What follows belongs to an exercise in optimizing a design on an open flow for small area, a short achievable clock period and few clock cycles; a production flow would make more cautious choices.
Only simulation tests tie the RTL to the original design; equivalence was not proved.
Some runs may be left out. An edit can pass the tests and still lose a function that they never use.

### design/flow/design.v
module controller(
  input clk, rst, start,
  output reg op_ready,
  output reg [3:0] alu1_sel1, alu1_sel2, log1_sel1, log1_sel2, mul1_sel1, mul1_sel2,
  output reg alu1_op,
  output reg [1:0] log1_op,
  output reg mul1_op,
  output reg done_next, result_en,
  output reg reg_alu0_en, reg_alu5_en, reg_log3_en, reg_mul1_en, reg_mul2_en, reg_mul4_en
);
reg [2:0] state, next_state;
localparam S_IDLE = 0, S_DONE = 5;
localparam S_CYCLE_1 = 1;
localparam S_CYCLE_2 = 2;
localparam S_CYCLE_3 = 3;
localparam S_CYCLE_4 = 4;
always @(posedge clk or posedge rst) begin
  if (rst) state <= S_IDLE;
  else state <= next_state;
end
always @(*) begin
  op_ready = 1'b0;
  next_state = state;
  reg_alu0_en = 0;
  reg_mul1_en = 0;
  reg_mul2_en = 0;
  reg_log3_en = 0;
  reg_mul4_en = 0;
  reg_alu5_en = 0;
  alu1_sel1 = 0;
  alu1_sel2 = 0;
  mul1_sel1 = 0;
  mul1_sel2 = 0;
  log1_sel1 = 0;
  log1_sel2 = 0;
  alu1_op = 0;
  mul1_op = 0;
  log1_op = 0;
  result_en = 0;
  done_next = 0;
  case (state)
    S_IDLE: begin
      op_ready = 1'b1;
      if (start) next_state = S_CYCLE_1;
    end
    S_CYCLE_1: begin
      alu1_op = 1'b0;
      alu1_sel1 = 0;
      alu1_sel2 = 1;
      reg_alu0_en = 1'b1;
      mul1_op = 1'b1;
      mul1_sel1 = 0;
      mul1_sel2 = 2;
      reg_mul1_en = 1'b1;
      log1_op = 2'b00;
      log1_sel1 = 1;
      log1_sel2 = 2;
      reg_log3_en = 1'b1;
      next_state = S_CYCLE_2;
    end
    S_CYCLE_2: begin
      mul1_op = 1'b0;
      mul1_sel1 = 3;
      mul1_sel2 = 4;
      reg_mul2_en = 1'b1;
      next_state = S_CYCLE_3;
    end
    S_CYCLE_3: begin
      mul1_op = 1'b0;
      mul1_sel1 = 6;
      mul1_sel2 = 0;
      reg_mul4_en = 1'b1;
      next_state = S_CYCLE_4;
    end
    S_CYCLE_4: begin
      alu1_op = 1'b0;
      alu1_sel1 = 5;
      alu1_sel2 = 7;
      reg_alu5_en = 1'b1;
      result_en = 1'b1;
      next_state = S_DONE;
    end
    S_DONE: begin
      done_next = 1'b1;
      next_state = S_IDLE;
    end
  endcase
end
endmodule
module datapath(
  input clk, rst,
  input [31:0] i1,
  input [31:0] i2,
  input [31:0] i3,
  input [3:0] alu1_sel1,
  input [3:0] alu1_sel2,
  input [3:0] log1_sel1,
  input [3:0] log1_sel2,
  input [3:0] mul1_sel1,
  input [3:0] mul1_sel2,
  input alu1_op,
  input [1:0] log1_op,
  input mul1_op,
  input done_next,
  input result_en,
  input reg_alu0_en,
  input reg_alu5_en,
  input reg_log3_en,
  input reg_mul1_en,
  input reg_mul2_en,
  input reg_mul4_en,
  output reg [31:0] result,
  output reg done
);
wire [31:0] alu1_out;
wire [31:0] alu1_op1, alu1_op2;
wire [31:0] mul1_out;
wire [31:0] mul1_op1, mul1_op2;
wire [31:0] log1_out;
wire [31:0] log1_op1, log1_op2;
reg [31:0] reg_alu0;
reg [31:0] reg_alu5;
reg [31:0] reg_log3;
reg [31:0] reg_mul1;
reg [31:0] reg_mul2;
reg [31:0] reg_mul4;
reg [31:0] alu1_op1_reg;
always @(*) begin
  case (alu1_sel1)
    4'd0: alu1_op1_reg = i1;
    4'd1: alu1_op1_reg = i2;
    4'd2: alu1_op1_reg = i3;
    4'd3: alu1_op1_reg = reg_alu0;
    4'd4: alu1_op1_reg = reg_mul1;
    4'd5: alu1_op1_reg = reg_mul2;
    4'd6: alu1_op1_reg = reg_log3;
    4'd7: alu1_op1_reg = reg_mul4;
    4'd8: alu1_op1_reg = reg_alu5;
    default: alu1_op1_reg = 0;
  endcase
end
assign alu1_op1 = alu1_op1_reg;
reg [31:0] alu1_op2_reg;
always @(*) begin
  case (alu1_sel2)
    4'd0: alu1_op2_reg = i1;
    4'd1: alu1_op2_reg = i2;
    4'd2: alu1_op2_reg = i3;
    4'd3: alu1_op2_reg = reg_alu0;
    4'd4: alu1_op2_reg = reg_mul1;
    4'd5: alu1_op2_reg = reg_mul2;
    4'd6: alu1_op2_reg = reg_log3;
    4'd7: alu1_op2_reg = reg_mul4;
    4'd8: alu1_op2_reg = reg_alu5;
    default: alu1_op2_reg = 0;
  endcase
end
assign alu1_op2 = alu1_op2_reg;
reg [31:0] mul1_op1_reg;
always @(*) begin
  case (mul1_sel1)
    4'd0: mul1_op1_reg = i1;
    4'd1: mul1_op1_reg = i2;
    4'd2: mul1_op1_reg = i3;
    4'd3: mul1_op1_reg = reg_alu0;
    4'd4: mul1_op1_reg = reg_mul1;
    4'd5: mul1_op1_reg = reg_mul2;
    4'd6: mul1_op1_reg = reg_log3;
    4'd7: mul1_op1_reg = reg_mul4;
    4'd8: mul1_op1_reg = reg_alu5;
    default: mul1_op1_reg = 0;
  endcase
end
assign mul1_op1 = mul1_op1_reg;
reg [31:0] mul1_op2_reg;
always @(*) begin
  case (mul1_sel2)
    4'd0: mul1_op2_reg = i1;
    4'd1: mul1_op2_reg = i2;
    4'd2: mul1_op2_reg = i3;
    4'd3: mul1_op2_reg = reg_alu0;
    4'd4: mul1_op2_reg = reg_mul1;
    4'd5: mul1_op2_reg = reg_mul2;
    4'd6: mul1_op2_reg = reg_log3;
    4'd7: mul1_op2_reg = reg_mul4;
    4'd8: mul1_op2_reg = reg_alu5;
    default: mul1_op2_reg = 0;
  endcase
end
assign mul1_op2 = mul1_op2_reg;
reg [31:0] log1_op1_reg;
always @(*) begin
  case (log1_sel1)
    4'd0: log1_op1_reg = i1;
    4'd1: log1_op1_reg = i2;
    4'd2: log1_op1_reg = i3;
    4'd3: log1_op1_reg = reg_alu0;
    4'd4: log1_op1_reg = reg_mul1;
    4'd5: log1_op1_reg = reg_mul2;
    4'd6: log1_op1_reg = reg_log3;
    4'd7: log1_op1_reg = reg_mul4;
    4'd8: log1_op1_reg = reg_alu5;
    default: log1_op1_reg = 0;
  endcase
end
assign log1_op1 = log1_op1_reg;
reg [31:0] log1_op2_reg;
always @(*) begin
  case (log1_sel2)
    4'd0: log1_op2_reg = i1;
    4'd1: log1_op2_reg = i2;
    4'd2: log1_op2_reg = i3;
    4'd3: log1_op2_reg = reg_alu0;
    4'd4: log1_op2_reg = reg_mul1;
    4'd5: log1_op2_reg = reg_mul2;
    4'd6: log1_op2_reg = reg_log3;
    4'd7: log1_op2_reg = reg_mul4;
    4'd8: log1_op2_reg = reg_alu5;
    default: log1_op2_reg = 0;
  endcase
end
assign log1_op2 = log1_op2_reg;
reg [31:0] alu1_out_reg;
always @(*) begin
  case (alu1_op)
    1'b0: alu1_out_reg = alu1_op1 + alu1_op2;
    1'b1: alu1_out_reg = alu1_op1 - alu1_op2;
    default: alu1_out_reg = 0;
  endcase
end
assign alu1_out = alu1_out_reg;
reg [31:0] mul1_out_reg;
always @(*) begin
  case (mul1_op)
    1'b0: mul1_out_reg = mul1_op1 * mul1_op2;
    1'b1: mul1_out_reg = (mul1_op2 == 32'd0) ? 32'hFFFFFFFF : mul1_op1 / mul1_op2;  
    default: mul1_out_reg = 0;
  endcase
end
assign mul1_out = mul1_out_reg;
reg [31:0] log1_out_reg;
always @(*) begin
  case (log1_op)
    2'b00: log1_out_reg = log1_op1 & log1_op2;
    2'b01: log1_out_reg = log1_op1 | log1_op2;
    2'b10: log1_out_reg = log1_op1 ^ log1_op2;
    default: log1_out_reg = 0;
  endcase
end
assign log1_out = log1_out_reg;
always @(posedge clk or posedge rst) begin
  if (rst) begin
    reg_alu0 <= 0;
    reg_alu5 <= 0;
    reg_log3 <= 0;
    reg_mul1 <= 0;
    reg_mul2 <= 0;
    reg_mul4 <= 0;
    result <= 0;
    done <= 0;
  end else begin
    done <= done_next;
    if (reg_alu0_en) reg_alu0 <= alu1_out;
    if (reg_mul1_en) reg_mul1 <= mul1_out;
    if (reg_mul2_en) reg_mul2 <= mul1_out;
    if (reg_log3_en) reg_log3 <= log1_out;
    if (reg_mul4_en) reg_mul4 <= mul1_out;
    if (reg_alu5_en) reg_alu5 <= alu1_out;
    if (result_en) result <= alu1_out;
  end
end
endmodule
module expr_unit(
  input clk,
  input rst,
  input start,
  input [31:0] i1,
  input [31:0] i2,
  input [31:0] i3,
  output op_ready,
  output done,
  output [31:0] result
);
wire [3:0] alu1_sel1, alu1_sel2, log1_sel1, log1_sel2, mul1_sel1, mul1_sel2;
wire alu1_op;
wire [1:0] log1_op;
wire mul1_op;
wire done_next, result_en;
wire reg_alu0_en, reg_alu5_en, reg_log3_en, reg_mul1_en, reg_mul2_en, reg_mul4_en;
controller u_ctrl(
  .clk(clk), .rst(rst), .start(start),
  .op_ready(op_ready),
  .alu1_sel1(alu1_sel1), .alu1_sel2(alu1_sel2),
  .log1_sel1(log1_sel1), .log1_sel2(log1_sel2),
  .mul1_sel1(mul1_sel1), .mul1_sel2(mul1_sel2),
  .alu1_op(alu1_op), .log1_op(log1_op), .mul1_op(mul1_op),
  .done_next(done_next), .result_en(result_en),
  .reg_alu0_en(reg_alu0_en), .reg_alu5_en(reg_alu5_en), .reg_log3_en(reg_log3_en),
  .reg_mul1_en(reg_mul1_en), .reg_mul2_en(reg_mul2_en), .reg_mul4_en(reg_mul4_en)
);
datapath u_dp(
  .clk(clk), .rst(rst),
  .i1(i1), .i2(i2), .i3(i3),
  .alu1_sel1(alu1_sel1), .alu1_sel2(alu1_sel2),
  .log1_sel1(log1_sel1), .log1_sel2(log1_sel2),
  .mul1_sel1(mul1_sel1), .mul1_sel2(mul1_sel2),
  .alu1_op(alu1_op), .log1_op(log1_op), .mul1_op(mul1_op),
  .done_next(done_next), .result_en(result_en),
  .reg_alu0_en(reg_alu0_en), .reg_alu5_en(reg_alu5_en), .reg_log3_en(reg_log3_en),
  .reg_mul1_en(reg_mul1_en), .reg_mul2_en(reg_mul2_en), .reg_mul4_en(reg_mul4_en),
  .result(result), .done(done)
);
endmodule
### design/flow/run.sh
#!/bin/bash
# synth_recipe.tcl (not shown) runs the flow's synth.tcl, then flattens the netlist and writes it again
# the make line also repeats each setting of config.mk as NAME=value (left out here)
make -C /OpenROAD-flow-scripts/flow DESIGN_CONFIG=/design/flow/config.mk WORK_HOME=/design/flow/orfs CLKGATE_MAP_FILE= SYNTH_SCRIPT=/design/flow/synth_recipe.tcl finish
### design/flow/config.mk
export PLATFORM = sky130hd
export DESIGN_NAME = expr_unit
export DESIGN_NICKNAME = expr_unit
export VERILOG_FILES = /design/flow/design.v
export SDC_FILE = /design/flow/constraint.sdc
export NUM_CORES = 4
export LEC_CHECK = 0
export CAP_MARGIN = 20
export CORE_MARGIN = 2
export CORE_UTILIZATION = 40
export SLEW_MARGIN = 20
### design/flow/constraint.sdc
create_clock -name core_clock -period 90.0 [get_ports {clk}]
set_input_delay 18.0000 -clock core_clock [delete_from_list [all_inputs] [get_ports {clk}]]
set_output_delay 18.0000 -clock core_clock [all_outputs]
set_load 0.01 [all_outputs]
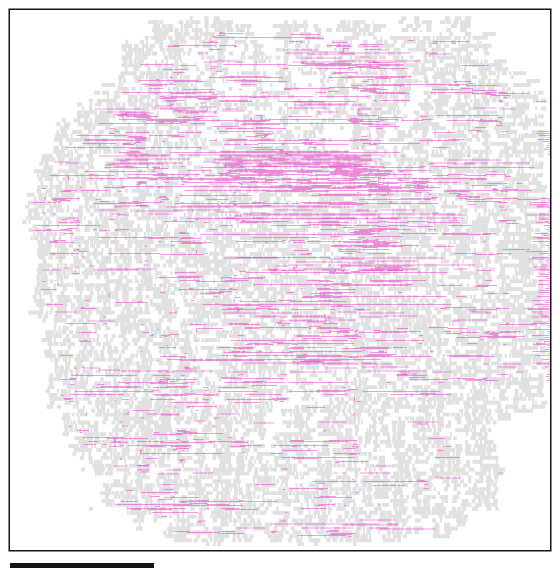
*Signal wires on met3, run 1*
Bar = 100 um.
The longest straight run is 172 um. 842 nets have wire on it. The layer holds 9.0% of the routed length.
routed vias: 60133
GR Layer Usage met3: 0.0617

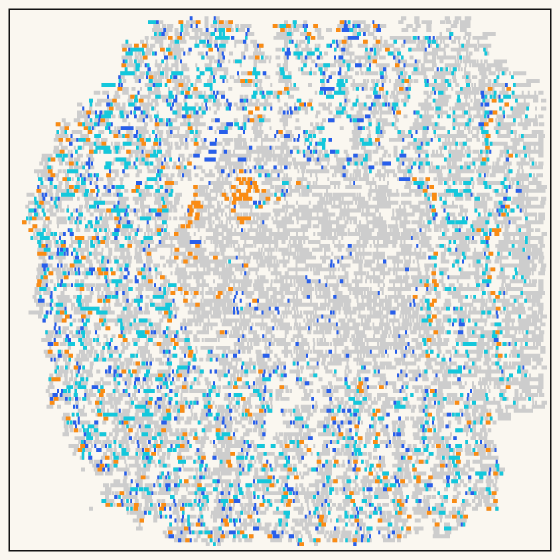
*Logic cells by family, run 1*
xor and xnor cells: drawn in orange, cells 433, where widely spread. aoi and oai cells: drawn in cyan, cells 1295, where widely spread. nor cells: drawn in blue, cells 939, where widely spread.
most common cell after layout, fill and taps aside: buf_4
non-filler cells, final: 10349
multi-input combinational area share: 0.688

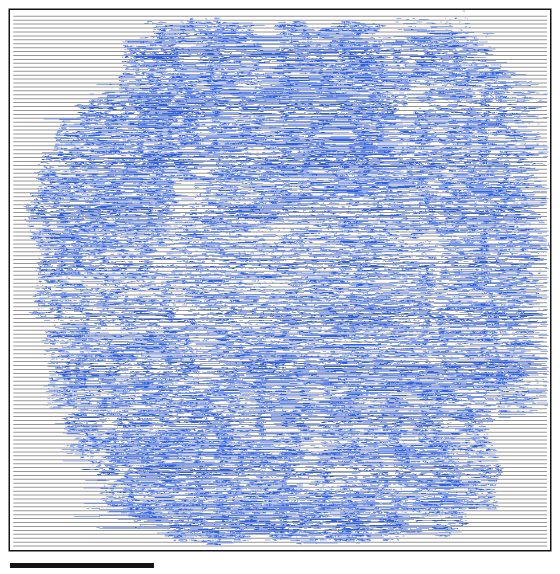
*Metal 1, run 1*
Bar = 100 um. Supply wires on this layer in grey.
The layer carries 104 mm of wire. The longest straight run is 86.5 um. 9202 nets have wire on it. The layer holds 43% of the routed length. The wires run mostly horizontal.

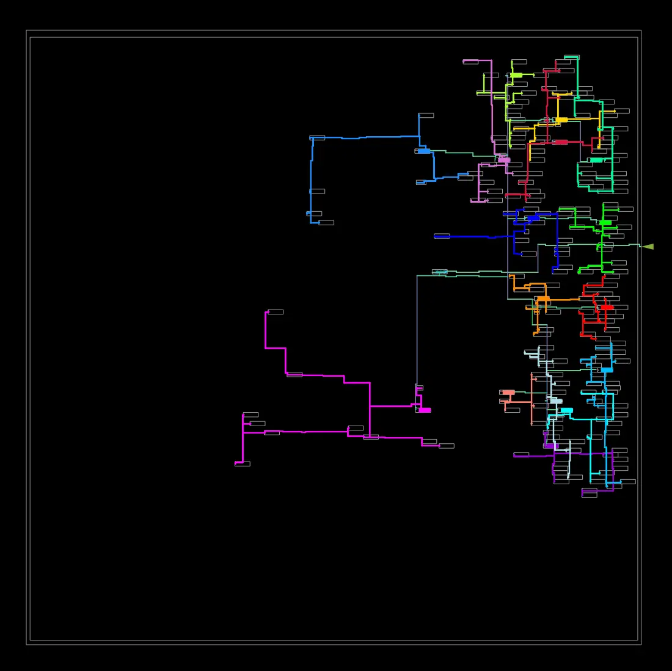
*The clock tree on the layout, run 1*
Seq Cell Count: 196
total CTS buffers: 17
CTS Sinks: 196
Clock Root Buffer: clkbuf_16

==> flow_summary_export.csv, run 1 <==
group,metric,value,unit
yosys,syn_area,54800,um^2
route,drc,0,
clocking,cts_tree,"done",
layout,diodes,5,
sta,setup_viol,0,
sta,drv_slew,0,
yosys,synth_seq_cells,196,
route,antenna_left,0,
layout,multi_input_area,48000,um^2
global_route,met2_usage,0.515,
route,wirelength,241,mm
global_route,use_met1,0.458,
place,place_congestion,0.989,
yosys,yosysWarnings,2,
sta,hold_viol_final,0,
floorplan,die_x,374,um
floorplan,die_y,374,um
yosys,synthAdderAreaFrac,0.306,
setup_path,timing.critical_path.mode_cell,"o21a_1",
global_route,grt_usage,0.333,
yosys,synth_ff_type,"dfrtp_1",
setup_path,endpoint,"u_dp.reg_mul4[0]$_DFFE_PP0P_",
setup_path,rr_endpoint,"u_dp.reg_mul4[0]$_DFFE_PP0P_",
place,preCtsSetupSlack,-3020,ps
layout,nonClockBufferCount,1437,
clocking,path_clk_slew,80,ps
layout,area_delta_synth_final,27.1,%
yosys,syn_nets,8596,
layout,utilization,0.513,
layout,nets,9745,
layout,buffer_area_frac,0.163,
yosys,synth_top_area_cell,"ha_1",
setup_path,cp_num_cells,349,
sta,timing.final.ws_setup,2630,ps
route,drt_pass1_iterations,9,
layout,multi_input_gates,6207,
yosys,synthTopCellsByCount,"1279 x nand2_1, 687 x ha_1, 686 x inv_1, 660 x nor2_1, 422 x a21oi_1",
yosys,synth_enable_flop_cells,0,
setup_path,cp_max_fo,15,
layout,seq_area_frac,0.0705,
clocking,worstSkewPairLatency,540,ps
clocking,cts_setup_buffers,7,
clocking,h-tree-depth,4,
sta,fin_crit,87370,ps
layout,final_area,69700,um^2
global_route,grt_pass1_wl,359,mm
hold_path,holdCritPathClass,"reg2reg",
run_status,outcome,"timing/DRC/antenna clean",
setup_path,start_kind,"input pin",
yosys,ys_top_cells_by_area,"ha_1 16%, fa_1 15%, dfrtp_1 8.9%, nand2_1 8.8%, inv_1 4.7%",
setup_path,crit_start,"i3[20]",
layout,clk_share,0.00848,
yosys,synth-simple-area-share,0.221,
yosys,synth_top_family_by_area,"adder cells",
route,highest_layer,"met5",
sta,finalCritPeriodShare,0.971,
global_route,grt_pass1_vias,57995,
Testbench counts for the RTL of run 1, summed over its fixed seeds: cycles 3,072.
==> run 2, diff against run 1 <==
==> design/flow/design.v (replaced) <==
module expr_unit(
  input clk,
  input rst,
  input start,
  input [31:0] i1,
  input [31:0] i2,
  input [31:0] i3,
  output op_ready,
  output reg done,
  output [31:0] result
);
localparam SB = 5;                  
localparam NG = 7;                  
localparam W  = SB * NG;
reg [31:0] a_q, b_q, d_q;           
reg [31:0] r_q;                     
reg [31:0] acc_q;                   
reg [2:0]  grp_q;                   
reg        busy_q, first_q;
assign op_ready = ~busy_q;
assign result   = acc_q;
always @(posedge clk) begin
  a_q <= i1;
  b_q <= i2;
  d_q <= i3;
end
wire [W-1:0] ap = {{(W-32){1'b0}}, a_q};
wire [31:0]  s_w = a_q + b_q;
wire [31:0]  m_w = b_q & d_q;
wire         d_zero = (d_q == 32'd0);
reg [2:0] g0;
integer gi;
always @(*) begin
  g0 = NG - 1;
  for (gi = NG - 1; gi >= 0; gi = gi - 1)
    if (ap[W-1-SB*gi -: SB] != 0) g0 = gi;
  if (d_zero) g0 = 0;
end
wire [2:0] grp = first_q ? g0 : grp_q;
wire [SB-1:0] abits = ap[W-1-SB*grp -: SB];
wire last = (grp == NG - 1);
reg [32:0] rr, t;
reg [31:0] rc, ac;
reg q;
integer k;
always @(*) begin
  rc = first_q ? 32'd0 : r_q;
  ac = first_q ? 32'd0 : acc_q;
  for (k = 0; k < SB; k = k + 1) begin
    rr = {rc, abits[SB-1-k]};
    t  = rr - {1'b0, d_q};
    q  = ~t[32];
    rc = q ? t[31:0] : rr[31:0];
    ac = {ac[30:0], 1'b0} + (q ? s_w : 32'd0) + (abits[SB-1-k] ? m_w : 32'd0);
  end
end
always @(posedge clk) begin
  if (busy_q) begin
    r_q   <= rc;
    acc_q <= ac;
    grp_q <= grp + 3'd1;
  end
end
always @(posedge clk or posedge rst) begin
  if (rst) begin
    busy_q  <= 1'b0;
    first_q <= 1'b0;
    done    <= 1'b0;
  end else begin
    done <= busy_q & last;
    if (~busy_q) begin
      busy_q  <= start;
      first_q <= 1'b1;
    end else begin
      first_q <= 1'b0;
      if (last) busy_q <= 1'b0;
    end
  end
end
endmodule
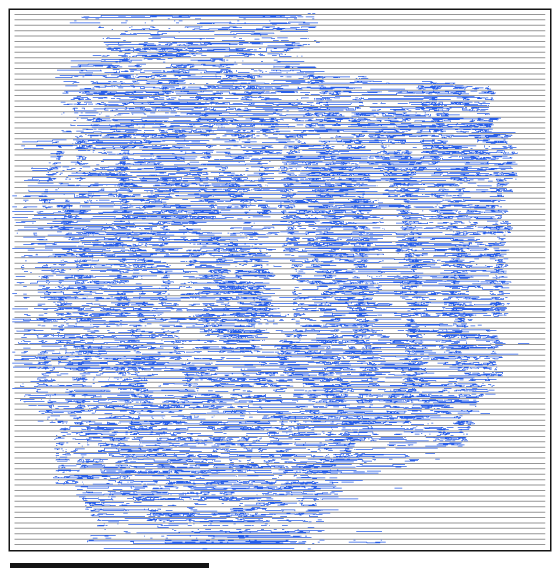
*Metal 1, run 2*
Bar = 100 um. Supply wires on this layer in grey.
The layer holds 46% of the routed length. The wires run mostly horizontal. The longest straight run is 101 um. The layer carries 42.5 mm of wire. 4030 nets have wire on it.

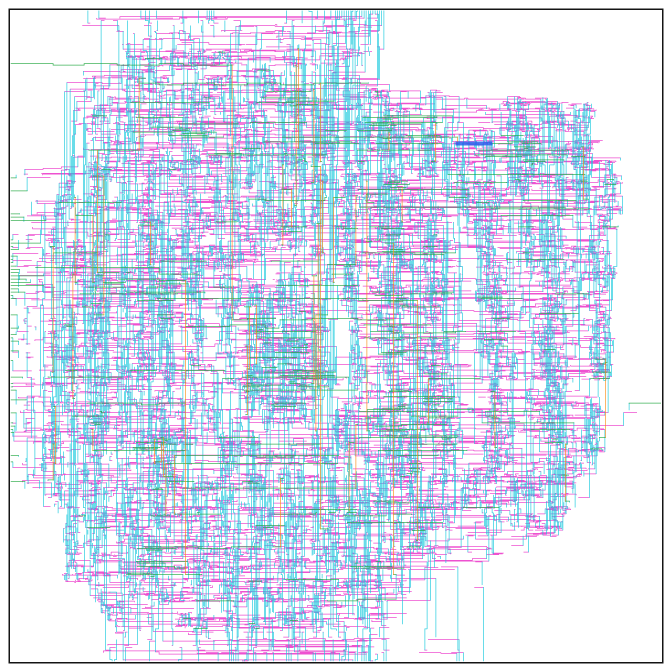
*Routed metal, one colour a layer, run 2*
M2: drawn in cyan, wire length 42.9 mm. M1: drawn in magenta, wire length 42.5 mm. M4: drawn in orange, wire length 1970 um. M5: drawn in blue, wire length 13.8 um. M3: drawn in green, wire length 4940 um.

==> run 2 against run 1 <==
  * Setup slack gained 56000 ps
  * Non-clock buffer count shrank 1273
  * Count of clock-buffer cells in the layout unchanged
  * Final cell count fell by 55%
  * Routed wire length down 62%
  * Synthesized area is 48% lower
  * Worst hold slack better by 400 ps
  * Clock skew fell by 25 ps
  * Global-route usage decreased by 8.2 points
  * Largest cell class unchanged
==> flow_summary_export.csv, run 2 <==
group,metric,value,unit
layout,final_area,31700,um^2
sta,hold_viol_final,0,
yosys,synth_enable_flop_cells,67,
setup_path,cp_max_fo,63,
yosys,synthAdderAreaFrac,0.257,
layout,nonClockBufferCount,164,
route,drc,0,
setup_path,rr_endpoint,"acc_q[31]$_DFFE_PP_",
route,antenna_left,0,
setup_path,endpoint,"acc_q[31]$_DFFE_PP_",
floorplan,die_y,272,um
yosys,synth_seq_cells,166,
yosys,syn_nets,4191,
global_route,use_met3,0.0310,
yosys,syn_area,28600,um^2
layout,layout_commonest_cell,"inv_1",
layout,seq_area_frac,0.127,
yosys,synthTopCellsByCount,"383 x inv_1, 367 x nand2_1, 341 x ha_1, 283 x a21oi_1, 220 x nor2_1",
place,preCtsSetupSlack,58390,ps
layout,nets,4288,
sta,fin_crit,31680,ps
layout,clk_share,0.0180,
route,wirelength,92.3,mm
clocking,cts_buffers,17,
clocking,worstSkewPairLatency,520,ps
layout,seq_cell_count,166,
route,dr_total_vias,26587,
clocking,h-tree-depth,4,
setup_path,start_kind,"flop",
global_route,grt_pass1_wl,146,mm
place,dp.cells,4625,
clocking,clock-root-buffer,"clkbuf_16",
setup_path,crit_start,"d_q[0]$_DFF_P_",
place,place_congestion,0.929,
layout,diodes,0,
layout,area_delta_synth_final,10.7,%
layout,nClkBuffers,17,
yosys,synth_compound_gate_area_share,0.213,
layout,multi_input_area,22900,um^2
setup_path,timing.critical_path.mode_cell,"a21oi_1",
global_route,met2_usage,0.420,
clocking,cts_setup_buffers,0,
sta,timing.final.ws_setup,58320,ps
clocking,clock_sinks,166,
sta,drv_slew,0,
run_status,outcome,"timing/DRC/antenna clean",
clocking,cts_tree,"done",
global_route,use_met1,0.341,
hold_path,holdCritPathClass,"reg2reg",
yosys,synth_top_area_cell,"ha_1",
layout,utilization,0.446,
global_route,grt_usage,0.251,
clocking,path_clk_slew,80,ps
layout,post_layout_nonfiller_instances,4657,
yosys,synth-simple-area-share,0.195,
Testbench counts for the RTL of run 2, summed over its fixed seeds: cycles 2,336.
==> run 3, diff against run 2 <==
==> design/flow/design.v (replaced) <==
module expr_unit(
  input clk,
  input rst,
  input start,
  input [31:0] i1,
  input [31:0] i2,
  input [31:0] i3,
  output op_ready,
  output reg done,
  output [31:0] result
);
localparam SB = 5;                
localparam NG = (32 + SB - 1) / SB;  
localparam W  = SB * NG;
reg [31:0]   a_q, b_q, d_q;          
reg [31:0]   r_q;                    
reg [31:0]   acc_q;                  
reg [NG-1:0] grp_q;                  
reg          busy_q;
assign op_ready = ~busy_q;
assign result   = acc_q;
always @(posedge clk) begin
  a_q <= i1;
  b_q <= i2;
  d_q <= i3;
end
wire [W-1:0] ip = {{(W-32){1'b0}}, i1};
reg [NG-1:0] g0;
reg          seen;
integer gi;
always @(*) begin
  seen = (i3 == 32'd0);
  for (gi = 0; gi < NG; gi = gi + 1) begin
    g0[gi] = ~seen & ((ip[W-1-SB*gi -: SB] != 0) | (gi == NG - 1));
    seen   = seen | (ip[W-1-SB*gi -: SB] != 0);
  end
  if (i3 == 32'd0) g0 = {{(NG-1){1'b0}}, 1'b1};
end
wire [W-1:0] ap = {{(W-32){1'b0}}, a_q};
reg [SB-1:0] abits;
integer bi;
always @(*) begin
  abits = {SB{1'b0}};
  for (bi = 0; bi < NG; bi = bi + 1)
    abits = abits | (ap[W-1-SB*bi -: SB] & {SB{grp_q[bi]}});
end
wire last = grp_q[NG-1];
wire [31:0] s_w = a_q + b_q;
wire [31:0] m_w = b_q & d_q;
reg [32:0] rr, t;
reg [31:0] rc;
reg [SB-1:0] q;
integer k;
always @(*) begin
  rc = r_q;
  for (k = 0; k < SB; k = k + 1) begin
    rr = {rc, abits[SB-1-k]};
    t  = rr - {1'b0, d_q};
    q[SB-1-k] = ~t[32];
    rc = q[SB-1-k] ? t[31:0] : rr[31:0];
  end
end
reg [31:0] cs, cc, v, ns, nc, x0, x1;
integer j;
always @(*) begin
  cs = acc_q << SB;
  cc = 32'd0;
  for (j = 0; j < SB; j = j + 1) begin
    v  = abits[j] ? (m_w << j) : 32'd0;
    ns = cs ^ cc ^ v;
    nc = (cs & cc) | (cs & v) | (cc & v);
    cs = ns;
    cc = {nc[30:0], 1'b0};
  end
  for (j = SB - 1; j >= 1; j = j - 1) begin
    v  = q[j] ? (s_w << j) : 32'd0;
    ns = cs ^ cc ^ v;
    nc = (cs & cc) | (cs & v) | (cc & v);
    cs = ns;
    cc = {nc[30:0], 1'b0};
  end
  x0 = cs + cc;
  ns = cs ^ cc ^ s_w;
  nc = (cs & cc) | (cs & s_w) | (cc & s_w);
  x1 = ns + {nc[30:0], 1'b0};
end
wire [31:0] acc_n = q[0] ? x1 : x0;
always @(posedge clk) begin
  if (busy_q) begin
    r_q   <= rc;
    acc_q <= acc_n;
    grp_q <= grp_q << 1;
  end else begin
    r_q   <= 32'd0;
    acc_q <= 32'd0;
    grp_q <= g0;
  end
end
always @(posedge clk or posedge rst) begin
  if (rst) begin
    busy_q <= 1'b0;
    done   <= 1'b0;
  end else begin
    done <= busy_q & last;
    if (~busy_q) busy_q <= start;
    else if (last) busy_q <= 1'b0;
  end
end
endmodule
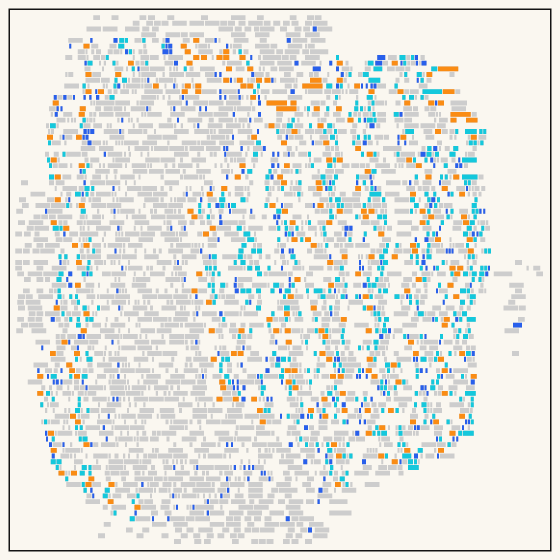
*Logic cells by family, run 3*
aoi and oai cells: drawn in cyan, cells 516. nor cells: drawn in blue, cells 361, where widely spread. xor and xnor cells: drawn in orange, cells 234, where widely spread.

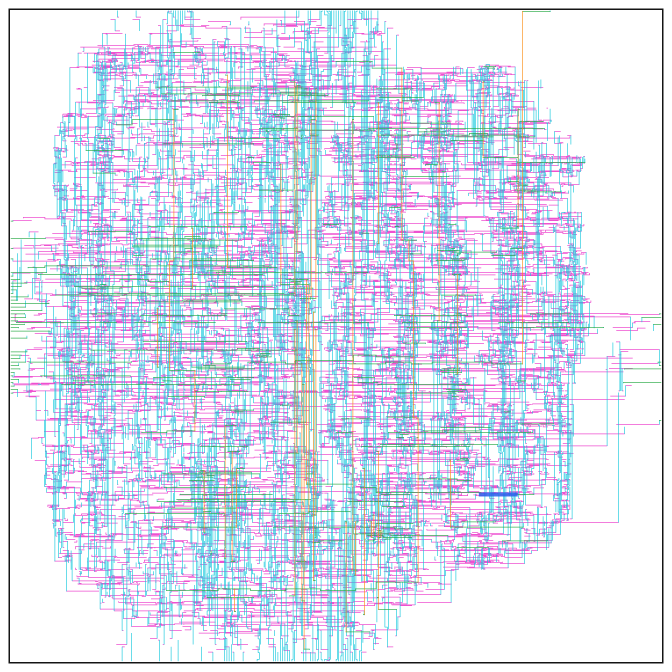
*Routed metal, one colour a layer, run 3*
M3: drawn in green, wire length 4540 um. M5: drawn in blue, wire length 13.8 um. M4: drawn in orange, wire length 2470 um. M2: drawn in cyan, wire length 35.7 mm. M1: drawn in magenta, wire length 35.1 mm.
drt total wl: 77.8 mm
DR WL/cell: 18.9 um
routed vias: 22400
total track usage: 0.239

==> run 3 against run 2 <==
  * Setup slack better by 11000 ps
  * Die area is 9.7% lower
  * Non-clock buffer count is 14 lower
  * Critical endpoint is now acc_q[31]$_SDFF_PN0_
  * Still clean
  * Highest routed layer unchanged
  * Synthesized area decreased by 9.9%
==> flow_summary_export.csv, run 3 <==
group,metric,value,unit
floorplan,tap-cell-count,855,
yosys,synth-simple-area-share,0.178,
place,portBuffers,132,
flow_run,cap_violations,0,
route,antenna_left,0,
yosys,syn_area,25800,um^2
yosys,async_reset_ff_frac,0.0118,
setup_path,endpoint,"acc_q[31]$_SDFF_PN0_",
sta,tightest_slew,1040,ps
layout,post_layout_nonfiller_instances,4111,
yosys,synth.mux.area_fraction,0.0270,
sta,relSlewSlack,0.305,
yosys,synth_top_family_by_area,"adder cells",
yosys,synth_compound_gate_area_share,0.182,
layout,area_delta_synth_final,11.0,%
clocking,cts_tree,"done",
layout,nonClockBufferCount,150,
yosys,synthTopCellsByCount,"343 x inv_1, 341 x nand2_1, 290 x ha_1, 264 x nor2_1, 253 x fa_1",
route,wl_met3,4.54,mm
setup_path,cp_slowest_cell,"xnor2_4",
layout,clk_share,0.0201,
clocking,cts_setup_buffers,0,
layout,final_area,28600,um^2
layout,nClkBuffers,20,
layout,seq_cell_count,169,
layout,fill_cells,6449,
place,place_hpwl,64.4,mm
global_route,grt_max_degree,52,
setup_path,cp_max_fo,51,
clocking,clock_sinks,169,
yosys,synth_top_area_cell,"fa_1",
setup_path,start_kind,"flop",
sta,setup_viol,0,
global_route,top_usage_layer,"met2",
yosys,synth_xor_xnor_area_share,0.0822,
yosys,avgSynthCellArea,8.21,um^2
setup_path,cp_top_family,"compound AO/OA/AOI/OAI gates",
clocking,clock-root-buffer,"clkbuf_16",
global_route,grt_pass1_vias,22581,
sta,hold_viol_final,0,
yosys,syn_inst,3143,
yosys,synthAdderAreaFrac,0.337,
clocking,path_clk_slew,90,ps
floorplan,rows,93,
floorplan,ios,133,
layout,multi_input_area_share,0.728,
floorplan,dieArea,66500,um^2
yosys,synth_ff_type,"dfxtp_1",
layout,buffer_area_frac,0.0509,
route,drt_iter0_markers,1228,
setup_path,crit_required,90430,ps
setup_path,reg2reg_from,"grp_q[3]$_DFF_P_",
hold_path,holdCritPathClass,"reg2reg",
yosys,yosysUniqueCellTypes,98,
setup_path,cp.buffers_inverters,9,
setup_path,cp_num_cells,74,
layout,seq_area_frac,0.118,
route,met2WireLength,35.7,mm
yosys,synth_seq_cells,169,
floorplan,die_x,258,um
route,viasPerCell,5.45,
sta,drv_slew,0,
clocking,hold_buffers,0,
sta,finalCritPeriodShare,0.229,
sta,fmax,48.6,MHz
layout,area_dominant_class,"multi-input gates",
setup_path,cpPeakStageDelay,850,ps
clocking,cts_buffers,17,
clocking,h-tree-depth,4,
floorplan,die_y,258,um
setup_path,critPathKind,"reg2reg",
setup_path,rr_endpoint,"acc_q[31]$_SDFF_PN0_",
floorplan,start_util,0.402,
sta,hold_ws,530,ps
yosys,ys_seq_area_frac,0.132,
sta,fin_setup_tns,0,ps
sta,fin_crit,20590,ps
global_route,met2_usage,0.392,
layout,nNonClkInverters,344,
run_status,outcome,"timing/DRC/antenna clean",
layout,multi_input_area,20900,um^2
yosys,yosysMostFrequentCell,"inv_1",
global_route,use_met3,0.0385,
route,highest_layer,"met5",
yosys,yosysWarnings,1,
global_route,use_met1,0.319,
place,dp.cells,4079,
hold_path,whs_endpoint,"grp_q[1]$_DFF_P_",
sta,timing.final.ws_setup,69410,ps
setup_path,crit_start,"grp_q[3]$_DFF_P_",
yosys,syn_nets,3785,
place,place_congestion,0.931,
layout,seq_area,3390,um^2
setup_path,arrival,21020,ps
yosys,synth_top_area_frac,0.196,
setup_path,rrSetupSlack,69410,ps
layout,diodes,0,
place,preCtsSetupSlack,69130,ps
clocking,worstSkewPairLatency,510,ps
yosys,ys_top_cells_by_area,"fa_1 20%, ha_1 14%, dfxtp_1 13%, xnor2_1 5.3%, inv_1 5.0%",
clocking,cts_resized,0,
layout,layout_commonest_cell,"inv_1",
layout,drive_above_1_share,0.0402,
clocking,clockBufferDepth,2,
layout,utilization,0.447,
sta,rsz0062_at_grt,"false",
layout,nets,3885,
global_route,gr-total-overflow,0,
sta,finClkSkew,19.1,ps
route,drt_pass1_iterations,5,
global_route,grt_pass1_wl,124,mm
floorplan,core_region_area,64100,um^2
yosys,synth_enable_flop_cells,0,
layout,multi_input_gates,2561,
route,drc,0,
Testbench counts for the RTL of run 3, summed over its fixed seeds: cycles 2,336.
--- run 4 (changed files replaced; the others as in run 3) ---
==> design/flow/design.v <==
module and2k(input a, input b, output y);
  assign y = a & b;
endmodule
module sfxzero(input [31:0] x, output [31:0] z);
  wire [31:0] l0 = ~x;
  wire [31:0] l1, l2, l3, l4, l5;
  genvar j;
  generate
    for (j = 0; j < 32; j = j + 1) begin : g
      if (j + 1 < 32) begin : a1 and2k u(l0[j], l0[j + 1], l1[j]); end else begin : b1 assign l1[j] = l0[j]; end
      if (j + 2 < 32) begin : a2 and2k u(l1[j], l1[j + 2], l2[j]); end else begin : b2 assign l2[j] = l1[j]; end
      if (j + 4 < 32) begin : a3 and2k u(l2[j], l2[j + 4], l3[j]); end else begin : b3 assign l3[j] = l2[j]; end
      if (j + 8 < 32) begin : a4 and2k u(l3[j], l3[j + 8], l4[j]); end else begin : b4 assign l4[j] = l3[j]; end
      if (j + 16 < 32) begin : a5 and2k u(l4[j], l4[j + 16], l5[j]); end else begin : b5 assign l5[j] = l4[j]; end
    end
  endgenerate
  assign z = l5;
endmodule
module expr_unit(
  input clk,
  input rst,
  input start,
  input [31:0] i1,
  input [31:0] i2,
  input [31:0] i3,
  output op_ready,
  output reg done,
  output [31:0] result
);
localparam SB = 4;                
localparam NG = (32 + SB - 1) / SB;  
localparam W  = SB * NG;
reg [31:0]   a_q, b_q, d_q;          
reg [31:0]   r_q;                    
reg [31:0]   acc_q;                  
reg [NG-1:0] grp_q;                  
reg          busy_q, first_q;
assign op_ready = ~busy_q;
assign result   = acc_q;
always @(posedge clk) begin
  a_q <= i1;
  b_q <= i2;
  d_q <= i3;
end
reg [31:0] az_q;
wire [31:0] az_in;
sfxzero u_az(.x(i1), .z(az_in));
always @(posedge clk) az_q <= az_in;
wire [32:0] az = {1'b1, az_q};
reg [NG-1:0] g1, need;
reg skq, mzp;
integer gi, pg, kk;
always @(*) begin
  for (gi = 0; gi < NG; gi = gi + 1) begin
    pg = W - SB * (gi + 1);
    skq = 1'b0;
    for (kk = 0; kk < 32; kk = kk + 1)
      if (pg + kk <= 32) skq = skq | (d_q[kk] & az[pg + kk]);
      else skq = skq | d_q[kk];
    mzp = (pg >= 32) ? 1'b1 : ~|((b_q & d_q) >> pg);
    need[gi] = (gi == NG - 1) | ~(skq & (az[pg > 32 ? 32 : pg] | mzp));
  end
  for (gi = 0; gi < NG; gi = gi + 1)
    g1[gi] = need[gi] & ((need & ((1 << gi) - 1)) == 0);
end
wire [NG-1:0] grp = first_q ? g1 : grp_q;
wire [31:0] m_w   = b_q & d_q;
wire        sel_m = (m_w <= a_q);
wire [31:0] x_w   = sel_m ? a_q : m_w;
wire [31:0] y_w   = sel_m ? m_w : a_q;
wire [31:0] s_w   = a_q + b_q;
wire [W-1:0] ap = {{(W-32){1'b0}}, a_q};
wire [W-1:0] yp = {{(W-32){1'b0}}, y_w};
reg [SB-1:0] abits, ybits;
reg [31:0]   rinit;
integer bi;
always @(*) begin
  abits = {SB{1'b0}};
  ybits = {SB{1'b0}};
  rinit = 32'd0;
  for (bi = 0; bi < NG; bi = bi + 1) begin
    abits = abits | (ap[W-1-SB*bi -: SB] & {SB{grp[bi]}});
    ybits = ybits | (yp[W-1-SB*bi -: SB] & {SB{grp[bi]}});
    rinit = rinit | ((a_q >> (W - SB * bi)) & {32{grp[bi]}});
  end
end
wire last = grp[NG-1];
reg [32:0] rr, t;
reg [31:0] rc;
reg [SB-1:0] q;
integer k;
always @(*) begin
  rc = first_q ? rinit : r_q;
  for (k = 0; k < SB; k = k + 1) begin
    rr = {rc, abits[SB-1-k]};
    t  = rr - {1'b0, d_q};
    q[SB-1-k] = ~t[32];
    rc = q[SB-1-k] ? t[31:0] : rr[31:0];
  end
end
reg [31:0] cs, cc, v, ns, nc, x0, x1;
integer j;
always @(*) begin
  cs = acc_q << SB;
  cc = 32'd0;
  for (j = 0; j < SB; j = j + 1) begin
    v  = ybits[j] ? (x_w << j) : 32'd0;
    ns = cs ^ cc ^ v;
    nc = (cs & cc) | (cs & v) | (cc & v);
    cs = ns;
    cc = {nc[30:0], 1'b0};
  end
  for (j = SB - 1; j >= 1; j = j - 1) begin
    v  = q[j] ? (s_w << j) : 32'd0;
    ns = cs ^ cc ^ v;
    nc = (cs & cc) | (cs & v) | (cc & v);
    cs = ns;
    cc = {nc[30:0], 1'b0};
  end
  x0 = cs + cc;
  ns = cs ^ cc ^ s_w;
  nc = (cs & cc) | (cs & s_w) | (cc & s_w);
  x1 = ns + {nc[30:0], 1'b0};
end
wire [31:0] acc_n = q[0] ? x1 : x0;
always @(posedge clk) begin
  if (busy_q) begin
    r_q   <= rc;
    acc_q <= acc_n;
    grp_q <= grp << 1;
  end else begin
    r_q   <= 32'd0;
    acc_q <= 32'd0;
  end
end
always @(posedge clk or posedge rst) begin
  if (rst) begin
    busy_q  <= 1'b0;
    first_q <= 1'b0;
    done    <= 1'b0;
  end else begin
    done    <= busy_q & last;
    first_q <= ~busy_q;
    if (~busy_q) busy_q <= start;
    else if (last) busy_q <= 1'b0;
  end
end
endmodule
==> design/flow/config.mk <==
export PLATFORM = sky130hd
export DESIGN_NAME = expr_unit
export DESIGN_NICKNAME = expr_unit
export VERILOG_FILES = /design/flow/design.v
export SDC_FILE = /design/flow/constraint.sdc
export NUM_CORES = 4
export LEC_CHECK = 0
export CAP_MARGIN = 20
export CORE_MARGIN = 2
export CORE_UTILIZATION = 40
export SLEW_MARGIN = 20
export SYNTH_HIERARCHICAL = 1
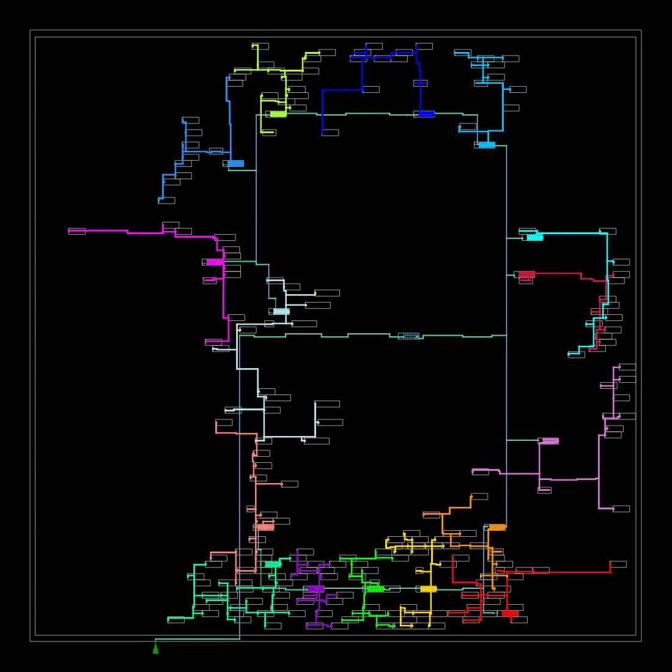
*The clock tree on the layout, run 4*
CTS Sinks: 198
Seq Cell Count: 198
CTS H-tree depth: 4

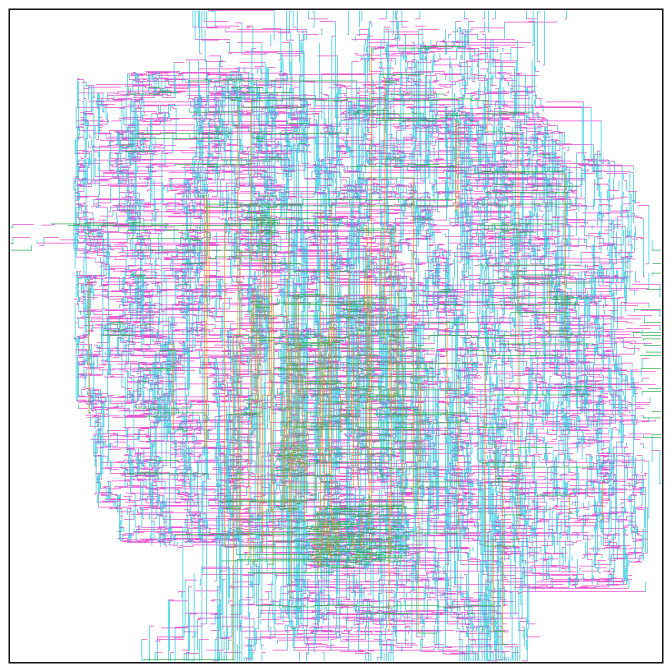
*Routed metal, one colour a layer, run 4*
M2: drawn in cyan, wire length 43.1 mm. M4: drawn in orange, wire length 5170 um. M1: drawn in magenta, wire length 41.9 mm. M3: drawn in green, wire length 5960 um.

==> run 4 against run 3 <==
  * Still clean on timing, DRC and antenna
  * Synthesized area increased by 9.5%
  * Setup slack improved by 470 ps
  * Non-clock buffer count increased by 9
  * Die area increased by 9.3%
  * Final cell count increased by 10%
  * Critical endpoint is now op_ready
==> flow_summary_export.csv, run 4 <==
group,metric,value,unit
setup_path,endpoint,"op_ready",
hold_path,holdCritPathClass,"reg2reg",
route,dr_total_vias,25823,
setup_path,cp_slowest_cell,"clkdlybuf4s50_1",
place,place_congestion,1.00,
yosys,syn_nets,4109,
floorplan,tap-cell-count,940,
sta,rsz0062_at_grt,"false",
layout,fill_cells,7136,
setup_path,critPathCaptureType,"primary output",
layout,utilization,0.444,
layout,diodes,1,
floorplan,rows,97,
route,drt-met1-wl,41.9,mm
setup_path,start_kind,"flop",
setup_path,cpPeakStageDelay,670,ps
clocking,worstSkewPairLatency,520,ps
layout,nNonClkInverters,438,
layout,layout_commonest_cell,"inv_1",
layout,multi_input_area,22000,um^2
sta,relSlewSlack,0.233,
layout,layout_common_cells,"436 x inv_1, 312 x nand2_1, 288 x ha_1",
route,highest_layer,"met4",
yosys,syn_area,28200,um^2
sta,timing.final.ws_setup,69880,ps
setup_path,critPathKind,"reg2out",
layout,area_delta_synth_final,9.96,%
sta,hold_ws,809,ps
global_route,antenna_found_initial,1,
floorplan,dieArea,72700,um^2
layout,seq_area_frac,0.130,
floorplan,core_region_area,69900,um^2
setup_path,rrSetupSlack,70750,ps
sta,fin_crit,20120,ps
route,drt_iter0_markers,2479,
layout,multi_input_gates,2758,
layout,drive_above_1_share,0.0516,
hold_path,whs_endpoint,"first_q$_DFF_PP0_",
global_route,gr-total-overflow,0,
setup_path,crit_chain,"inv_2, clkdlybuf4s50_1",
layout,final_area,31100,um^2
setup_path,crit_start,"busy_q$_DFF_PP0_",
place,place_hpwl,78.2,mm
layout,clk_share,0.0207,
floorplan,ios,133,
clocking,cts_tree,"done",
clocking,cts_setup_buffers,0,
setup_path,r2r_cells,61,
sta,fin_setup_tns,0,ps
hold_path,hp-start,"busy_q$_DFF_PP0_",
place,placed_area,30400,um^2
hold_path,hold_depth,1,
setup_path,cp_num_cells,2,
setup_path,rr_endpoint,"r_q[16]$_SDFF_PN0_",
clocking,cts_buffers,17,
setup_path,cp_top_family,"buffers and inverters",
place,dp.cells,4493,
yosys,yosysWarnings,7,
clocking,path_clk_slew,90,ps
floorplan,die_y,270,um
flow_run,cap_violations,0,
route,drt_pass1_iterations,10,
route,viasPerCell,5.71,
clocking,clockBufferDepth,2,
global_route,use_met3,0.0388,
sta,finalCritPeriodShare,0.224,
route,met2WireLength,43.1,mm
route,wirelength,96.1,mm
sta,hold_viol_final,0,
layout,area_dominant_class,"multi-input gates",
sta,fmax,49.7,MHz
layout,buffer_area_frac,0.0491,
sta,tightest_slew,1140,ps
layout,post_layout_nonfiller_instances,4526,
route,wl_per_cell,21.2,um
global_route,top_usage_layer,"met2",
clocking,clock-root-buffer,"clkbuf_16",
clocking,cts_resized,0,
setup_path,cp_max_fo,28,
floorplan,start_util,0.404,
setup_path,arrival,2120,ps
layout,nonClockBufferCount,159,
layout,seq_area,4050,um^2
global_route,grt_max_degree,57,
yosys,syn_inst,3521,
global_route,grt_pass1_wl,149,mm
route,drc,0,
sta,drv_slew,0,
yosys,avgSynthCellArea,8.02,um^2
setup_path,cp.buffers_inverters,2,
floorplan,die_x,270,um
global_route,met2_usage,0.427,
route,antenna_left,0,
global_route,use_met1,0.341,
global_route,grt_pass1_vias,25364,
place,preCtsSetupSlack,70420,ps
sta,setup_viol,0,
setup_path,crit_required,72000,ps
setup_path,reg2reg_from,"d_q[30]$_DFF_P_",
layout,nets,4160,
sta,finClkSkew,27.4,ps
run_status,outcome,"timing/DRC/antenna clean",
global_route,grt_usage,0.263,
layout,nClkBuffers,17,
layout,multi_input_area_share,0.709,
route,wl_met3,5.96,mm
clocking,hold_buffers,0,
place,portBuffers,132,
Testbench counts for the RTL of run 4, summed over its fixed seeds: cycles 2,079.
==> run 5, diff against run 4 <==
--- a/design/flow/design.v
+++ b/design/flow/design.v
@@ -35,7 +35,8 @@
 reg [31:0]   acc_q;                  
 reg [NG-1:0] grp_q;                  
 reg          busy_q, first_q;
-assign op_ready = ~busy_q;
+reg          ready_q;                 
+assign op_ready = ready_q;
 assign result   = acc_q;
 always @(posedge clk) begin
   a_q <= i1;
@@ -101,7 +102,7 @@
 reg [31:0] cs, cc, v, ns, nc, x0, x1;
 integer j;
 always @(*) begin
-  cs = acc_q << SB;
+  cs = first_q ? 32'd0 : (acc_q << SB);
   cc = 32'd0;
   for (j = 0; j < SB; j = j + 1) begin
     v  = ybits[j] ? (x_w << j) : 32'd0;
@@ -124,14 +125,13 @@
 end
 wire [31:0] acc_n = q[0] ? x1 : x0;
 always @(posedge clk) begin
-  if (busy_q) begin
-    r_q   <= rc;
-    acc_q <= acc_n;
-    grp_q <= grp << 1;
-  end else begin
-    r_q   <= 32'd0;
-    acc_q <= 32'd0;
-  end
+  r_q   <= rc;
+  acc_q <= acc_n;
+  grp_q <= grp << 1;
+end
+always @(posedge clk or posedge rst) begin
+  if (rst) ready_q <= 1'b1;
+  else     ready_q <= busy_q ? last : ~start;
 end
 always @(posedge clk or posedge rst) begin
   if (rst) begin
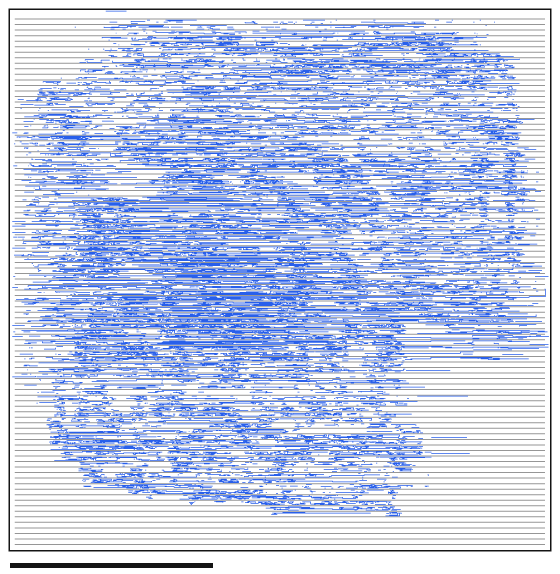
*Metal 1, run 5*
Bar = 100 um. Supply wires on this layer in grey.
The layer holds 45% of the routed length. The layer carries 42.8 mm of wire. The longest straight run is 89.9 um.
routed vias: 24796
GR Layer Usage met1: 0.369

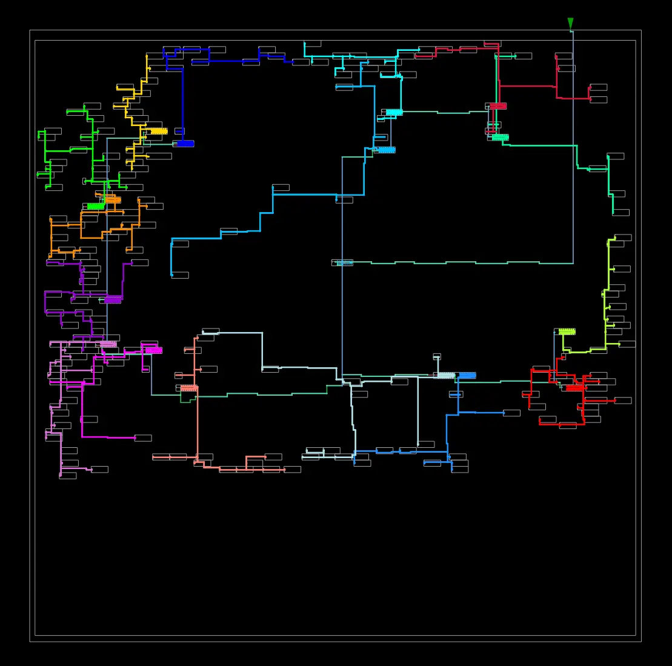
*The clock tree on the layout, run 5*
Seq Cell Count: 199
CTS Sinks: 199

==> run 5 against run 4 <==
  * Still clean on timing, DRC and antenna
  * Setup slack better by 150 ps
  * Sequential cell count increased by 1
  * Final area fell by 2.8%
  * Critical path depth is 61 higher
  * Global-route usage up 0.71 points
  * Final cell count is 4.2% lower
  * Worst hold slack got worse by 370 ps
  * Via count shrank 4.0%
  * Critical endpoint is now acc_q[22]$_DFF_P_
==> flow_summary_export.csv, run 5 <==
group,metric,value,unit
run_status,outcome,"timing/DRC/antenna clean",
route,highest_layer,"met5",
layout,nClkBuffers,20,
layout,nets,4039,
layout,post_layout_nonfiller_instances,4338,
route,wirelength,95.1,mm
place,dp.cells,4305,
setup_path,endpoint,"acc_q[22]$_DFF_P_",
route,drt-met1-wl,42.8,mm
place,place_congestion,1.10,
clocking,hold_buffers,0,
hold_path,hold_depth,1,
layout,layout_commonest_cell,"inv_1",
clocking,cts_tree,"done",
layout,multi_input_gates,2669,
setup_path,arrival,20350,ps
yosys,avgSynthCellArea,8.08,um^2
floorplan,die_y,266,um
floorplan,tap-cell-count,873,
place,portBuffers,132,
setup_path,crit_required,90370,ps
hold_path,holdCritPathClass,"reg2reg",
setup_path,critPathKind,"reg2reg",
place,placed_area,29600,um^2
floorplan,rows,95,
layout,drive_above_1_share,0.0494,
setup_path,rrSetupSlack,70030,ps
layout,seq_area_frac,0.133,
layout,area_delta_synth_final,10.3,%
yosys,yosysWarnings,7,
sta,fin_setup_tns,0,ps
route,wl_per_cell,21.9,um
layout,multi_input_area,21400,um^2
global_route,use_met3,0.0580,
sta,rsz0062_at_grt,"false",
route,antenna_left,0,
route,drc,0,
floorplan,core_region_area,67400,um^2
floorplan,start_util,0.406,
hold_path,hp-start,"busy_q$_DFF_PP0_",
sta,fmax,50.1,MHz
clocking,cts_buffers,17,
global_route,met2_usage,0.428,
floorplan,die_x,266,um
route,viasPerCell,5.72,
global_route,antenna_found_initial,3,
global_route,grt_pass1_wl,146,mm
floorplan,dieArea,70500,um^2
global_route,grt_pass1_vias,24457,
layout,nNonClkInverters,397,
setup_path,cp.buffers_inverters,8,
setup_path,critPathCaptureType,"flop",
setup_path,cp_num_cells,63,
layout,layout_common_cells,"396 x inv_1, 320 x nand2_1, 288 x ha_1",
setup_path,cp_max_fo,56,
route,met2WireLength,41.6,mm
sta,relSlewSlack,0.304,
layout,multi_input_area_share,0.709,
sta,hold_ws,441,ps
route,drt_pass1_iterations,9,
layout,utilization,0.448,
setup_path,rr_endpoint,"acc_q[22]$_DFF_P_",
sta,setup_viol,0,
yosys,syn_area,27400,um^2
clocking,cts_resized,0,
setup_path,start_kind,"flop",
clocking,h-tree-depth,4,
sta,drv_slew,0,
setup_path,cp_slowest_cell,"xnor2_4",
layout,clk_share,0.0203,
hold_path,whs_endpoint,"first_q$_DFF_PP0_",
sta,finClkSkew,23.7,ps
layout,fill_cells,6796,
setup_path,r2r_cells,63,
sta,hold_viol_final,0,
layout,diodes,1,
route,drt_iter0_markers,2594,
sta,timing.final.ws_setup,70030,ps
yosys,syn_nets,3974,
place,place_hpwl,77.7,mm
layout,nonClockBufferCount,167,
global_route,top_usage_layer,"met2",
sta,finalCritPeriodShare,0.222,
yosys,syn_inst,3386,
clocking,cts_setup_buffers,0,
layout,area_dominant_class,"multi-input gates",
layout,buffer_area_frac,0.0525,
sta,fin_crit,19970,ps
place,preCtsSetupSlack,70370,ps
setup_path,reg2reg_from,"d_q[30]$_DFF_P_",
sta,tightest_slew,1040,ps
floorplan,ios,133,
clocking,clock-root-buffer,"clkbuf_16",
clocking,path_clk_slew,80,ps
global_route,gr-total-overflow,0,
layout,seq_area,4010,um^2
clocking,worstSkewPairLatency,510,ps
setup_path,cp_top_family,"compound AO/OA/AOI/OAI gates",
route,wl_met3,7.63,mm
global_route,grt_max_degree,57,
clocking,clockBufferDepth,2,
flow_run,cap_violations,0,
setup_path,crit_start,"d_q[30]$_DFF_P_",
layout,final_area,30200,um^2
setup_path,cpPeakStageDelay,860,ps
global_route,grt_usage,0.270,
Testbench counts for the RTL of run 5, summed over its fixed seeds: cycles 2,079.
==> run 6, diff against run 5 <==
==> design/flow/flow/run.sh (new file) <==
#!/bin/bash
# The standard layout (standard.sh: the ORFS flow with the standard
# synthesis), with the port buffers that ORFS inserts made plain buf_2
# cells instead of the delay buffers buffer_ports picks by default.
set -euo pipefail
export BUFFER_PORTS_ARGS="-buffer_cell sky130_fd_sc_hd__buf_2"
bash standard.sh > flow.log 2>&1
==> design/flow/standard.sh (new file) <==
#!/bin/bash
# synth_recipe.tcl (not shown) runs the flow's synth.tcl, then flattens the netlist and writes it again
# the make line also repeats each setting of config.mk as NAME=value (left out here)
make -C /OpenROAD-flow-scripts/flow DESIGN_CONFIG=/design/flow/config.mk WORK_HOME=/design/flow/orfs CLKGATE_MAP_FILE= SYNTH_SCRIPT=/design/flow/synth_recipe.tcl "${@:-finish}"
removed: design/flow/run.sh
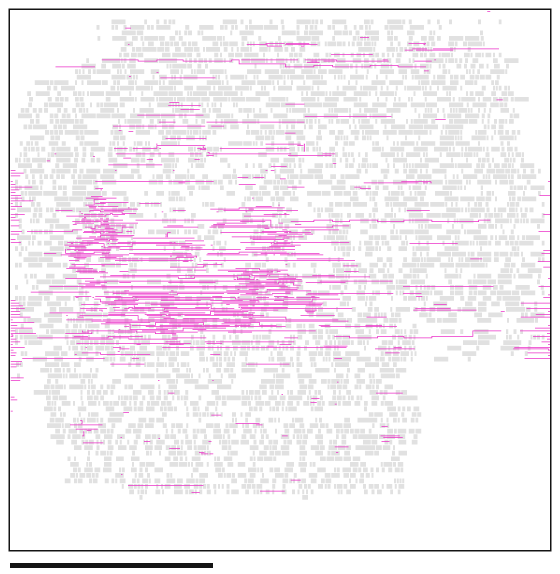
*Signal wires on met3, run 6*
Bar = 100 um.
The layer holds 8.3% of the routed length. 360 nets have wire on it.

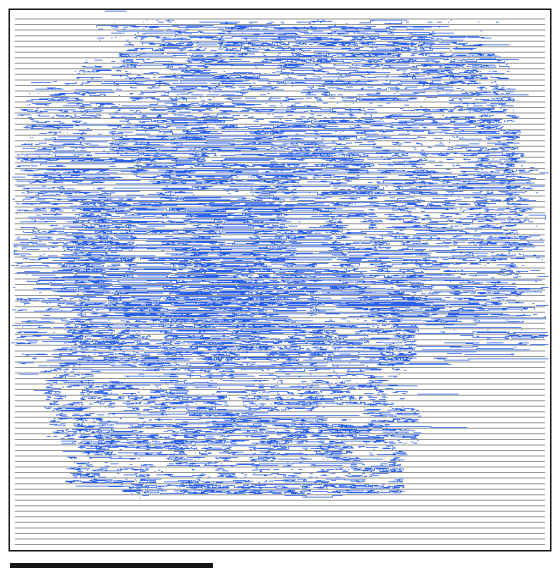
*Metal 1, run 6*
Bar = 100 um. Supply wires on this layer in grey.
The longest straight run is 60.7 um. 3772 nets have wire on it. The layer carries 42.7 mm of wire. The layer holds 45% of the routed length.
drt total wl: 94.4 mm
routed vias: 24596

==> run 6 against run 5 <==
  * Still clean
  * Synthesized cell count is the same
  * Sequential cell count is the same
  * Count of clock-buffer cells in the layout shrank 2
  * Synthesized area is the same
==> flow_summary_export.csv, run 6 <==
group,metric,value,unit
layout,nets,4032,
yosys,syn_area,27400,um^2
layout,seq_area_frac,0.136,
layout,drive_above_1_share,0.0859,
clocking,clock-root-buffer,"clkbuf_16",
setup_path,cp_num_cells,64,
yosys,syn_inst,3386,
hold_path,hp-start,"busy_q$_DFF_PP0_",
clocking,h-tree-depth,4,
setup_path,r2r_cells,64,
sta,drv_slew,0,
sta,tightest_slew,978,ps
floorplan,core_region_area,67400,um^2
setup_path,arrival,20200,ps
hold_path,whs_endpoint,"first_q$_DFF_PP0_",
hold_path,holdCritPathClass,"reg2reg",
clocking,path_clk_slew,90,ps
layout,area_dominant_class,"multi-input gates",
layout,diodes,1,
sta,timing.final.ws_setup,70210,ps
place,place_congestion,1.09,
floorplan,die_x,266,um
layout,layout_common_cells,"396 x inv_1, 320 x nand2_1, 288 x ha_1",
sta,fin_setup_tns,0,ps
route,met2WireLength,41.2,mm
setup_path,cp_max_fo,43,
place,placed_area,28900,um^2
place,place_hpwl,77.3,mm
flow_run,cap_violations,0,
floorplan,rows,95,
layout,utilization,0.437,
setup_path,timing.critical_path.mode_cell,"o21ai_0",
layout,final_area,29500,um^2
global_route,grt_max_degree,57,
yosys,avgSynthCellArea,8.08,um^2
place,dp.cells,4298,
layout,area_delta_synth_final,7.72,%
sta,rsz0062_at_grt,"false",
clocking,cts_buffers,17,
layout,nNonClkInverters,397,
layout,multi_input_area_share,0.726,
global_route,use_met3,0.0605,
global_route,use_met1,0.371,
route,wl_per_cell,21.8,um
global_route,grt_pass1_wl,145,mm
clocking,hold_buffers,0,
place,portBuffers,132,
setup_path,critPathCaptureType,"flop",
hold_path,hold_depth,1,
sta,fin_crit,19790,ps
sta,fmax,50.5,MHz
layout,clk_share,0.0212,
global_route,antenna_found_initial,5,
global_route,top_usage_layer,"met2",
setup_path,crit_required,90410,ps
layout,seq_area,4010,um^2
route,drt-met1-wl,42.7,mm
layout,multi_input_gates,2669,
yosys,syn_nets,3974,
setup_path,crit_start,"d_q[30]$_DFF_P_",
setup_path,reg2reg_from,"d_q[30]$_DFF_P_",
layout,multi_input_area,21400,um^2
route,drt_iter0_markers,2563,
route,drc,0,
floorplan,die_y,266,um
setup_path,cp_slowest_cell,"xnor2_4",
route,drt_pass1_iterations,10,
setup_path,cp.buffers_inverters,6,
clocking,cts_tree,"done",
layout,buffer_area_frac,0.0295,
sta,finClkSkew,23.5,ps
place,preCtsSetupSlack,70570,ps
run_status,outcome,"timing/DRC/antenna clean",
route,antenna_left,0,
setup_path,rrSetupSlack,70210,ps
global_route,grt_pass1_vias,24027,
setup_path,rr_endpoint,"acc_q[31]$_DFF_P_",
sta,relSlewSlack,0.348,
global_route,gr-total-overflow,0,
sta,hold_ws,422,ps
sta,setup_viol,0,
sta,hold_viol_final,0,
route,viasPerCell,5.68,
floorplan,ios,133,
layout,nonClockBufferCount,160,
clocking,clock_sinks,199,
clocking,worstSkewPairLatency,520,ps
layout,nClkBuffers,18,
global_route,met2_usage,0.417,
==> run 7, diff against run 6 <==
==> design/flow/flow/run.sh (replaced) <==
#!/bin/bash
# The standard layout (standard.sh: the ORFS flow with the standard
# synthesis), with
#  - the port buffers that ORFS inserts made plain buf_2 cells instead of
#    the delay buffers buffer_ports picks by default;
#  - ORFS's own timing repair (after CTS and after global routing) asked to
#    keep a setup slack margin, so that it sizes the few paths that set the
#    achieved period instead of stopping as soon as the 90 ns clock is met.
set -euo pipefail
export BUFFER_PORTS_ARGS="-buffer_cell sky130_fd_sc_hd__buf_2"
export SETUP_SLACK_MARGIN=70.9
bash standard.sh > flow.log 2>&1
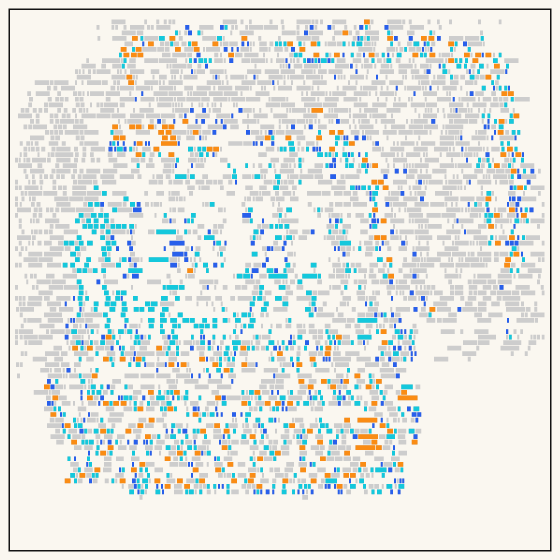
*Logic cells by family, run 7*
xor and xnor cells: drawn in orange, cells 213, where widely spread. nor cells: drawn in blue, cells 406, where widely spread. aoi and oai cells: drawn in cyan, cells 652, where widely spread.
most common cell after layout, fill and taps aside: inv_1
non-filler cells, final: 4336

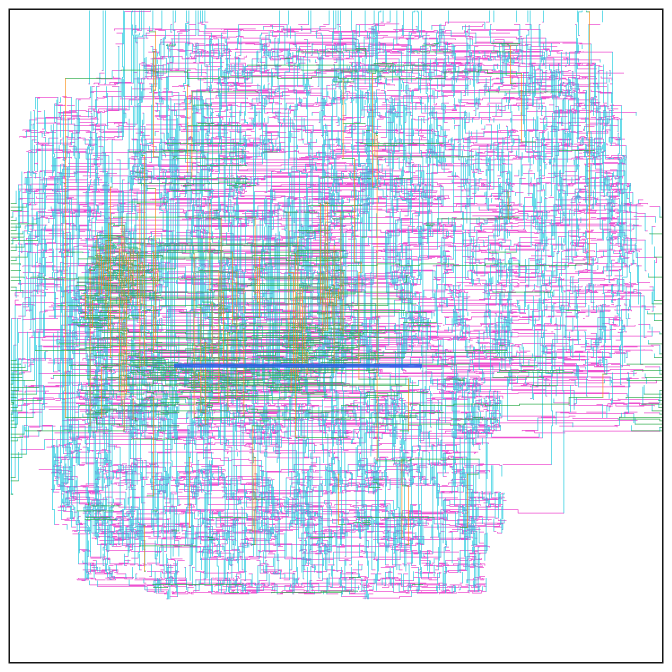
*Routed metal, one colour a layer, run 7*
M5: drawn in blue, wire length 99.4 um. M4: drawn in orange, wire length 3120 um. M3: drawn in green, wire length 8140 um. M2: drawn in cyan, wire length 41.1 mm. M1: drawn in magenta, wire length 42.6 mm.

==> run 7 against run 6 <==
  * Maximum frequency grew 3.5%
  * Final cell count rose by 0.12%
  * Synthesized area stayed put
  * Synthesized cell count is the same
  * Die area unchanged
  * Final area increased by 0.53%
  * First-iteration DRC count rose by 3.6%
  * Via count is 0.23% higher
  * Sequential cell count did not move
  * Utilization grew 0.23 points
  * Critical path type is now reg2out
  * Highest routed layer is now met5
==> flow_summary_export.csv, run 7 <==
group,metric,value,unit
global_route,grt_pass1_wl,145,mm
route,dr_total_vias,24653,
setup_path,cp_num_cells,1,
hold_path,hp-start,"busy_q$_DFF_PP0_",
place,portBuffers,132,
layout,clk_share,0.0211,
layout,nets,4035,
setup_path,cp_max_fo,1,
layout,drive_above_1_share,0.0902,
sta,finClkSkew,25.2,ps
clocking,clock_sinks,199,
setup_path,cp_top_family,"flip-flops",
setup_path,critPathKind,"reg2out",
route,wirelength,95.0,mm
place,preCtsSetupSlack,70570,ps
hold_path,whs_endpoint,"first_q$_DFF_PP0_",
setup_path,cp.buffers_inverters,1,
sta,hold_ws,420,ps
yosys,syn_inst,3386,
setup_path,cpPeakStageDelay,530,ps
sta,timing.final.ws_setup,70880,ps
sta,drv_slew,0,
global_route,grt_max_degree,57,
yosys,yosysWarnings,7,
global_route,top_usage_layer,"met2",
clocking,hold_buffers,0,
route,wl_per_cell,21.9,um
route,highest_layer,"met5",
hold_path,holdCritPathClass,"reg2reg",
yosys,syn_nets,3974,
floorplan,tap-cell-count,873,
clocking,clockBufferDepth,2,
setup_path,endpoint,"op_ready",
floorplan,core_region_area,67400,um^2
run_status,outcome,"timing/DRC/antenna clean",
place,place_hpwl,77.3,mm
layout,area_dominant_class,"multi-input gates",
sta,fin_setup_tns,0,ps
route,antenna_left,0,
setup_path,reg2reg_from,"d_q[16]$_DFF_P_",
sta,fin_crit,19120,ps
clocking,h-tree-depth,4,
route,met2WireLength,41.1,mm
layout,utilization,0.440,
sta,hold_viol_final,0,
layout,nonClockBufferCount,162,
layout,layout_common_cells,"396 x inv_1, 320 x nand2_1, 288 x ha_1",
global_route,gr-total-overflow,0,
clocking,cts_buffers,17,
layout,area_delta_synth_final,8.29,%
setup_path,rrSetupSlack,71590,ps
setup_path,cp_slowest_cell,"dfstp_2",
setup_path,critPathCaptureType,"primary output",
layout,seq_area,4010,um^2
floorplan,die_y,266,um
clocking,path_clk_slew,90,ps
layout,seq_area_frac,0.135,
setup_path,crit_required,72000,ps
route,drt_pass1_iterations,10,
clocking,worstSkewPairLatency,520,ps
global_route,grt_usage,0.269,
sta,tightest_slew,993,ps
global_route,grt_pass1_vias,24069,
flow_run,cap_violations,0,
yosys,avgSynthCellArea,8.08,um^2
floorplan,rows,95,
sta,setup_viol,0,
hold_path,hold_depth,1,
sta,fmax,52.3,MHz
setup_path,start_kind,"flop",
place,place_congestion,1.09,
layout,diodes,3,
clocking,cts_tree,"done",
route,viasPerCell,5.69,
place,placed_area,28900,um^2
global_route,use_met3,0.0609,
--- run 8 (changed files replaced; the others as in run 7) ---
removed: design/flow/flow/run.sh
removed: design/flow/standard.sh
==> design/flow/design.v <==
module divstage(
  input  [31:0] r,
  input         a,
  input  [31:0] d,
  output [31:0] rn,
  output        q
);
  wire [32:0] rr = {r, a};
  wire [32:0] t  = rr - {1'b0, d};
  assign q  = ~t[32];
  assign rn = q ? t[31:0] : rr[31:0];
endmodule
module and2k(input a, input b, output y);
  assign y = a & b;
endmodule
module sfxzero(input [31:0] x, output [31:0] z);
  wire [31:0] l0 = ~x;
  wire [31:0] l1, l2, l3, l4, l5;
  genvar j;
  generate
    for (j = 0; j < 32; j = j + 1) begin : g
      if (j + 1 < 32) begin : a1 and2k u(l0[j], l0[j + 1], l1[j]); end else begin : b1 assign l1[j] = l0[j]; end
      if (j + 2 < 32) begin : a2 and2k u(l1[j], l1[j + 2], l2[j]); end else begin : b2 assign l2[j] = l1[j]; end
      if (j + 4 < 32) begin : a3 and2k u(l2[j], l2[j + 4], l3[j]); end else begin : b3 assign l3[j] = l2[j]; end
      if (j + 8 < 32) begin : a4 and2k u(l3[j], l3[j + 8], l4[j]); end else begin : b4 assign l4[j] = l3[j]; end
      if (j + 16 < 32) begin : a5 and2k u(l4[j], l4[j + 16], l5[j]); end else begin : b5 assign l5[j] = l4[j]; end
    end
  endgenerate
  assign z = l5;
endmodule
module grpsel #(parameter SB = 4, parameter NG = 8) (
  input  [31:0]   az,                
  input  [31:0]   d,
  input  [31:0]   m,
  output [NG-1:0] g1
);
  localparam W = SB * NG;
  wire [32:0] azx = {1'b1, az};
  reg [NG-1:0] need, oh;
  reg skq, mzp;
  integer gi, pg, kk;
  always @(*) begin
    for (gi = 0; gi < NG; gi = gi + 1) begin
      pg = W - SB * (gi + 1);
      skq = 1'b0;
      for (kk = 0; kk < 32; kk = kk + 1)
        if (pg + kk <= 32) skq = skq | (d[kk] & azx[pg + kk]);
        else skq = skq | d[kk];
      mzp = (pg >= 32) ? 1'b1 : ~|(m >> pg);
      need[gi] = (gi == NG - 1) | ~(skq & (azx[pg > 32 ? 32 : pg] | mzp));
    end
    for (gi = 0; gi < NG; gi = gi + 1)
      oh[gi] = need[gi] & ((need & ((1 << gi) - 1)) == 0);
  end
  assign g1 = oh;
endmodule
module hacc #(parameter SB = 4) (
  input  [31:0]   acc,
  input  [31:0]   x,
  input  [31:0]   s,
  input  [SB-1:0] yb,
  input  [SB-1:0] q,
  output [31:0]   accn
);
  reg [31:0] cs, cc, v, ns, nc, x0, x1;
  integer j;
  always @(*) begin
    cs = acc << SB;
    cc = 32'd0;
    for (j = 0; j < SB; j = j + 1) begin
      v  = yb[j] ? (x << j) : 32'd0;
      ns = cs ^ cc ^ v;
      nc = (cs & cc) | (cs & v) | (cc & v);
      cs = ns;
      cc = {nc[30:0], 1'b0};
    end
    for (j = SB - 1; j >= 1; j = j - 1) begin
      v  = q[j] ? (s << j) : 32'd0;
      ns = cs ^ cc ^ v;
      nc = (cs & cc) | (cs & v) | (cc & v);
      cs = ns;
      cc = {nc[30:0], 1'b0};
    end
    x0 = cs + cc;
    ns = cs ^ cc ^ s;
    nc = (cs & cc) | (cs & s) | (cc & s);
    x1 = ns + {nc[30:0], 1'b0};
  end
  assign accn = q[0] ? x1 : x0;
endmodule
module expr_unit(
  input clk,
  input rst,
  input start,
  input [31:0] i1,
  input [31:0] i2,
  input [31:0] i3,
  output op_ready,
  output reg done,
  output [31:0] result
);
localparam SB = 4;                
localparam NG = (32 + SB - 1) / SB;  
localparam W  = SB * NG;
reg [31:0]   a_q, b_q, d_q;          
reg [31:0]   az_q;                   
reg [31:0]   r_q;                    
reg [31:0]   acc_q;                  
reg [NG-1:0] grp_q;                  
reg          busy_q, first_q;
assign op_ready = ~busy_q;
assign result   = acc_q;
wire [31:0] az_in;
sfxzero u_az(.x(i1), .z(az_in));
always @(posedge clk) begin
  a_q  <= i1;
  b_q  <= i2;
  d_q  <= i3;
  az_q <= az_in;
end
wire [31:0] m_w = b_q & d_q;
wire [NG-1:0] g1;
grpsel #(.SB(SB), .NG(NG)) u_grp(.az(az_q), .d(d_q), .m(m_w), .g1(g1));
wire [NG-1:0] grp = first_q ? g1 : grp_q;
wire last = grp[NG-1];
wire        sel_m = (m_w <= a_q);
wire [31:0] x_w   = sel_m ? a_q : m_w;
wire [31:0] y_w   = sel_m ? m_w : a_q;
wire [31:0] s_w   = a_q + b_q;
wire [W-1:0] ap = {{(W-32){1'b0}}, a_q};
wire [W-1:0] yp = {{(W-32){1'b0}}, y_w};
reg [SB-1:0] abits, ybits;
reg [31:0]   rinit;
integer bi;
always @(*) begin
  abits = {SB{1'b0}};
  ybits = {SB{1'b0}};
  rinit = 32'd0;
  for (bi = 0; bi < NG; bi = bi + 1) begin
    abits = abits | (ap[W-1-SB*bi -: SB] & {SB{grp[bi]}});
    ybits = ybits | (yp[W-1-SB*bi -: SB] & {SB{grp[bi]}});
    rinit = rinit | ((a_q >> (W - SB * bi)) & {32{grp[bi]}});
  end
end
wire [31:0] rs [0:SB];
wire [SB-1:0] q;
assign rs[0] = first_q ? rinit : r_q;
genvar k;
generate
  for (k = 0; k < SB; k = k + 1) begin : st
    divstage u(.r(rs[k]), .a(abits[SB-1-k]), .d(d_q), .rn(rs[k+1]), .q(q[SB-1-k]));
  end
endgenerate
wire [31:0] acc_n;
hacc #(.SB(SB)) u_acc(.acc(acc_q), .x(x_w), .s(s_w), .yb(ybits), .q(q), .accn(acc_n));
always @(posedge clk) begin
  if (busy_q) begin
    r_q   <= rs[SB];
    acc_q <= acc_n;
    grp_q <= grp << 1;
  end else begin
    r_q   <= 32'd0;
    acc_q <= 32'd0;
  end
end
always @(posedge clk or posedge rst) begin
  if (rst) begin
    busy_q  <= 1'b0;
    first_q <= 1'b0;
    done    <= 1'b0;
  end else begin
    done    <= busy_q & last;
    first_q <= ~busy_q;
    if (~busy_q) busy_q <= start;
    else if (last) busy_q <= 1'b0;
  end
end
endmodule
==> design/flow/run.sh <==
#!/bin/bash
# synth_recipe.tcl (not shown) runs the flow's synth.tcl, then flattens the netlist and writes it again
# the make line also repeats each setting of config.mk as NAME=value (left out here)
make -C /OpenROAD-flow-scripts/flow DESIGN_CONFIG=/design/flow/config.mk WORK_HOME=/design/flow/orfs CLKGATE_MAP_FILE= SYNTH_SCRIPT=/design/flow/synth_recipe.tcl finish
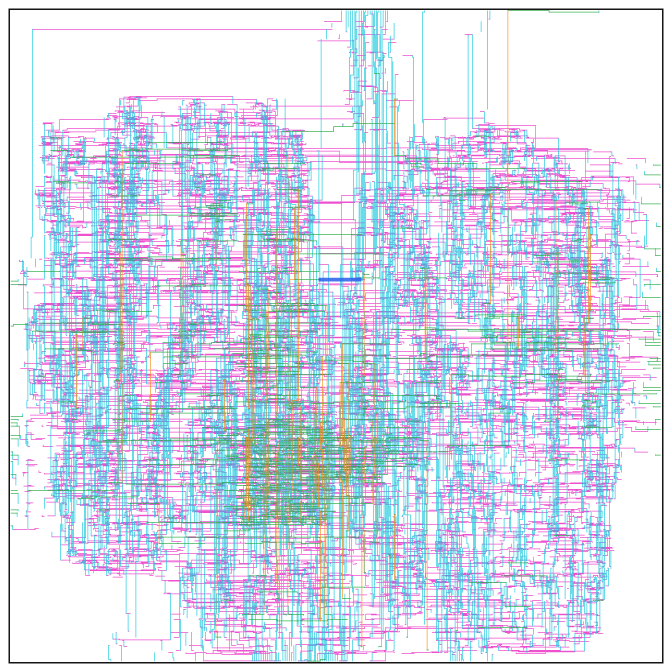
*Routed metal, one colour a layer, run 8*
M2: drawn in cyan, wire length 44.1 mm. M3: drawn in green, wire length 6550 um. M1: drawn in magenta, wire length 43.0 mm. M5: drawn in blue, wire length 16.6 um. M4: drawn in orange, wire length 4720 um.
routed vias: 25952
total track usage: 0.262
DR WL/cell: 22.1 um

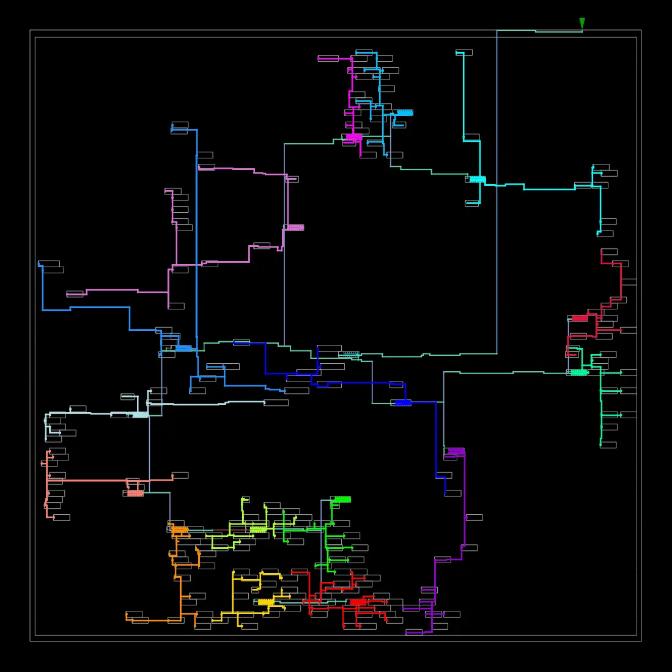
*The clock tree on the layout, run 8*
CTS Sinks: 198
Seq Cell Count: 198

==> run 8 against run 7 <==
  * Register-to-register slack better by 120 ps
  * Setup slack got worse by 1200 ps
  * Synthesized area rose by 7.6%
  * Maximum frequency decreased by 5.7%
  * Sequential cell count shrank 1
  * Clock skew rose by 13 ps
==> flow_summary_export.csv, run 8 <==
group,metric,value,unit
layout,area_delta_synth_final,7.83,%
layout,multi_input_gates,2751,
sta,finalCritPeriodShare,0.225,
setup_path,crit_required,72000,ps
hold_path,holdCritPathClass,"reg2reg",
floorplan,start_util,0.404,
sta,rsz0062_at_grt,"false",
global_route,gr-total-overflow,0,
global_route,grt_pass1_vias,25981,
layout,layout_common_cells,"367 x inv_1, 318 x nand2_1, 286 x ha_1",
layout,post_layout_nonfiller_instances,4456,
clocking,clockBufferDepth,2,
setup_path,critPathCaptureType,"primary output",
global_route,grt_max_degree,82,
layout,drive_above_1_share,0.0815,
clocking,clock-root-buffer,"clkbuf_16",
sta,timing.final.ws_setup,69710,ps
clocking,cts_tree,"done",
setup_path,rrSetupSlack,71710,ps
layout,final_area,31800,um^2
layout,seq_area,4050,um^2
clocking,cts_buffers,17,
layout,multi_input_area_share,0.724,
setup_path,start_kind,"flop",
flow_run,cap_violations,0,
layout,nets,4070,
global_route,met2_usage,0.425,
clocking,cts_setup_buffers,0,
layout,seq_area_frac,0.128,
hold_path,whs_endpoint,"grp_q[2]$_DFFE_PP_",
run_status,outcome,"timing/DRC/antenna clean",
place,dp.cells,4424,
layout,utilization,0.435,
floorplan,core_region_area,73000,um^2
place,placed_area,31100,um^2
yosys,syn_nets,4045,
yosys,avgSynthCellArea,8.51,um^2
global_route,grt_pass1_wl,151,mm
sta,relSlewSlack,0.252,
place,place_hpwl,77.9,mm
floorplan,dieArea,75800,um^2
yosys,syn_area,29400,um^2
place,portBuffers,132,
route,wirelength,98.4,mm
sta,fin_crit,20290,ps
setup_path,arrival,2290,ps
route,drt_pass1_iterations,6,
clocking,h-tree-depth,4,
floorplan,die_y,275,um
layout,layout_commonest_cell,"inv_1",
route,drt-met1-wl,43.0,mm
setup_path,cp.buffers_inverters,3,
sta,drv_slew,0,
route,drt_iter0_markers,2461,
route,met2WireLength,44.1,mm
layout,nNonClkInverters,371,
layout,buffer_area_frac,0.0447,
setup_path,r2r_cells,60,
floorplan,ios,133,
route,viasPerCell,5.82,
layout,nClkBuffers,17,
clocking,worstSkewPairLatency,540,ps
layout,area_dominant_class,"multi-input gates",
hold_path,hold_depth,1,
layout,clk_share,0.0207,
route,antenna_left,0,
sta,hold_viol_final,0,
Testbench counts for the RTL of run 8, summed over its fixed seeds: cycles 2,079.
==> run 9, diff against run 8 <==
--- a/design/flow/design.v
+++ b/design/flow/design.v
@@ -108,7 +108,8 @@
 reg [31:0]   acc_q;                  
 reg [NG-1:0] grp_q;                  
 reg          busy_q, first_q;
-assign op_ready = ~busy_q;
+reg          ready_q;                 
+assign op_ready = ready_q;
 assign result   = acc_q;
 wire [31:0] az_in;
 sfxzero u_az(.x(i1), .z(az_in));
@@ -152,16 +153,16 @@
   end
 endgenerate
 wire [31:0] acc_n;
-hacc #(.SB(SB)) u_acc(.acc(acc_q), .x(x_w), .s(s_w), .yb(ybits), .q(q), .accn(acc_n));
+wire [31:0] acc_in = first_q ? 32'd0 : acc_q;
+hacc #(.SB(SB)) u_acc(.acc(acc_in), .x(x_w), .s(s_w), .yb(ybits), .q(q), .accn(acc_n));
 always @(posedge clk) begin
-  if (busy_q) begin
-    r_q   <= rs[SB];
-    acc_q <= acc_n;
-    grp_q <= grp << 1;
-  end else begin
-    r_q   <= 32'd0;
-    acc_q <= 32'd0;
-  end
+  r_q   <= rs[SB];
+  acc_q <= acc_n;
+  grp_q <= grp << 1;
+end
+always @(posedge clk or posedge rst) begin
+  if (rst) ready_q <= 1'b1;
+  else     ready_q <= busy_q ? last : ~start;
 end
 always @(posedge clk or posedge rst) begin
   if (rst) begin
==> design/flow/flow/run.sh (new file) <==
#!/bin/bash
# The standard layout (standard.sh: the ORFS flow with the standard
# synthesis), with the port buffers that ORFS inserts made plain buf_2
# cells instead of the delay buffers buffer_ports picks by default.
set -euo pipefail
export BUFFER_PORTS_ARGS="-buffer_cell sky130_fd_sc_hd__buf_2"
bash standard.sh > flow.log 2>&1
==> design/flow/standard.sh (new file) <==
#!/bin/bash
# synth_recipe.tcl (not shown) runs the flow's synth.tcl, then flattens the netlist and writes it again
# the make line also repeats each setting of config.mk as NAME=value (left out here)
make -C /OpenROAD-flow-scripts/flow DESIGN_CONFIG=/design/flow/config.mk WORK_HOME=/design/flow/orfs CLKGATE_MAP_FILE= SYNTH_SCRIPT=/design/flow/synth_recipe.tcl "${@:-finish}"
removed: design/flow/run.sh
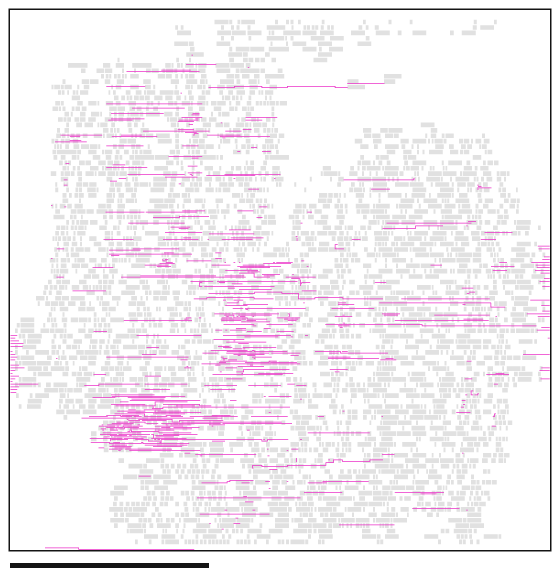
*Signal wires on met3, run 9*
Bar = 100 um.
The wires run mostly horizontal. 316 nets have wire on it.

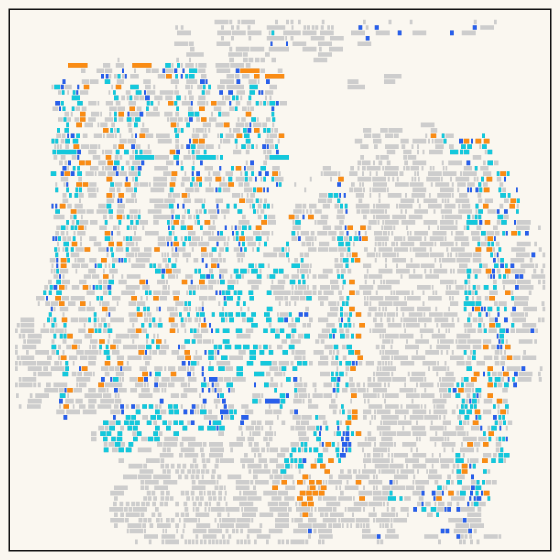
*Logic cells by family, run 9*
nor cells: drawn in blue, cells 294, where widely spread. aoi and oai cells: drawn in cyan, cells 642. xor and xnor cells: drawn in orange, cells 202, where widely spread.

==> run 9 against run 8 <==
  * Still clean on timing, DRC and antenna
  * Maximum frequency grew 6.0%
  * Non-clock buffer count grew 13
  * First-iteration DRC count shrank 9.5%
  * Setup slack gained 1200 ps
  * Final cell count shrank 0.85%
  * Critical path type unchanged
==> flow_summary_export.csv, run 9 <==
group,metric,value,unit
setup_path,reg2reg_from,"d_q[9]$_DFF_P_",
floorplan,ios,133,
global_route,antenna_found_initial,1,
floorplan,tap-cell-count,940,
layout,layout_commonest_cell,"inv_1",
sta,finClkSkew,20.1,ps
sta,hold_viol_final,0,
sta,fin_setup_tns,0,ps
clocking,cts_buffers,17,
layout,seq_area_frac,0.131,
route,viasPerCell,5.68,
yosys,syn_nets,4022,
setup_path,cp_slowest_cell,"dfstp_2",
floorplan,dieArea,73600,um^2
setup_path,cp_top_family,"flip-flops",
layout,seq_area,4010,um^2
floorplan,start_util,0.406,
route,wirelength,91.1,mm
global_route,grt_pass1_wl,142,mm
flow_run,cap_violations,0,
layout,final_area,30600,um^2
setup_path,start_kind,"flop",
layout,seq_cell_count,199,
sta,rsz0062_at_grt,"false",
layout,diodes,2,
clocking,h-tree-depth,4,
clocking,clock_sinks,199,
yosys,avgSynthCellArea,8.31,um^2
sta,finalCritPeriodShare,0.213,
layout,post_layout_nonfiller_instances,4418,
place,portBuffers,132,
clocking,hold_buffers,0,
sta,hold_ws,429,ps
yosys,syn_inst,3436,
clocking,cts_setup_buffers,0,
clocking,cts_tree,"done",
clocking,path_clk_slew,80,ps
global_route,top_usage_layer,"met2",
route,met2WireLength,40.6,mm
global_route,use_met3,0.0411,
layout,area_dominant_class,"multi-input gates",
route,wl_per_cell,20.6,um
place,placed_area,29900,um^2
hold_path,hp-start,"busy_q$_DFF_PP0_",
place,preCtsSetupSlack,70970,ps
hold_path,holdCritPathClass,"reg2reg",
floorplan,die_y,271,um
route,antenna_left,0,
global_route,grt_usage,0.246,
sta,tightest_slew,1050,ps
route,drt_pass1_iterations,9,
layout,nNonClkInverters,387,
sta,relSlewSlack,0.295,
setup_path,critPathCaptureType,"primary output",
setup_path,cp_max_fo,1,
sta,fmax,52.3,MHz
sta,timing.final.ws_setup,70870,ps
route,wl_met3,5.59,mm
sta,fin_crit,19130,ps
route,drt_iter0_markers,2228,
yosys,yosysWarnings,9,
layout,drive_above_1_share,0.121,
setup_path,cp.buffers_inverters,1,
layout,nets,4049,
setup_path,crit_chain,"buf_2",
global_route,grt_pass1_vias,24597,
setup_path,rr_endpoint,"acc_q[31]$_DFF_P_",
sta,setup_viol,0,
layout,utilization,0.434,
clocking,cts_resized,0,
global_route,gr-total-overflow,0,
setup_path,endpoint,"op_ready",
clocking,worstSkewPairLatency,520,ps
route,dr_total_vias,25089,
clocking,clock-root-buffer,"clkbuf_16",
place,place_hpwl,74.4,mm
layout,multi_input_area,22500,um^2
place,place_congestion,0.960,
place,dp.cells,4384,
layout,nClkBuffers,18,
layout,fill_cells,7193,
floorplan,rows,97,
route,drc,0,
run_status,outcome,"timing/DRC/antenna clean",
setup_path,r2r_cells,65,
layout,area_delta_synth_final,6.99,%
route,highest_layer,"met4",
setup_path,crit_start,"ready_q$_DFF_PP1_",
floorplan,core_region_area,70400,um^2
global_route,use_met1,0.330,
setup_path,crit_required,72000,ps
route,drt-met1-wl,41.0,mm
layout,clk_share,0.0202,
setup_path,critPathKind,"reg2out",
layout,layout_common_cells,"386 x inv_1, 319 x nand2_1, 286 x ha_1",
layout,buffer_area_frac,0.0280,
floorplan,die_x,271,um
layout,multi_input_area_share,0.735,
global_route,grt_max_degree,51,
hold_path,hold_depth,1,
layout,multi_input_gates,2700,
setup_path,rrSetupSlack,72720,ps
sta,drv_slew,0,
hold_path,whs_endpoint,"first_q$_DFF_PP0_",
setup_path,cp_num_cells,1,
setup_path,cpPeakStageDelay,520,ps
setup_path,arrival,1130,ps
layout,nonClockBufferCount,158,
global_route,met2_usage,0.391,
yosys,syn_area,28600,um^2
clocking,clockBufferDepth,2,
Testbench counts for the RTL of run 9, summed over its fixed seeds: cycles 2,079.
==> run 10, diff against run 9 <==
--- a/design/flow/design.v
+++ b/design/flow/design.v
@@ -5,10 +5,30 @@
   output [31:0] rn,
   output        q
 );
-  wire [32:0] rr = {r, a};
-  wire [32:0] t  = rr - {1'b0, d};
-  assign q  = ~t[32];
-  assign rn = q ? t[31:0] : rr[31:0];
+  wire [32:0] x = {r, a};
+  wire [32:0] y = ~{1'b0, d};
+  reg  [32:0] g, p, gg, pp, t;
+  integer i, l;
+  always @(*) begin
+    g = x & y;
+    p = x ^ y;
+    g[0] = g[0] | p[0];                
+    gg = g;
+    pp = p;
+    for (l = 1; l < 33; l = l * 2)     
+      for (i = 2 * l - 1; i < 33; i = i + 2 * l) begin
+        gg[i] = gg[i] | (pp[i] & gg[i - l]);
+        pp[i] = pp[i] & pp[i - l];
+      end
+    for (l = 16; l >= 1; l = l / 2)    
+      for (i = 3 * l - 1; i < 33; i = i + 2 * l) begin
+        gg[i] = gg[i] | (pp[i] & gg[i - l]);
+        pp[i] = pp[i] & pp[i - l];
+      end
+    t = p ^ {gg[31:0], 1'b1};          
+  end
+  assign q  = gg[32];
+  assign rn = q ? t[31:0] : x[31:0];
 endmodule
 module and2k(input a, input b, output y);
   assign y = a & b;
@@ -47,7 +67,7 @@
         if (pg + kk <= 32) skq = skq | (d[kk] & azx[pg + kk]);
         else skq = skq | d[kk];
       mzp = (pg >= 32) ? 1'b1 : ~|(m >> pg);
-      need[gi] = (gi == NG - 1) | ~(skq & (azx[pg > 32 ? 32 : pg] | mzp));
+      need[gi] = (gi == NG - 1) | (|d & ~(skq & (azx[pg > 32 ? 32 : pg] | mzp)));
     end
     for (gi = 0; gi < NG; gi = gi + 1)
       oh[gi] = need[gi] & ((need & ((1 << gi) - 1)) == 0);
@@ -56,17 +76,18 @@
 endmodule
 module hacc #(parameter SB = 4) (
   input  [31:0]   acc,
+  input           cin,               
   input  [31:0]   x,
   input  [31:0]   s,
   input  [SB-1:0] yb,
   input  [SB-1:0] q,
   output [31:0]   accn
 );
-  reg [31:0] cs, cc, v, ns, nc, x0, x1;
+  reg [31:0] cs, cc, v, ns, nc;
   integer j;
   always @(*) begin
     cs = acc << SB;
-    cc = 32'd0;
+    cc = {{(31-SB){1'b0}}, cin, {SB{1'b0}}};
     for (j = 0; j < SB; j = j + 1) begin
       v  = yb[j] ? (x << j) : 32'd0;
       ns = cs ^ cc ^ v;
@@ -74,19 +95,15 @@
       cs = ns;
       cc = {nc[30:0], 1'b0};
     end
-    for (j = SB - 1; j >= 1; j = j - 1) begin
+    for (j = SB - 1; j >= 0; j = j - 1) begin
       v  = q[j] ? (s << j) : 32'd0;
       ns = cs ^ cc ^ v;
       nc = (cs & cc) | (cs & v) | (cc & v);
       cs = ns;
       cc = {nc[30:0], 1'b0};
     end
-    x0 = cs + cc;
-    ns = cs ^ cc ^ s;
-    nc = (cs & cc) | (cs & s) | (cc & s);
-    x1 = ns + {nc[30:0], 1'b0};
   end
-  assign accn = q[0] ? x1 : x0;
+  assign accn = cs + cc;
 endmodule
 module expr_unit(
   input clk,
@@ -153,8 +170,10 @@
   end
 endgenerate
 wire [31:0] acc_n;
-wire [31:0] acc_in = first_q ? 32'd0 : acc_q;
-hacc #(.SB(SB)) u_acc(.acc(acc_in), .x(x_w), .s(s_w), .yb(ybits), .q(q), .accn(acc_n));
+wire        d_zero = (d_q == 32'd0);
+wire [31:0] acc_in = first_q ? (d_zero ? ~s_w : 32'd0) : acc_q;
+wire        acc_ci = first_q & d_zero;
+hacc #(.SB(SB)) u_acc(.acc(acc_in), .cin(acc_ci), .x(x_w), .s(s_w), .yb(ybits), .q(q), .accn(acc_n));
 always @(posedge clk) begin
   r_q   <= rs[SB];
   acc_q <= acc_n;
==> design/flow/flow/run.sh (replaced) <==
#!/bin/bash
# The standard layout (standard.sh: the ORFS flow with the standard
# synthesis), with
#  - the port buffers that ORFS inserts made plain buf_2 cells instead of
#    the delay buffers buffer_ports picks by default;
#  - ORFS's own timing repair (after CTS and after global routing) asked to
#    keep a setup slack margin, so that it sizes the few paths that set the
#    achieved period instead of stopping as soon as the 90 ns clock is met.
set -euo pipefail
export BUFFER_PORTS_ARGS="-buffer_cell sky130_fd_sc_hd__buf_2"
export SETUP_SLACK_MARGIN=70.9
bash standard.sh > flow.log 2>&1
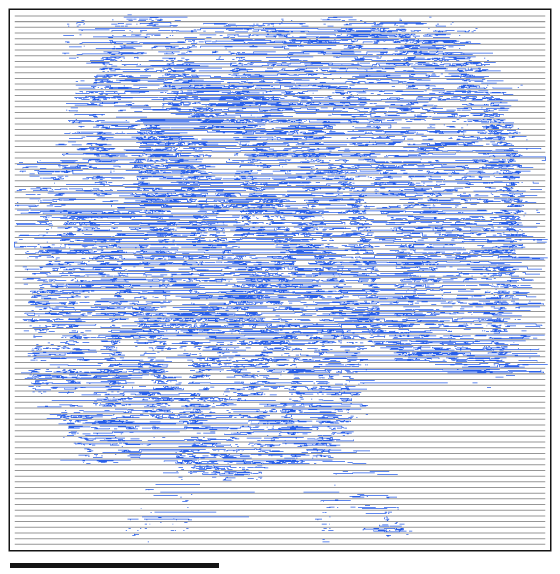
*Metal 1, run 10*
Bar = 100 um. Supply wires on this layer in grey.
The wires run mostly horizontal. 3291 nets have wire on it. The longest straight run is 74.5 um.
drt total wl: 82.1 mm
routed vias: 21704
GR Layer Usage met1: 0.334

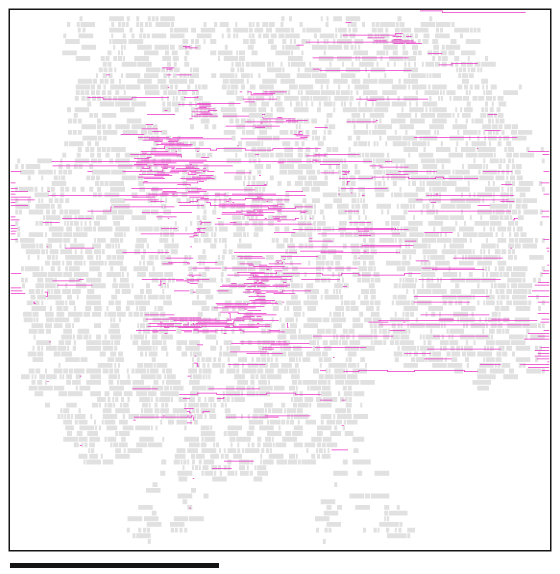
*Signal wires on met3, run 10*
Bar = 100 um.
The longest straight run is 125 um. The layer holds 7.0% of the routed length. 284 nets have wire on it. The wires run mostly horizontal.
GR Layer Usage met3: 0.0432

==> run 10 against run 9 <==
  * Count of clock-buffer cells in the layout fell by 1
  * Critical path type unchanged
  * Clock skew is 5.7 ps higher
  * Final cell count shrank 14%
  * Still clean
  * Sequential share of layout area is 1.2 points higher
  * Final area is 8.4% lower
  * Highest routed layer is now met5
  * Sequential cell count unchanged
  * Non-clock buffer count rose by 6
==> flow_summary_export.csv, run 10 <==
group,metric,value,unit
layout,multi_input_gates,2145,
clocking,cts_resized,1,
global_route,grt_usage,0.249,
global_route,grt_pass1_vias,22351,
layout,seq_area,4010,um^2
clocking,hold_buffers,0,
flow_run,cap_violations,0,
layout,post_layout_nonfiller_instances,3796,
clocking,clock-root-buffer,"clkbuf_16",
setup_path,cp_slowest_cell,"dfstp_2",
layout,seq_cell_count,199,
hold_path,hold_depth,1,
yosys,syn_area,25900,um^2
floorplan,die_x,259,um
global_route,antenna_found_initial,2,
clocking,cts_buffers,17,
layout,nonClockBufferCount,164,
yosys,syn_inst,2854,
sta,relSlewSlack,0.314,
floorplan,tap-cell-count,855,
setup_path,arrival,1140,ps
sta,setup_viol,0,
layout,drive_above_1_share,0.139,
sta,fin_crit,19140,ps
sta,hold_viol_final,0,
global_route,grt_pass1_wl,129,mm
layout,clk_share,0.0236,
floorplan,rows,93,
route,antenna_left,0,
clocking,cts_setup_buffers,0,
layout,nets,3539,
clocking,h-tree-depth,4,
clocking,worstSkewPairLatency,530,ps
yosys,syn_nets,3466,
setup_path,endpoint,"op_ready",
sta,rsz0062_at_grt,"true",
yosys,yosysWarnings,10,
setup_path,cp_num_cells,1,
layout,nClkBuffers,17,
place,placed_area,27300,um^2
floorplan,ios,133,
place,place_congestion,0.950,
layout,area_dominant_class,"multi-input gates",
setup_path,cp_max_fo,1,
setup_path,rrSetupSlack,72690,ps
setup_path,critPathCaptureType,"primary output",
sta,finalCritPeriodShare,0.213,
sta,timing.final.ws_setup,70860,ps
route,wl_per_cell,21.6,um
global_route,grt_max_degree,61,
sta,fin_setup_tns,0,ps
run_status,outcome,"timing/DRC/antenna clean",
global_route,gr-total-overflow,0,
sta,fmax,52.2,MHz
route,drc,0,
setup_path,reg2reg_from,"d_q[28]$_DFF_P_",
route,drt_iter0_markers,1945,
clocking,cts_tree,"done",
setup_path,crit_required,72000,ps
layout,multi_input_area,19800,um^2
setup_path,cp_top_family,"flip-flops",
route,highest_layer,"met5",
clocking,clock_sinks,199,
place,preCtsSetupSlack,70940,ps
setup_path,crit_chain,"buf_6",
sta,tightest_slew,1030,ps
layout,layout_common_cells,"395 x inv_1, 280 x nand2_1, 261 x fa_1",
clocking,clockBufferDepth,2,
layout,diodes,1,
route,drt_pass1_iterations,6,
layout,multi_input_area_share,0.709,
floorplan,core_region_area,64200,um^2
setup_path,r2r_cells,58,
setup_path,crit_start,"ready_q$_DFF_PP1_",
place,place_hpwl,65.3,mm
place,portBuffers,132,
hold_path,hp-start,"busy_q$_DFF_PP0_",
place,dp.cells,3762,
clocking,path_clk_slew,90,ps
layout,utilization,0.436,
hold_path,whs_endpoint,"first_q$_DFF_PP0_",
Testbench counts for the RTL of run 10, summed over its fixed seeds: cycles 2,016.
==> run 11, diff against run 10 <==
--- a/design/flow/design.v
+++ b/design/flow/design.v
@@ -116,7 +116,7 @@
   output reg done,
   output [31:0] result
 );
-localparam SB = 4;                
+localparam SB = 5;                
 localparam NG = (32 + SB - 1) / SB;  
 localparam W  = SB * NG;
 reg [31:0]   a_q, b_q, d_q;          
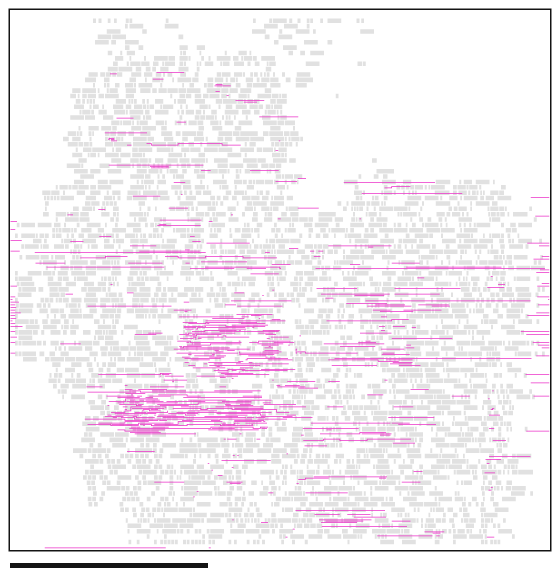
*Signal wires on met3, run 11*
Bar = 100 um.
The wires run mostly horizontal. The layer holds 6.9% of the routed length.

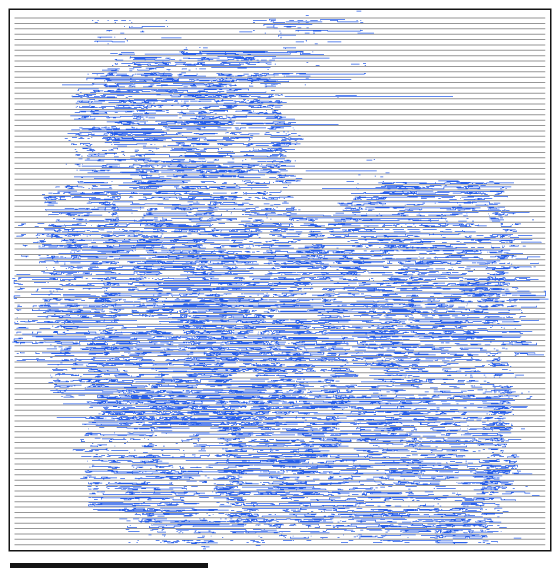
*Metal 1, run 11*
Bar = 100 um. Supply wires on this layer in grey.
The wires run mostly horizontal. The layer holds 45% of the routed length. The longest straight run is 85.1 um.

==> run 11 against run 10 <==
  * Still clean on timing, DRC and antenna
  * Setup slack worse by 6.1 ps
  * Clock skew decreased by 4.1 ps
  * Critical path type unchanged
  * Critical endpoint unchanged
  * Largest cell class unchanged
==> flow_summary_export.csv, run 11 <==
group,metric,value,unit
run_status,outcome,"timing/DRC/antenna clean",
setup_path,crit_required,72000,ps
sta,timing.final.ws_setup,70850,ps
global_route,met2_usage,0.373,
setup_path,endpoint,"op_ready",
setup_path,rr_endpoint,"acc_q[25]$_DFF_P_",
yosys,syn_area,29000,um^2
clocking,cts_resized,14,
layout,diodes,3,
flow_run,cap_violations,0,
layout,multi_input_area,22600,um^2
sta,rsz0062_at_grt,"true",
sta,fmax,52.2,MHz
setup_path,cp.buffers_inverters,1,
route,met2WireLength,38.8,mm
layout,seq_cell_count,197,
layout,fill_cells,7203,
layout,layout_commonest_cell,"inv_1",
route,drt_iter0_markers,2078,
hold_path,whs_endpoint,"first_q$_DFF_PP0_",
layout,seq_area_frac,0.127,
route,wl_per_cell,20.7,um
setup_path,arrival,1150,ps
place,dp.cells,4185,
clocking,cts_tree,"done",
clocking,clock_sinks,197,
clocking,worstSkewPairLatency,510,ps
layout,nonClockBufferCount,171,
clocking,path_clk_slew,100,ps
setup_path,cp_top_family,"flip-flops",
layout,layout_common_cells,"476 x inv_1, 335 x nand2_1, 328 x fa_1",
route,wirelength,87.5,mm
layout,nClkBuffers,17,
setup_path,cp_slowest_cell,"dfstp_2",
route,antenna_left,0,
layout,area_dominant_class,"multi-input gates",
route,drt-met1-wl,39.3,mm
setup_path,rrSetupSlack,71790,ps
layout,nets,3967,
layout,buffer_area_frac,0.0317,
route,dr_total_vias,23118,
sta,relSlewSlack,0.289,
place,portBuffers,132,
clocking,h-tree-depth,4,
clocking,cts_setup_buffers,0,
layout,clk_share,0.0210,
sta,finClkSkew,21.6,ps
hold_path,holdCritPathClass,"reg2reg",
sta,setup_viol,0,
hold_path,hold_depth,1,
setup_path,critPathCaptureType,"primary output",
route,wl_met3,6.01,mm
global_route,grt_pass1_wl,137,mm
setup_path,crit_start,"ready_q$_DFF_PP1_",
route,drc,0,
layout,drive_above_1_share,0.137,
layout,area_delta_synth_final,7.70,%
route,viasPerCell,5.48,
sta,finalCritPeriodShare,0.213,
route,highest_layer,"met4",
global_route,grt_usage,0.238,
route,drt_pass1_iterations,8,
place,place_hpwl,70.2,mm
global_route,top_usage_layer,"met2",
floorplan,start_util,0.405,
floorplan,die_y,273,um
global_route,antenna_found_initial,2,
setup_path,cp_max_fo,1,
setup_path,reg2reg_from,"d_q[31]$_DFF_P_",
clocking,cts_buffers,17,
setup_path,r2r_cells,71,
sta,tightest_slew,1070,ps
global_route,grt_max_degree,67,
clocking,clockBufferDepth,2,
floorplan,core_region_area,71600,um^2
floorplan,rows,98,
setup_path,cp_num_cells,1,
sta,hold_viol_final,0,
Testbench counts for the RTL of run 11, summed over its fixed seeds: cycles 1,766.
==> run 12, diff against run 11 <==
--- a/design/flow/design.v
+++ b/design/flow/design.v
@@ -116,7 +116,7 @@
   output reg done,
   output [31:0] result
 );
-localparam SB = 5;                
+localparam SB = 4;                
 localparam NG = (32 + SB - 1) / SB;  
 localparam W  = SB * NG;
 reg [31:0]   a_q, b_q, d_q;          
@@ -179,10 +179,7 @@
   acc_q <= acc_n;
   grp_q <= grp << 1;
 end
-always @(posedge clk or posedge rst) begin
-  if (rst) ready_q <= 1'b1;
-  else     ready_q <= busy_q ? last : ~start;
-end
+always @(posedge clk) ready_q <= busy_q ? last : ~start;
 always @(posedge clk or posedge rst) begin
   if (rst) begin
     busy_q  <= 1'b0;
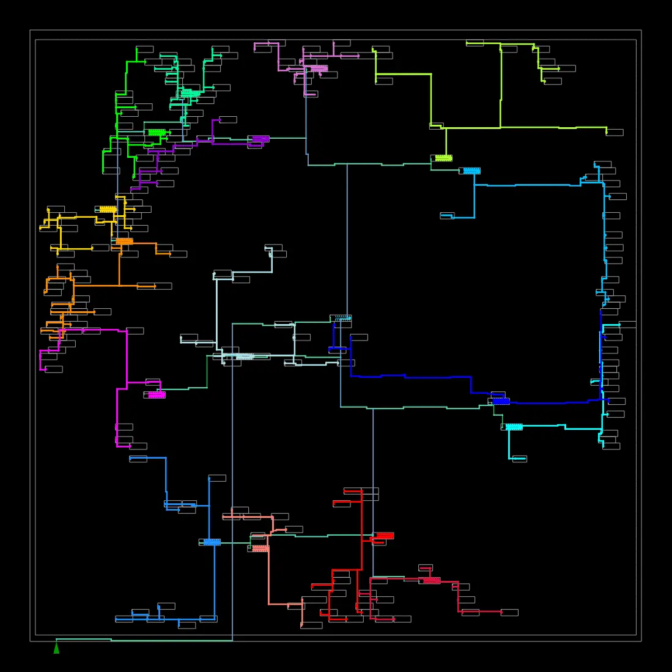
*The clock tree on the layout, run 12*
CTS Sinks: 199
Seq Cell Count: 199

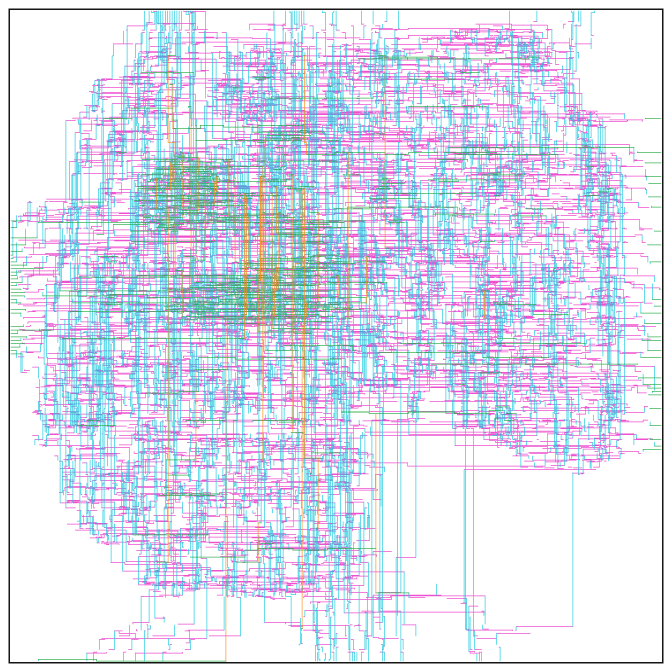
*Routed metal, one colour a layer, run 12*
M1: drawn in magenta, wire length 36.1 mm. M3: drawn in green, wire length 5230 um. M2: drawn in cyan, wire length 34.2 mm. M4: drawn in orange, wire length 2760 um.
total track usage: 0.238
drt total wl: 78.4 mm

==> run 12 against run 11 <==
  * Critical endpoint is now result[27]
  * Still clean on timing, DRC and antenna
  * Final cell count shrank 9.0%
  * Largest cell class unchanged
  * Critical path depth is the same
  * Count of clock-buffer cells in the layout is the same
==> flow_summary_export.csv, run 12 <==
group,metric,value,unit
run_status,outcome,"timing/DRC/antenna clean",
floorplan,die_x,260,um
clocking,h-tree-depth,4,
hold_path,holdCritPathClass,"reg2reg",
setup_path,arrival,990,ps
setup_path,endpoint,"result[27]",
setup_path,crit_required,72000,ps
floorplan,tap-cell-count,855,
global_route,grt_pass1_wl,124,mm
yosys,syn_area,26200,um^2
route,drt-met1-wl,36.1,mm
layout,area_delta_synth_final,7.61,%
sta,hold_ws,452,ps
yosys,syn_nets,3514,
setup_path,start_kind,"flop",
setup_path,cp.buffers_inverters,1,
route,drt_pass1_iterations,12,
sta,finalCritPeriodShare,0.211,
route,met2WireLength,34.2,mm
place,place_hpwl,63.2,mm
layout,seq_area,4000,um^2
setup_path,reg2reg_from,"d_q[25]$_DFF_P_",
yosys,avgSynthCellArea,9.02,um^2
flow_run,cap_violations,0,
hold_path,hold_depth,1,
setup_path,cp_num_cells,1,
setup_path,cp_slowest_cell,"dfxtp_1",
layout,multi_input_gates,2160,
clocking,cts_tree,"done",
setup_path,critPathKind,"reg2out",
sta,timing.final.ws_setup,71010,ps
layout,buffer_area_frac,0.0320,
clocking,cts_resized,0,
global_route,use_met1,0.325,
layout,seq_area_frac,0.142,
sta,fmax,52.7,MHz
clocking,cts_setup_buffers,0,
route,wl_met3,5.23,mm
clocking,cts_buffers,17,
global_route,grt_max_degree,57,
setup_path,rr_endpoint,"acc_q[29]$_DFF_P_",
route,wl_per_cell,20.4,um
setup_path,r2r_cells,58,
layout,layout_common_cells,"426 x inv_1, 283 x nand2_1, 261 x fa_1",
place,place_congestion,0.961,
sta,setup_viol,0,
route,viasPerCell,5.51,
sta,drv_slew,0,
layout,area_dominant_class,"multi-input gates",
floorplan,start_util,0.405,
floorplan,core_region_area,64600,um^2
setup_path,critPathCaptureType,"primary output",
global_route,grt_pass1_vias,21651,
route,antenna_left,0,
clocking,clockBufferDepth,2,
place,preCtsSetupSlack,70920,ps
yosys,syn_inst,2902,
route,dr_total_vias,21155,
place,portBuffers,132,
route,drc,0,
sta,hold_viol_final,0,
sta,rsz0062_at_grt,"false",
setup_path,cp_max_fo,2,
sta,tightest_slew,1070,ps
layout,diodes,1,
setup_path,cpPeakStageDelay,340,ps
clocking,hold_buffers,0,
route,highest_layer,"met4",
global_route,met2_usage,0.372,
clocking,path_clk_slew,100,ps
route,drt_iter0_markers,1999,
setup_path,cp_top_family,"flip-flops",
Testbench counts for the RTL of run 12, summed over its fixed seeds: cycles 2,016.
==> run 13, diff against run 12 <==
--- a/design/flow/design.v
+++ b/design/flow/design.v
@@ -116,7 +116,7 @@
   output reg done,
   output [31:0] result
 );
-localparam SB = 4;                
+localparam SB = 5;                
 localparam NG = (32 + SB - 1) / SB;  
 localparam W  = SB * NG;
 reg [31:0]   a_q, b_q, d_q;          
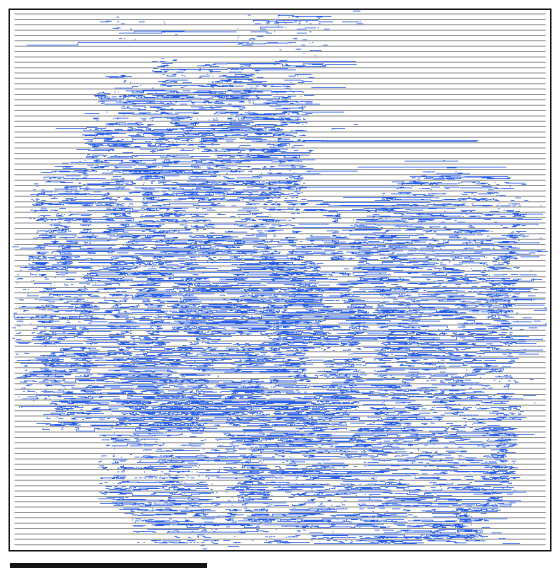
*Metal 1, run 13*
Bar = 100 um. Supply wires on this layer in grey.
The longest straight run is 88.8 um. The layer holds 44% of the routed length. 3645 nets have wire on it. The layer carries 39.1 mm of wire.
routed vias: 23299
GR Layer Usage met1: 0.319
drt total wl: 88.0 mm

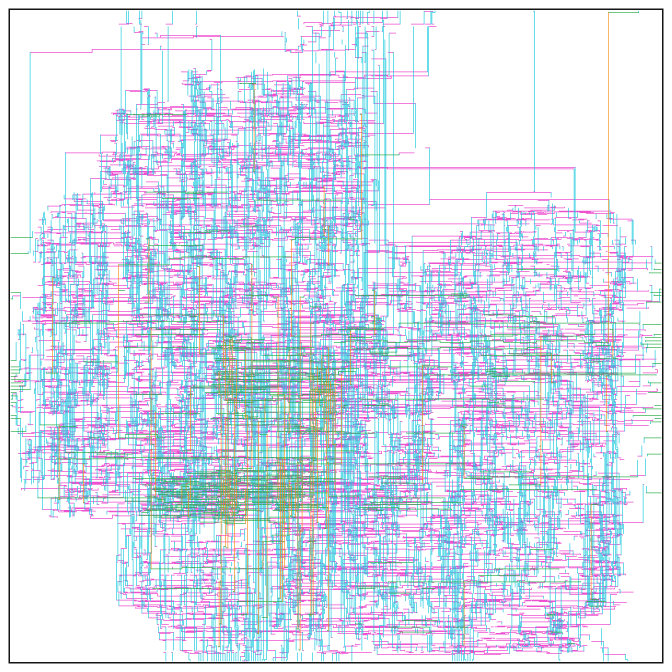
*Routed metal, one colour a layer, run 13*
M4: drawn in orange, wire length 3130 um. M2: drawn in cyan, wire length 40.2 mm. M3: drawn in green, wire length 5580 um. M1: drawn in magenta, wire length 39.1 mm.
total track usage: 0.238
DR WL/cell: 20.8 um

==> run 13 against run 12 <==
  * Sequential share of layout area decreased by 1.5 points
  * Sequential cell count shrank 2
  * Still clean on timing, DRC and antenna
  * First-iteration DRC count fell by 7.2%
  * Setup slack got worse by 69 ps
  * Worst hold slack got worse by 21 ps
==> flow_summary_export.csv, run 13 <==
group,metric,value,unit
place,placed_area,30600,um^2
route,drt_iter0_markers,1856,
layout,multi_input_area_share,0.728,
sta,hold_ws,431,ps
floorplan,start_util,0.402,
layout,seq_area,4020,um^2
setup_path,rrSetupSlack,71860,ps
yosys,yosysWarnings,10,
floorplan,ios,133,
clocking,cts_buffers,17,
place,dp.cells,4184,
layout,diodes,2,
sta,drv_slew,0,
layout,seq_area_frac,0.128,
hold_path,holdCritPathClass,"reg2reg",
route,antenna_left,0,
layout,area_delta_synth_final,7.86,%
clocking,clock_sinks,197,
setup_path,reg2reg_from,"d_q[13]$_DFF_P_",
global_route,met2_usage,0.386,
yosys,syn_nets,3880,
sta,setup_viol,0,
layout,drive_above_1_share,0.146,
yosys,syn_area,29200,um^2
sta,hold_viol_final,0,
layout,area_dominant_class,"multi-input gates",
sta,timing.final.ws_setup,70940,ps
sta,relSlewSlack,0.288,
setup_path,arrival,1060,ps
setup_path,cp_num_cells,1,
layout,final_area,31500,um^2
clocking,h-tree-depth,4,
layout,seq_cell_count,197,
clocking,worstSkewPairLatency,530,ps
floorplan,core_region_area,72600,um^2
layout,nNonClkInverters,451,
global_route,antenna_found_initial,5,
clocking,path_clk_slew,120,ps
place,place_hpwl,71.1,mm
floorplan,rows,99,
setup_path,crit_required,72000,ps
clocking,hold_buffers,0,
setup_path,crit_chain,"buf_2",
sta,finClkSkew,47.7,ps
route,highest_layer,"met4",
setup_path,cp_max_fo,2,
sta,rsz0062_at_grt,"false",
place,place_congestion,0.968,
sta,fin_setup_tns,0,ps
floorplan,die_x,274,um
layout,nonClockBufferCount,178,
sta,fin_crit,19060,ps
global_route,use_met3,0.0421,
setup_path,critPathKind,"reg2out",
global_route,grt_max_degree,57,
layout,post_layout_nonfiller_instances,4229,
layout,nets,3967,
global_route,grt_pass1_vias,23489,
clocking,cts_resized,36,
place,portBuffers,132,
layout,multi_input_gates,2410,
setup_path,endpoint,"result[18]",
setup_path,cp_top_family,"flip-flops",
sta,fmax,52.5,MHz
setup_path,cp.buffers_inverters,1,
hold_path,hp-start,"busy_q$_DFF_PP0_",
yosys,syn_inst,3168,
setup_path,crit_start,"acc_q[18]$_DFF_P_",
sta,tightest_slew,1070,ps
hold_path,hold_depth,1,
run_status,outcome,"timing/DRC/antenna clean",
setup_path,r2r_cells,69,
layout,clk_share,0.0200,
setup_path,cp_slowest_cell,"dfxtp_4",
route,drc,0,
floorplan,tap-cell-count,959,
setup_path,cpPeakStageDelay,400,ps
global_route,grt_pass1_wl,138,mm
layout,fill_cells,7247,
flow_run,cap_violations,0,
layout,layout_commonest_cell,"inv_1",
route,met2WireLength,40.2,mm
place,preCtsSetupSlack,70760,ps
setup_path,rr_endpoint,"acc_q[29]$_DFF_P_",
clocking,cts_tree,"done",
route,drt_pass1_iterations,10,
setup_path,start_kind,"flop",
floorplan,dieArea,75100,um^2
clocking,cts_setup_buffers,2,
sta,finalCritPeriodShare,0.212,
global_route,gr-total-overflow,0,
hold_path,whs_endpoint,"first_q$_DFF_PP0_",
clocking,clock-root-buffer,"clkbuf_16",
route,viasPerCell,5.51,
yosys,avgSynthCellArea,9.21,um^2
layout,buffer_area_frac,0.0328,
floorplan,die_y,274,um
global_route,top_usage_layer,"met2",
route,wl_met3,5.58,mm
clocking,clockBufferDepth,2,
layout,nClkBuffers,18,
layout,utilization,0.433,
layout,layout_common_cells,"445 x inv_1, 345 x nand2_1, 328 x fa_1",
route,drt-met1-wl,39.1,mm
setup_path,critPathCaptureType,"primary output",
layout,multi_input_area,22900,um^2
Testbench counts for the RTL of run 13, summed over its fixed seeds: cycles 1,766.
==> run 14, diff against run 13 <==
--- a/design/flow/config.mk
+++ b/design/flow/config.mk
@@ -7,6 +7,6 @@
 export LEC_CHECK = 0
 export CAP_MARGIN = 20
 export CORE_MARGIN = 2
-export CORE_UTILIZATION = 40
+export CORE_UTILIZATION = 55
 export SLEW_MARGIN = 20
 export SYNTH_HIERARCHICAL = 1
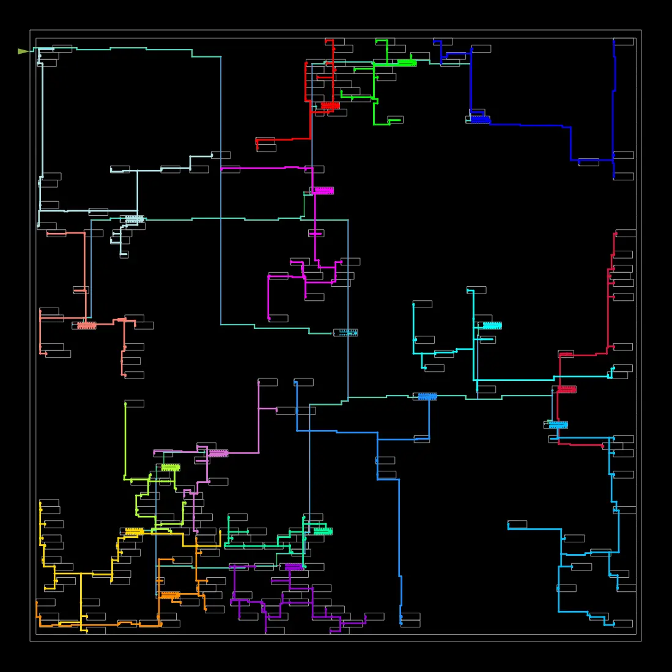
*The clock tree on the layout, run 14*
Seq Cell Count: 197
CTS Sinks: 197

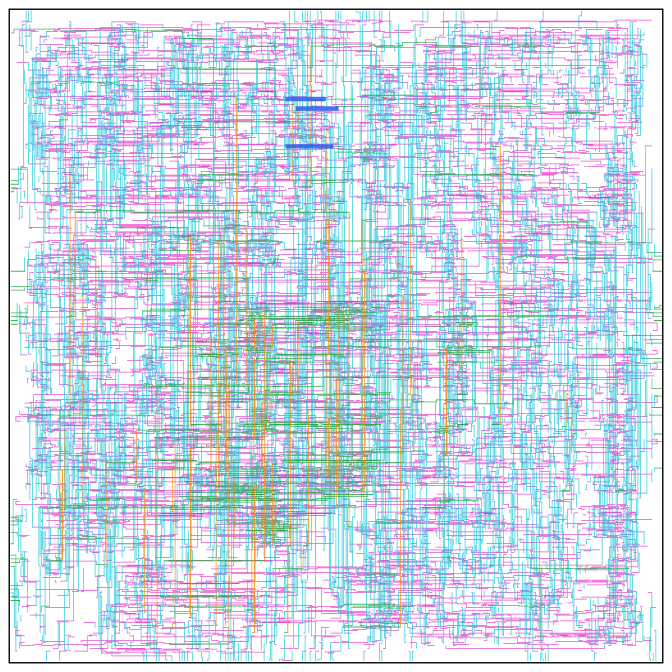
*Routed metal, one colour a layer, run 14*
M2: drawn in cyan, wire length 42.6 mm. M4: drawn in orange, wire length 4620 um. M5: drawn in blue, wire length 42.3 um. M3: drawn in green, wire length 5400 um. M1: drawn in magenta, wire length 37.4 mm.
total track usage: 0.337
DR WL/cell: 22.8 um
drt total wl: 90.1 mm
routed vias: 23754

==> run 14 against run 13 <==
  * Via count grew 2.0%
  * Still clean on timing, DRC and antenna
  * Worst hold slack improved by 13 ps
  * Critical path type unchanged
  * Synthesized cell count stayed put
  * Maximum frequency barely moved
  * Clock skew is 25 ps lower
  * Critical path depth unchanged
  * Final area is 1.3% lower
  * First-iteration DRC count shrank 0.81%
  * Count of clock-buffer cells in the layout fell by 1
==> flow_summary_export.csv, run 14 <==
group,metric,value,unit
global_route,gr-total-overflow,0,
layout,multi_input_gates,2410,
setup_path,cp_max_fo,2,
route,wl_met3,5.40,mm
clocking,h-tree-depth,4,
layout,nets,3968,
hold_path,hp-start,"busy_q$_DFF_PP0_",
floorplan,start_util,0.555,
route,highest_layer,"met5",
place,preCtsSetupSlack,70180,ps
setup_path,reg2reg_from,"d_q[13]$_DFF_P_",
setup_path,cpPeakStageDelay,390,ps
setup_path,r2r_cells,72,
layout,clk_share,0.0198,
clocking,clock-root-buffer,"clkbuf_16",
route,met2WireLength,42.6,mm
clocking,path_clk_slew,100,ps
route,viasPerCell,6.00,
setup_path,cp_top_family,"flip-flops",
setup_path,endpoint,"result[22]",
place,placed_area,30400,um^2
setup_path,crit_chain,"buf_2",
layout,layout_common_cells,"446 x inv_1, 345 x nand2_1, 328 x fa_1",
setup_path,arrival,1060,ps
layout,drive_above_1_share,0.144,
route,drc,0,
layout,seq_area_frac,0.128,
clocking,cts_buffers,17,
flow_run,cap_violations,0,
hold_path,whs_endpoint,"first_q$_DFF_PP0_",
layout,post_layout_nonfiller_instances,3956,
yosys,avgSynthCellArea,9.21,um^2
place,dp.cells,3920,
route,drt_iter0_markers,1841,
floorplan,core_region_area,52600,um^2
sta,hold_ws,444,ps
layout,layout_commonest_cell,"inv_1",
setup_path,critPathCaptureType,"primary output",
layout,buffer_area_frac,0.0333,
yosys,syn_inst,3168,
sta,fin_crit,19060,ps
setup_path,cp_slowest_cell,"dfxtp_1",
global_route,grt_pass1_vias,24426,
setup_path,cp_num_cells,1,
layout,diodes,0,
layout,multi_input_area,22900,um^2
setup_path,critPathKind,"reg2out",
sta,timing.final.ws_setup,70940,ps
global_route,antenna_found_initial,3,
sta,fin_setup_tns,0,ps
floorplan,die_y,234,um
global_route,top_usage_layer,"met2",
global_route,use_met3,0.0547,
setup_path,rrSetupSlack,71710,ps
clocking,clockBufferDepth,2,
clocking,cts_tree,"done",
floorplan,dieArea,54900,um^2
floorplan,die_x,234,um
layout,final_area,31100,um^2
layout,multi_input_area_share,0.736,
hold_path,hold_depth,1,
sta,drv_slew,0,
sta,rsz0062_at_grt,"false",
layout,seq_area,3980,um^2
sta,hold_viol_final,0,
sta,fmax,52.5,MHz
clocking,cts_resized,18,
layout,nonClockBufferCount,179,
run_status,outcome,"timing/DRC/antenna clean",
floorplan,tap-cell-count,688,
yosys,syn_area,29200,um^2
setup_path,cp.buffers_inverters,1,
global_route,use_met1,0.425,
setup_path,crit_required,72000,ps
layout,fill_cells,4703,
hold_path,holdCritPathClass,"reg2reg",
layout,nClkBuffers,17,
floorplan,rows,84,
global_route,met2_usage,0.562,
global_route,grt_max_degree,57,
setup_path,start_kind,"flop",
place,portBuffers,132,
layout,nNonClkInverters,451,
sta,tightest_slew,1070,ps
layout,area_dominant_class,"multi-input gates",
place,place_hpwl,73.7,mm
setup_path,crit_start,"acc_q[22]$_DFF_P_",
setup_path,rr_endpoint,"acc_q[29]$_DFF_P_",
yosys,syn_nets,3880,
layout,area_delta_synth_final,6.50,%
clocking,cts_setup_buffers,1,
clocking,hold_buffers,0,
yosys,yosysWarnings,10,
route,drt_pass1_iterations,9,
route,drt-met1-wl,37.4,mm
sta,finalCritPeriodShare,0.212,
sta,finClkSkew,23.1,ps
floorplan,ios,133,
sta,setup_viol,0,
global_route,grt_pass1_wl,140,mm
route,antenna_left,0,
layout,utilization,0.591,
clocking,worstSkewPairLatency,520,ps
sta,relSlewSlack,0.283,
place,place_congestion,1.03,

static timing again, ports no longer ideal:
In the flow no input, the clock included, has a driving cell. The finished layouts below were timed again as built, in two steps.
Step 1 assumes that a clkbuf_16 drives the clock port and a buf_2 every other input.
Step 2 moves the port delays by t, midway between the first and last clock arrival at a register: inputs arrive t later, outputs are due t later. That takes back most of the time a late clock gives input paths.
a / b / c = ideal ports / drivers / drivers and shift; a / b = the first two.
| run | shift t [ns] | setup WS [ns] | worst data-port slew with drivers (ns) |
|---|---|---|---|
| run 1 | 0.572 | 2.632 / 2.660 / 2.089 | 0.09 |
| run 2 | 0.571 | 58.317 / 58.317 / 58.317 | 0.13 |
| run 3 | 0.562 | 69.410 / 69.410 / 69.087 | 0.05 |
| run 4 | 0.575 | 69.880 / 69.811 / 70.386 | 0.06 |
| run 5 | 0.554 | 70.027 / 70.027 / 70.027 | 0.06 |
| run 6 | 0.569 | 70.214 / 70.214 / 70.214 | 0.06 |
| run 7 | 0.571 | 70.878 / 70.818 / 70.915 | 0.06 |
| run 8 | 0.586 | 69.713 / 69.648 / 70.234 | 0.07 |
| run 9 | 0.566 | 70.866 / 70.806 / 70.957 | 0.05 |
| run 10 | 0.578 | 70.856 / 70.792 / 70.925 | 0.04 |
| run 11 | 0.567 | 70.850 / 70.785 / 70.907 | 0.06 |
| run 12 | 0.573 | 71.009 / 70.944 / 70.916 | 0.05 |
| run 13 | 0.575 | 70.940 / 70.875 / 70.863 | 0.06 |
| run 14 | 0.572 | 70.935 / 70.870 / 70.916 | 0.05 |
After both steps every run listed still meets setup and hold. The setup slack of run 1, which loses most, moves by +0.028 ns with the drivers and by -0.543 ns with both steps.
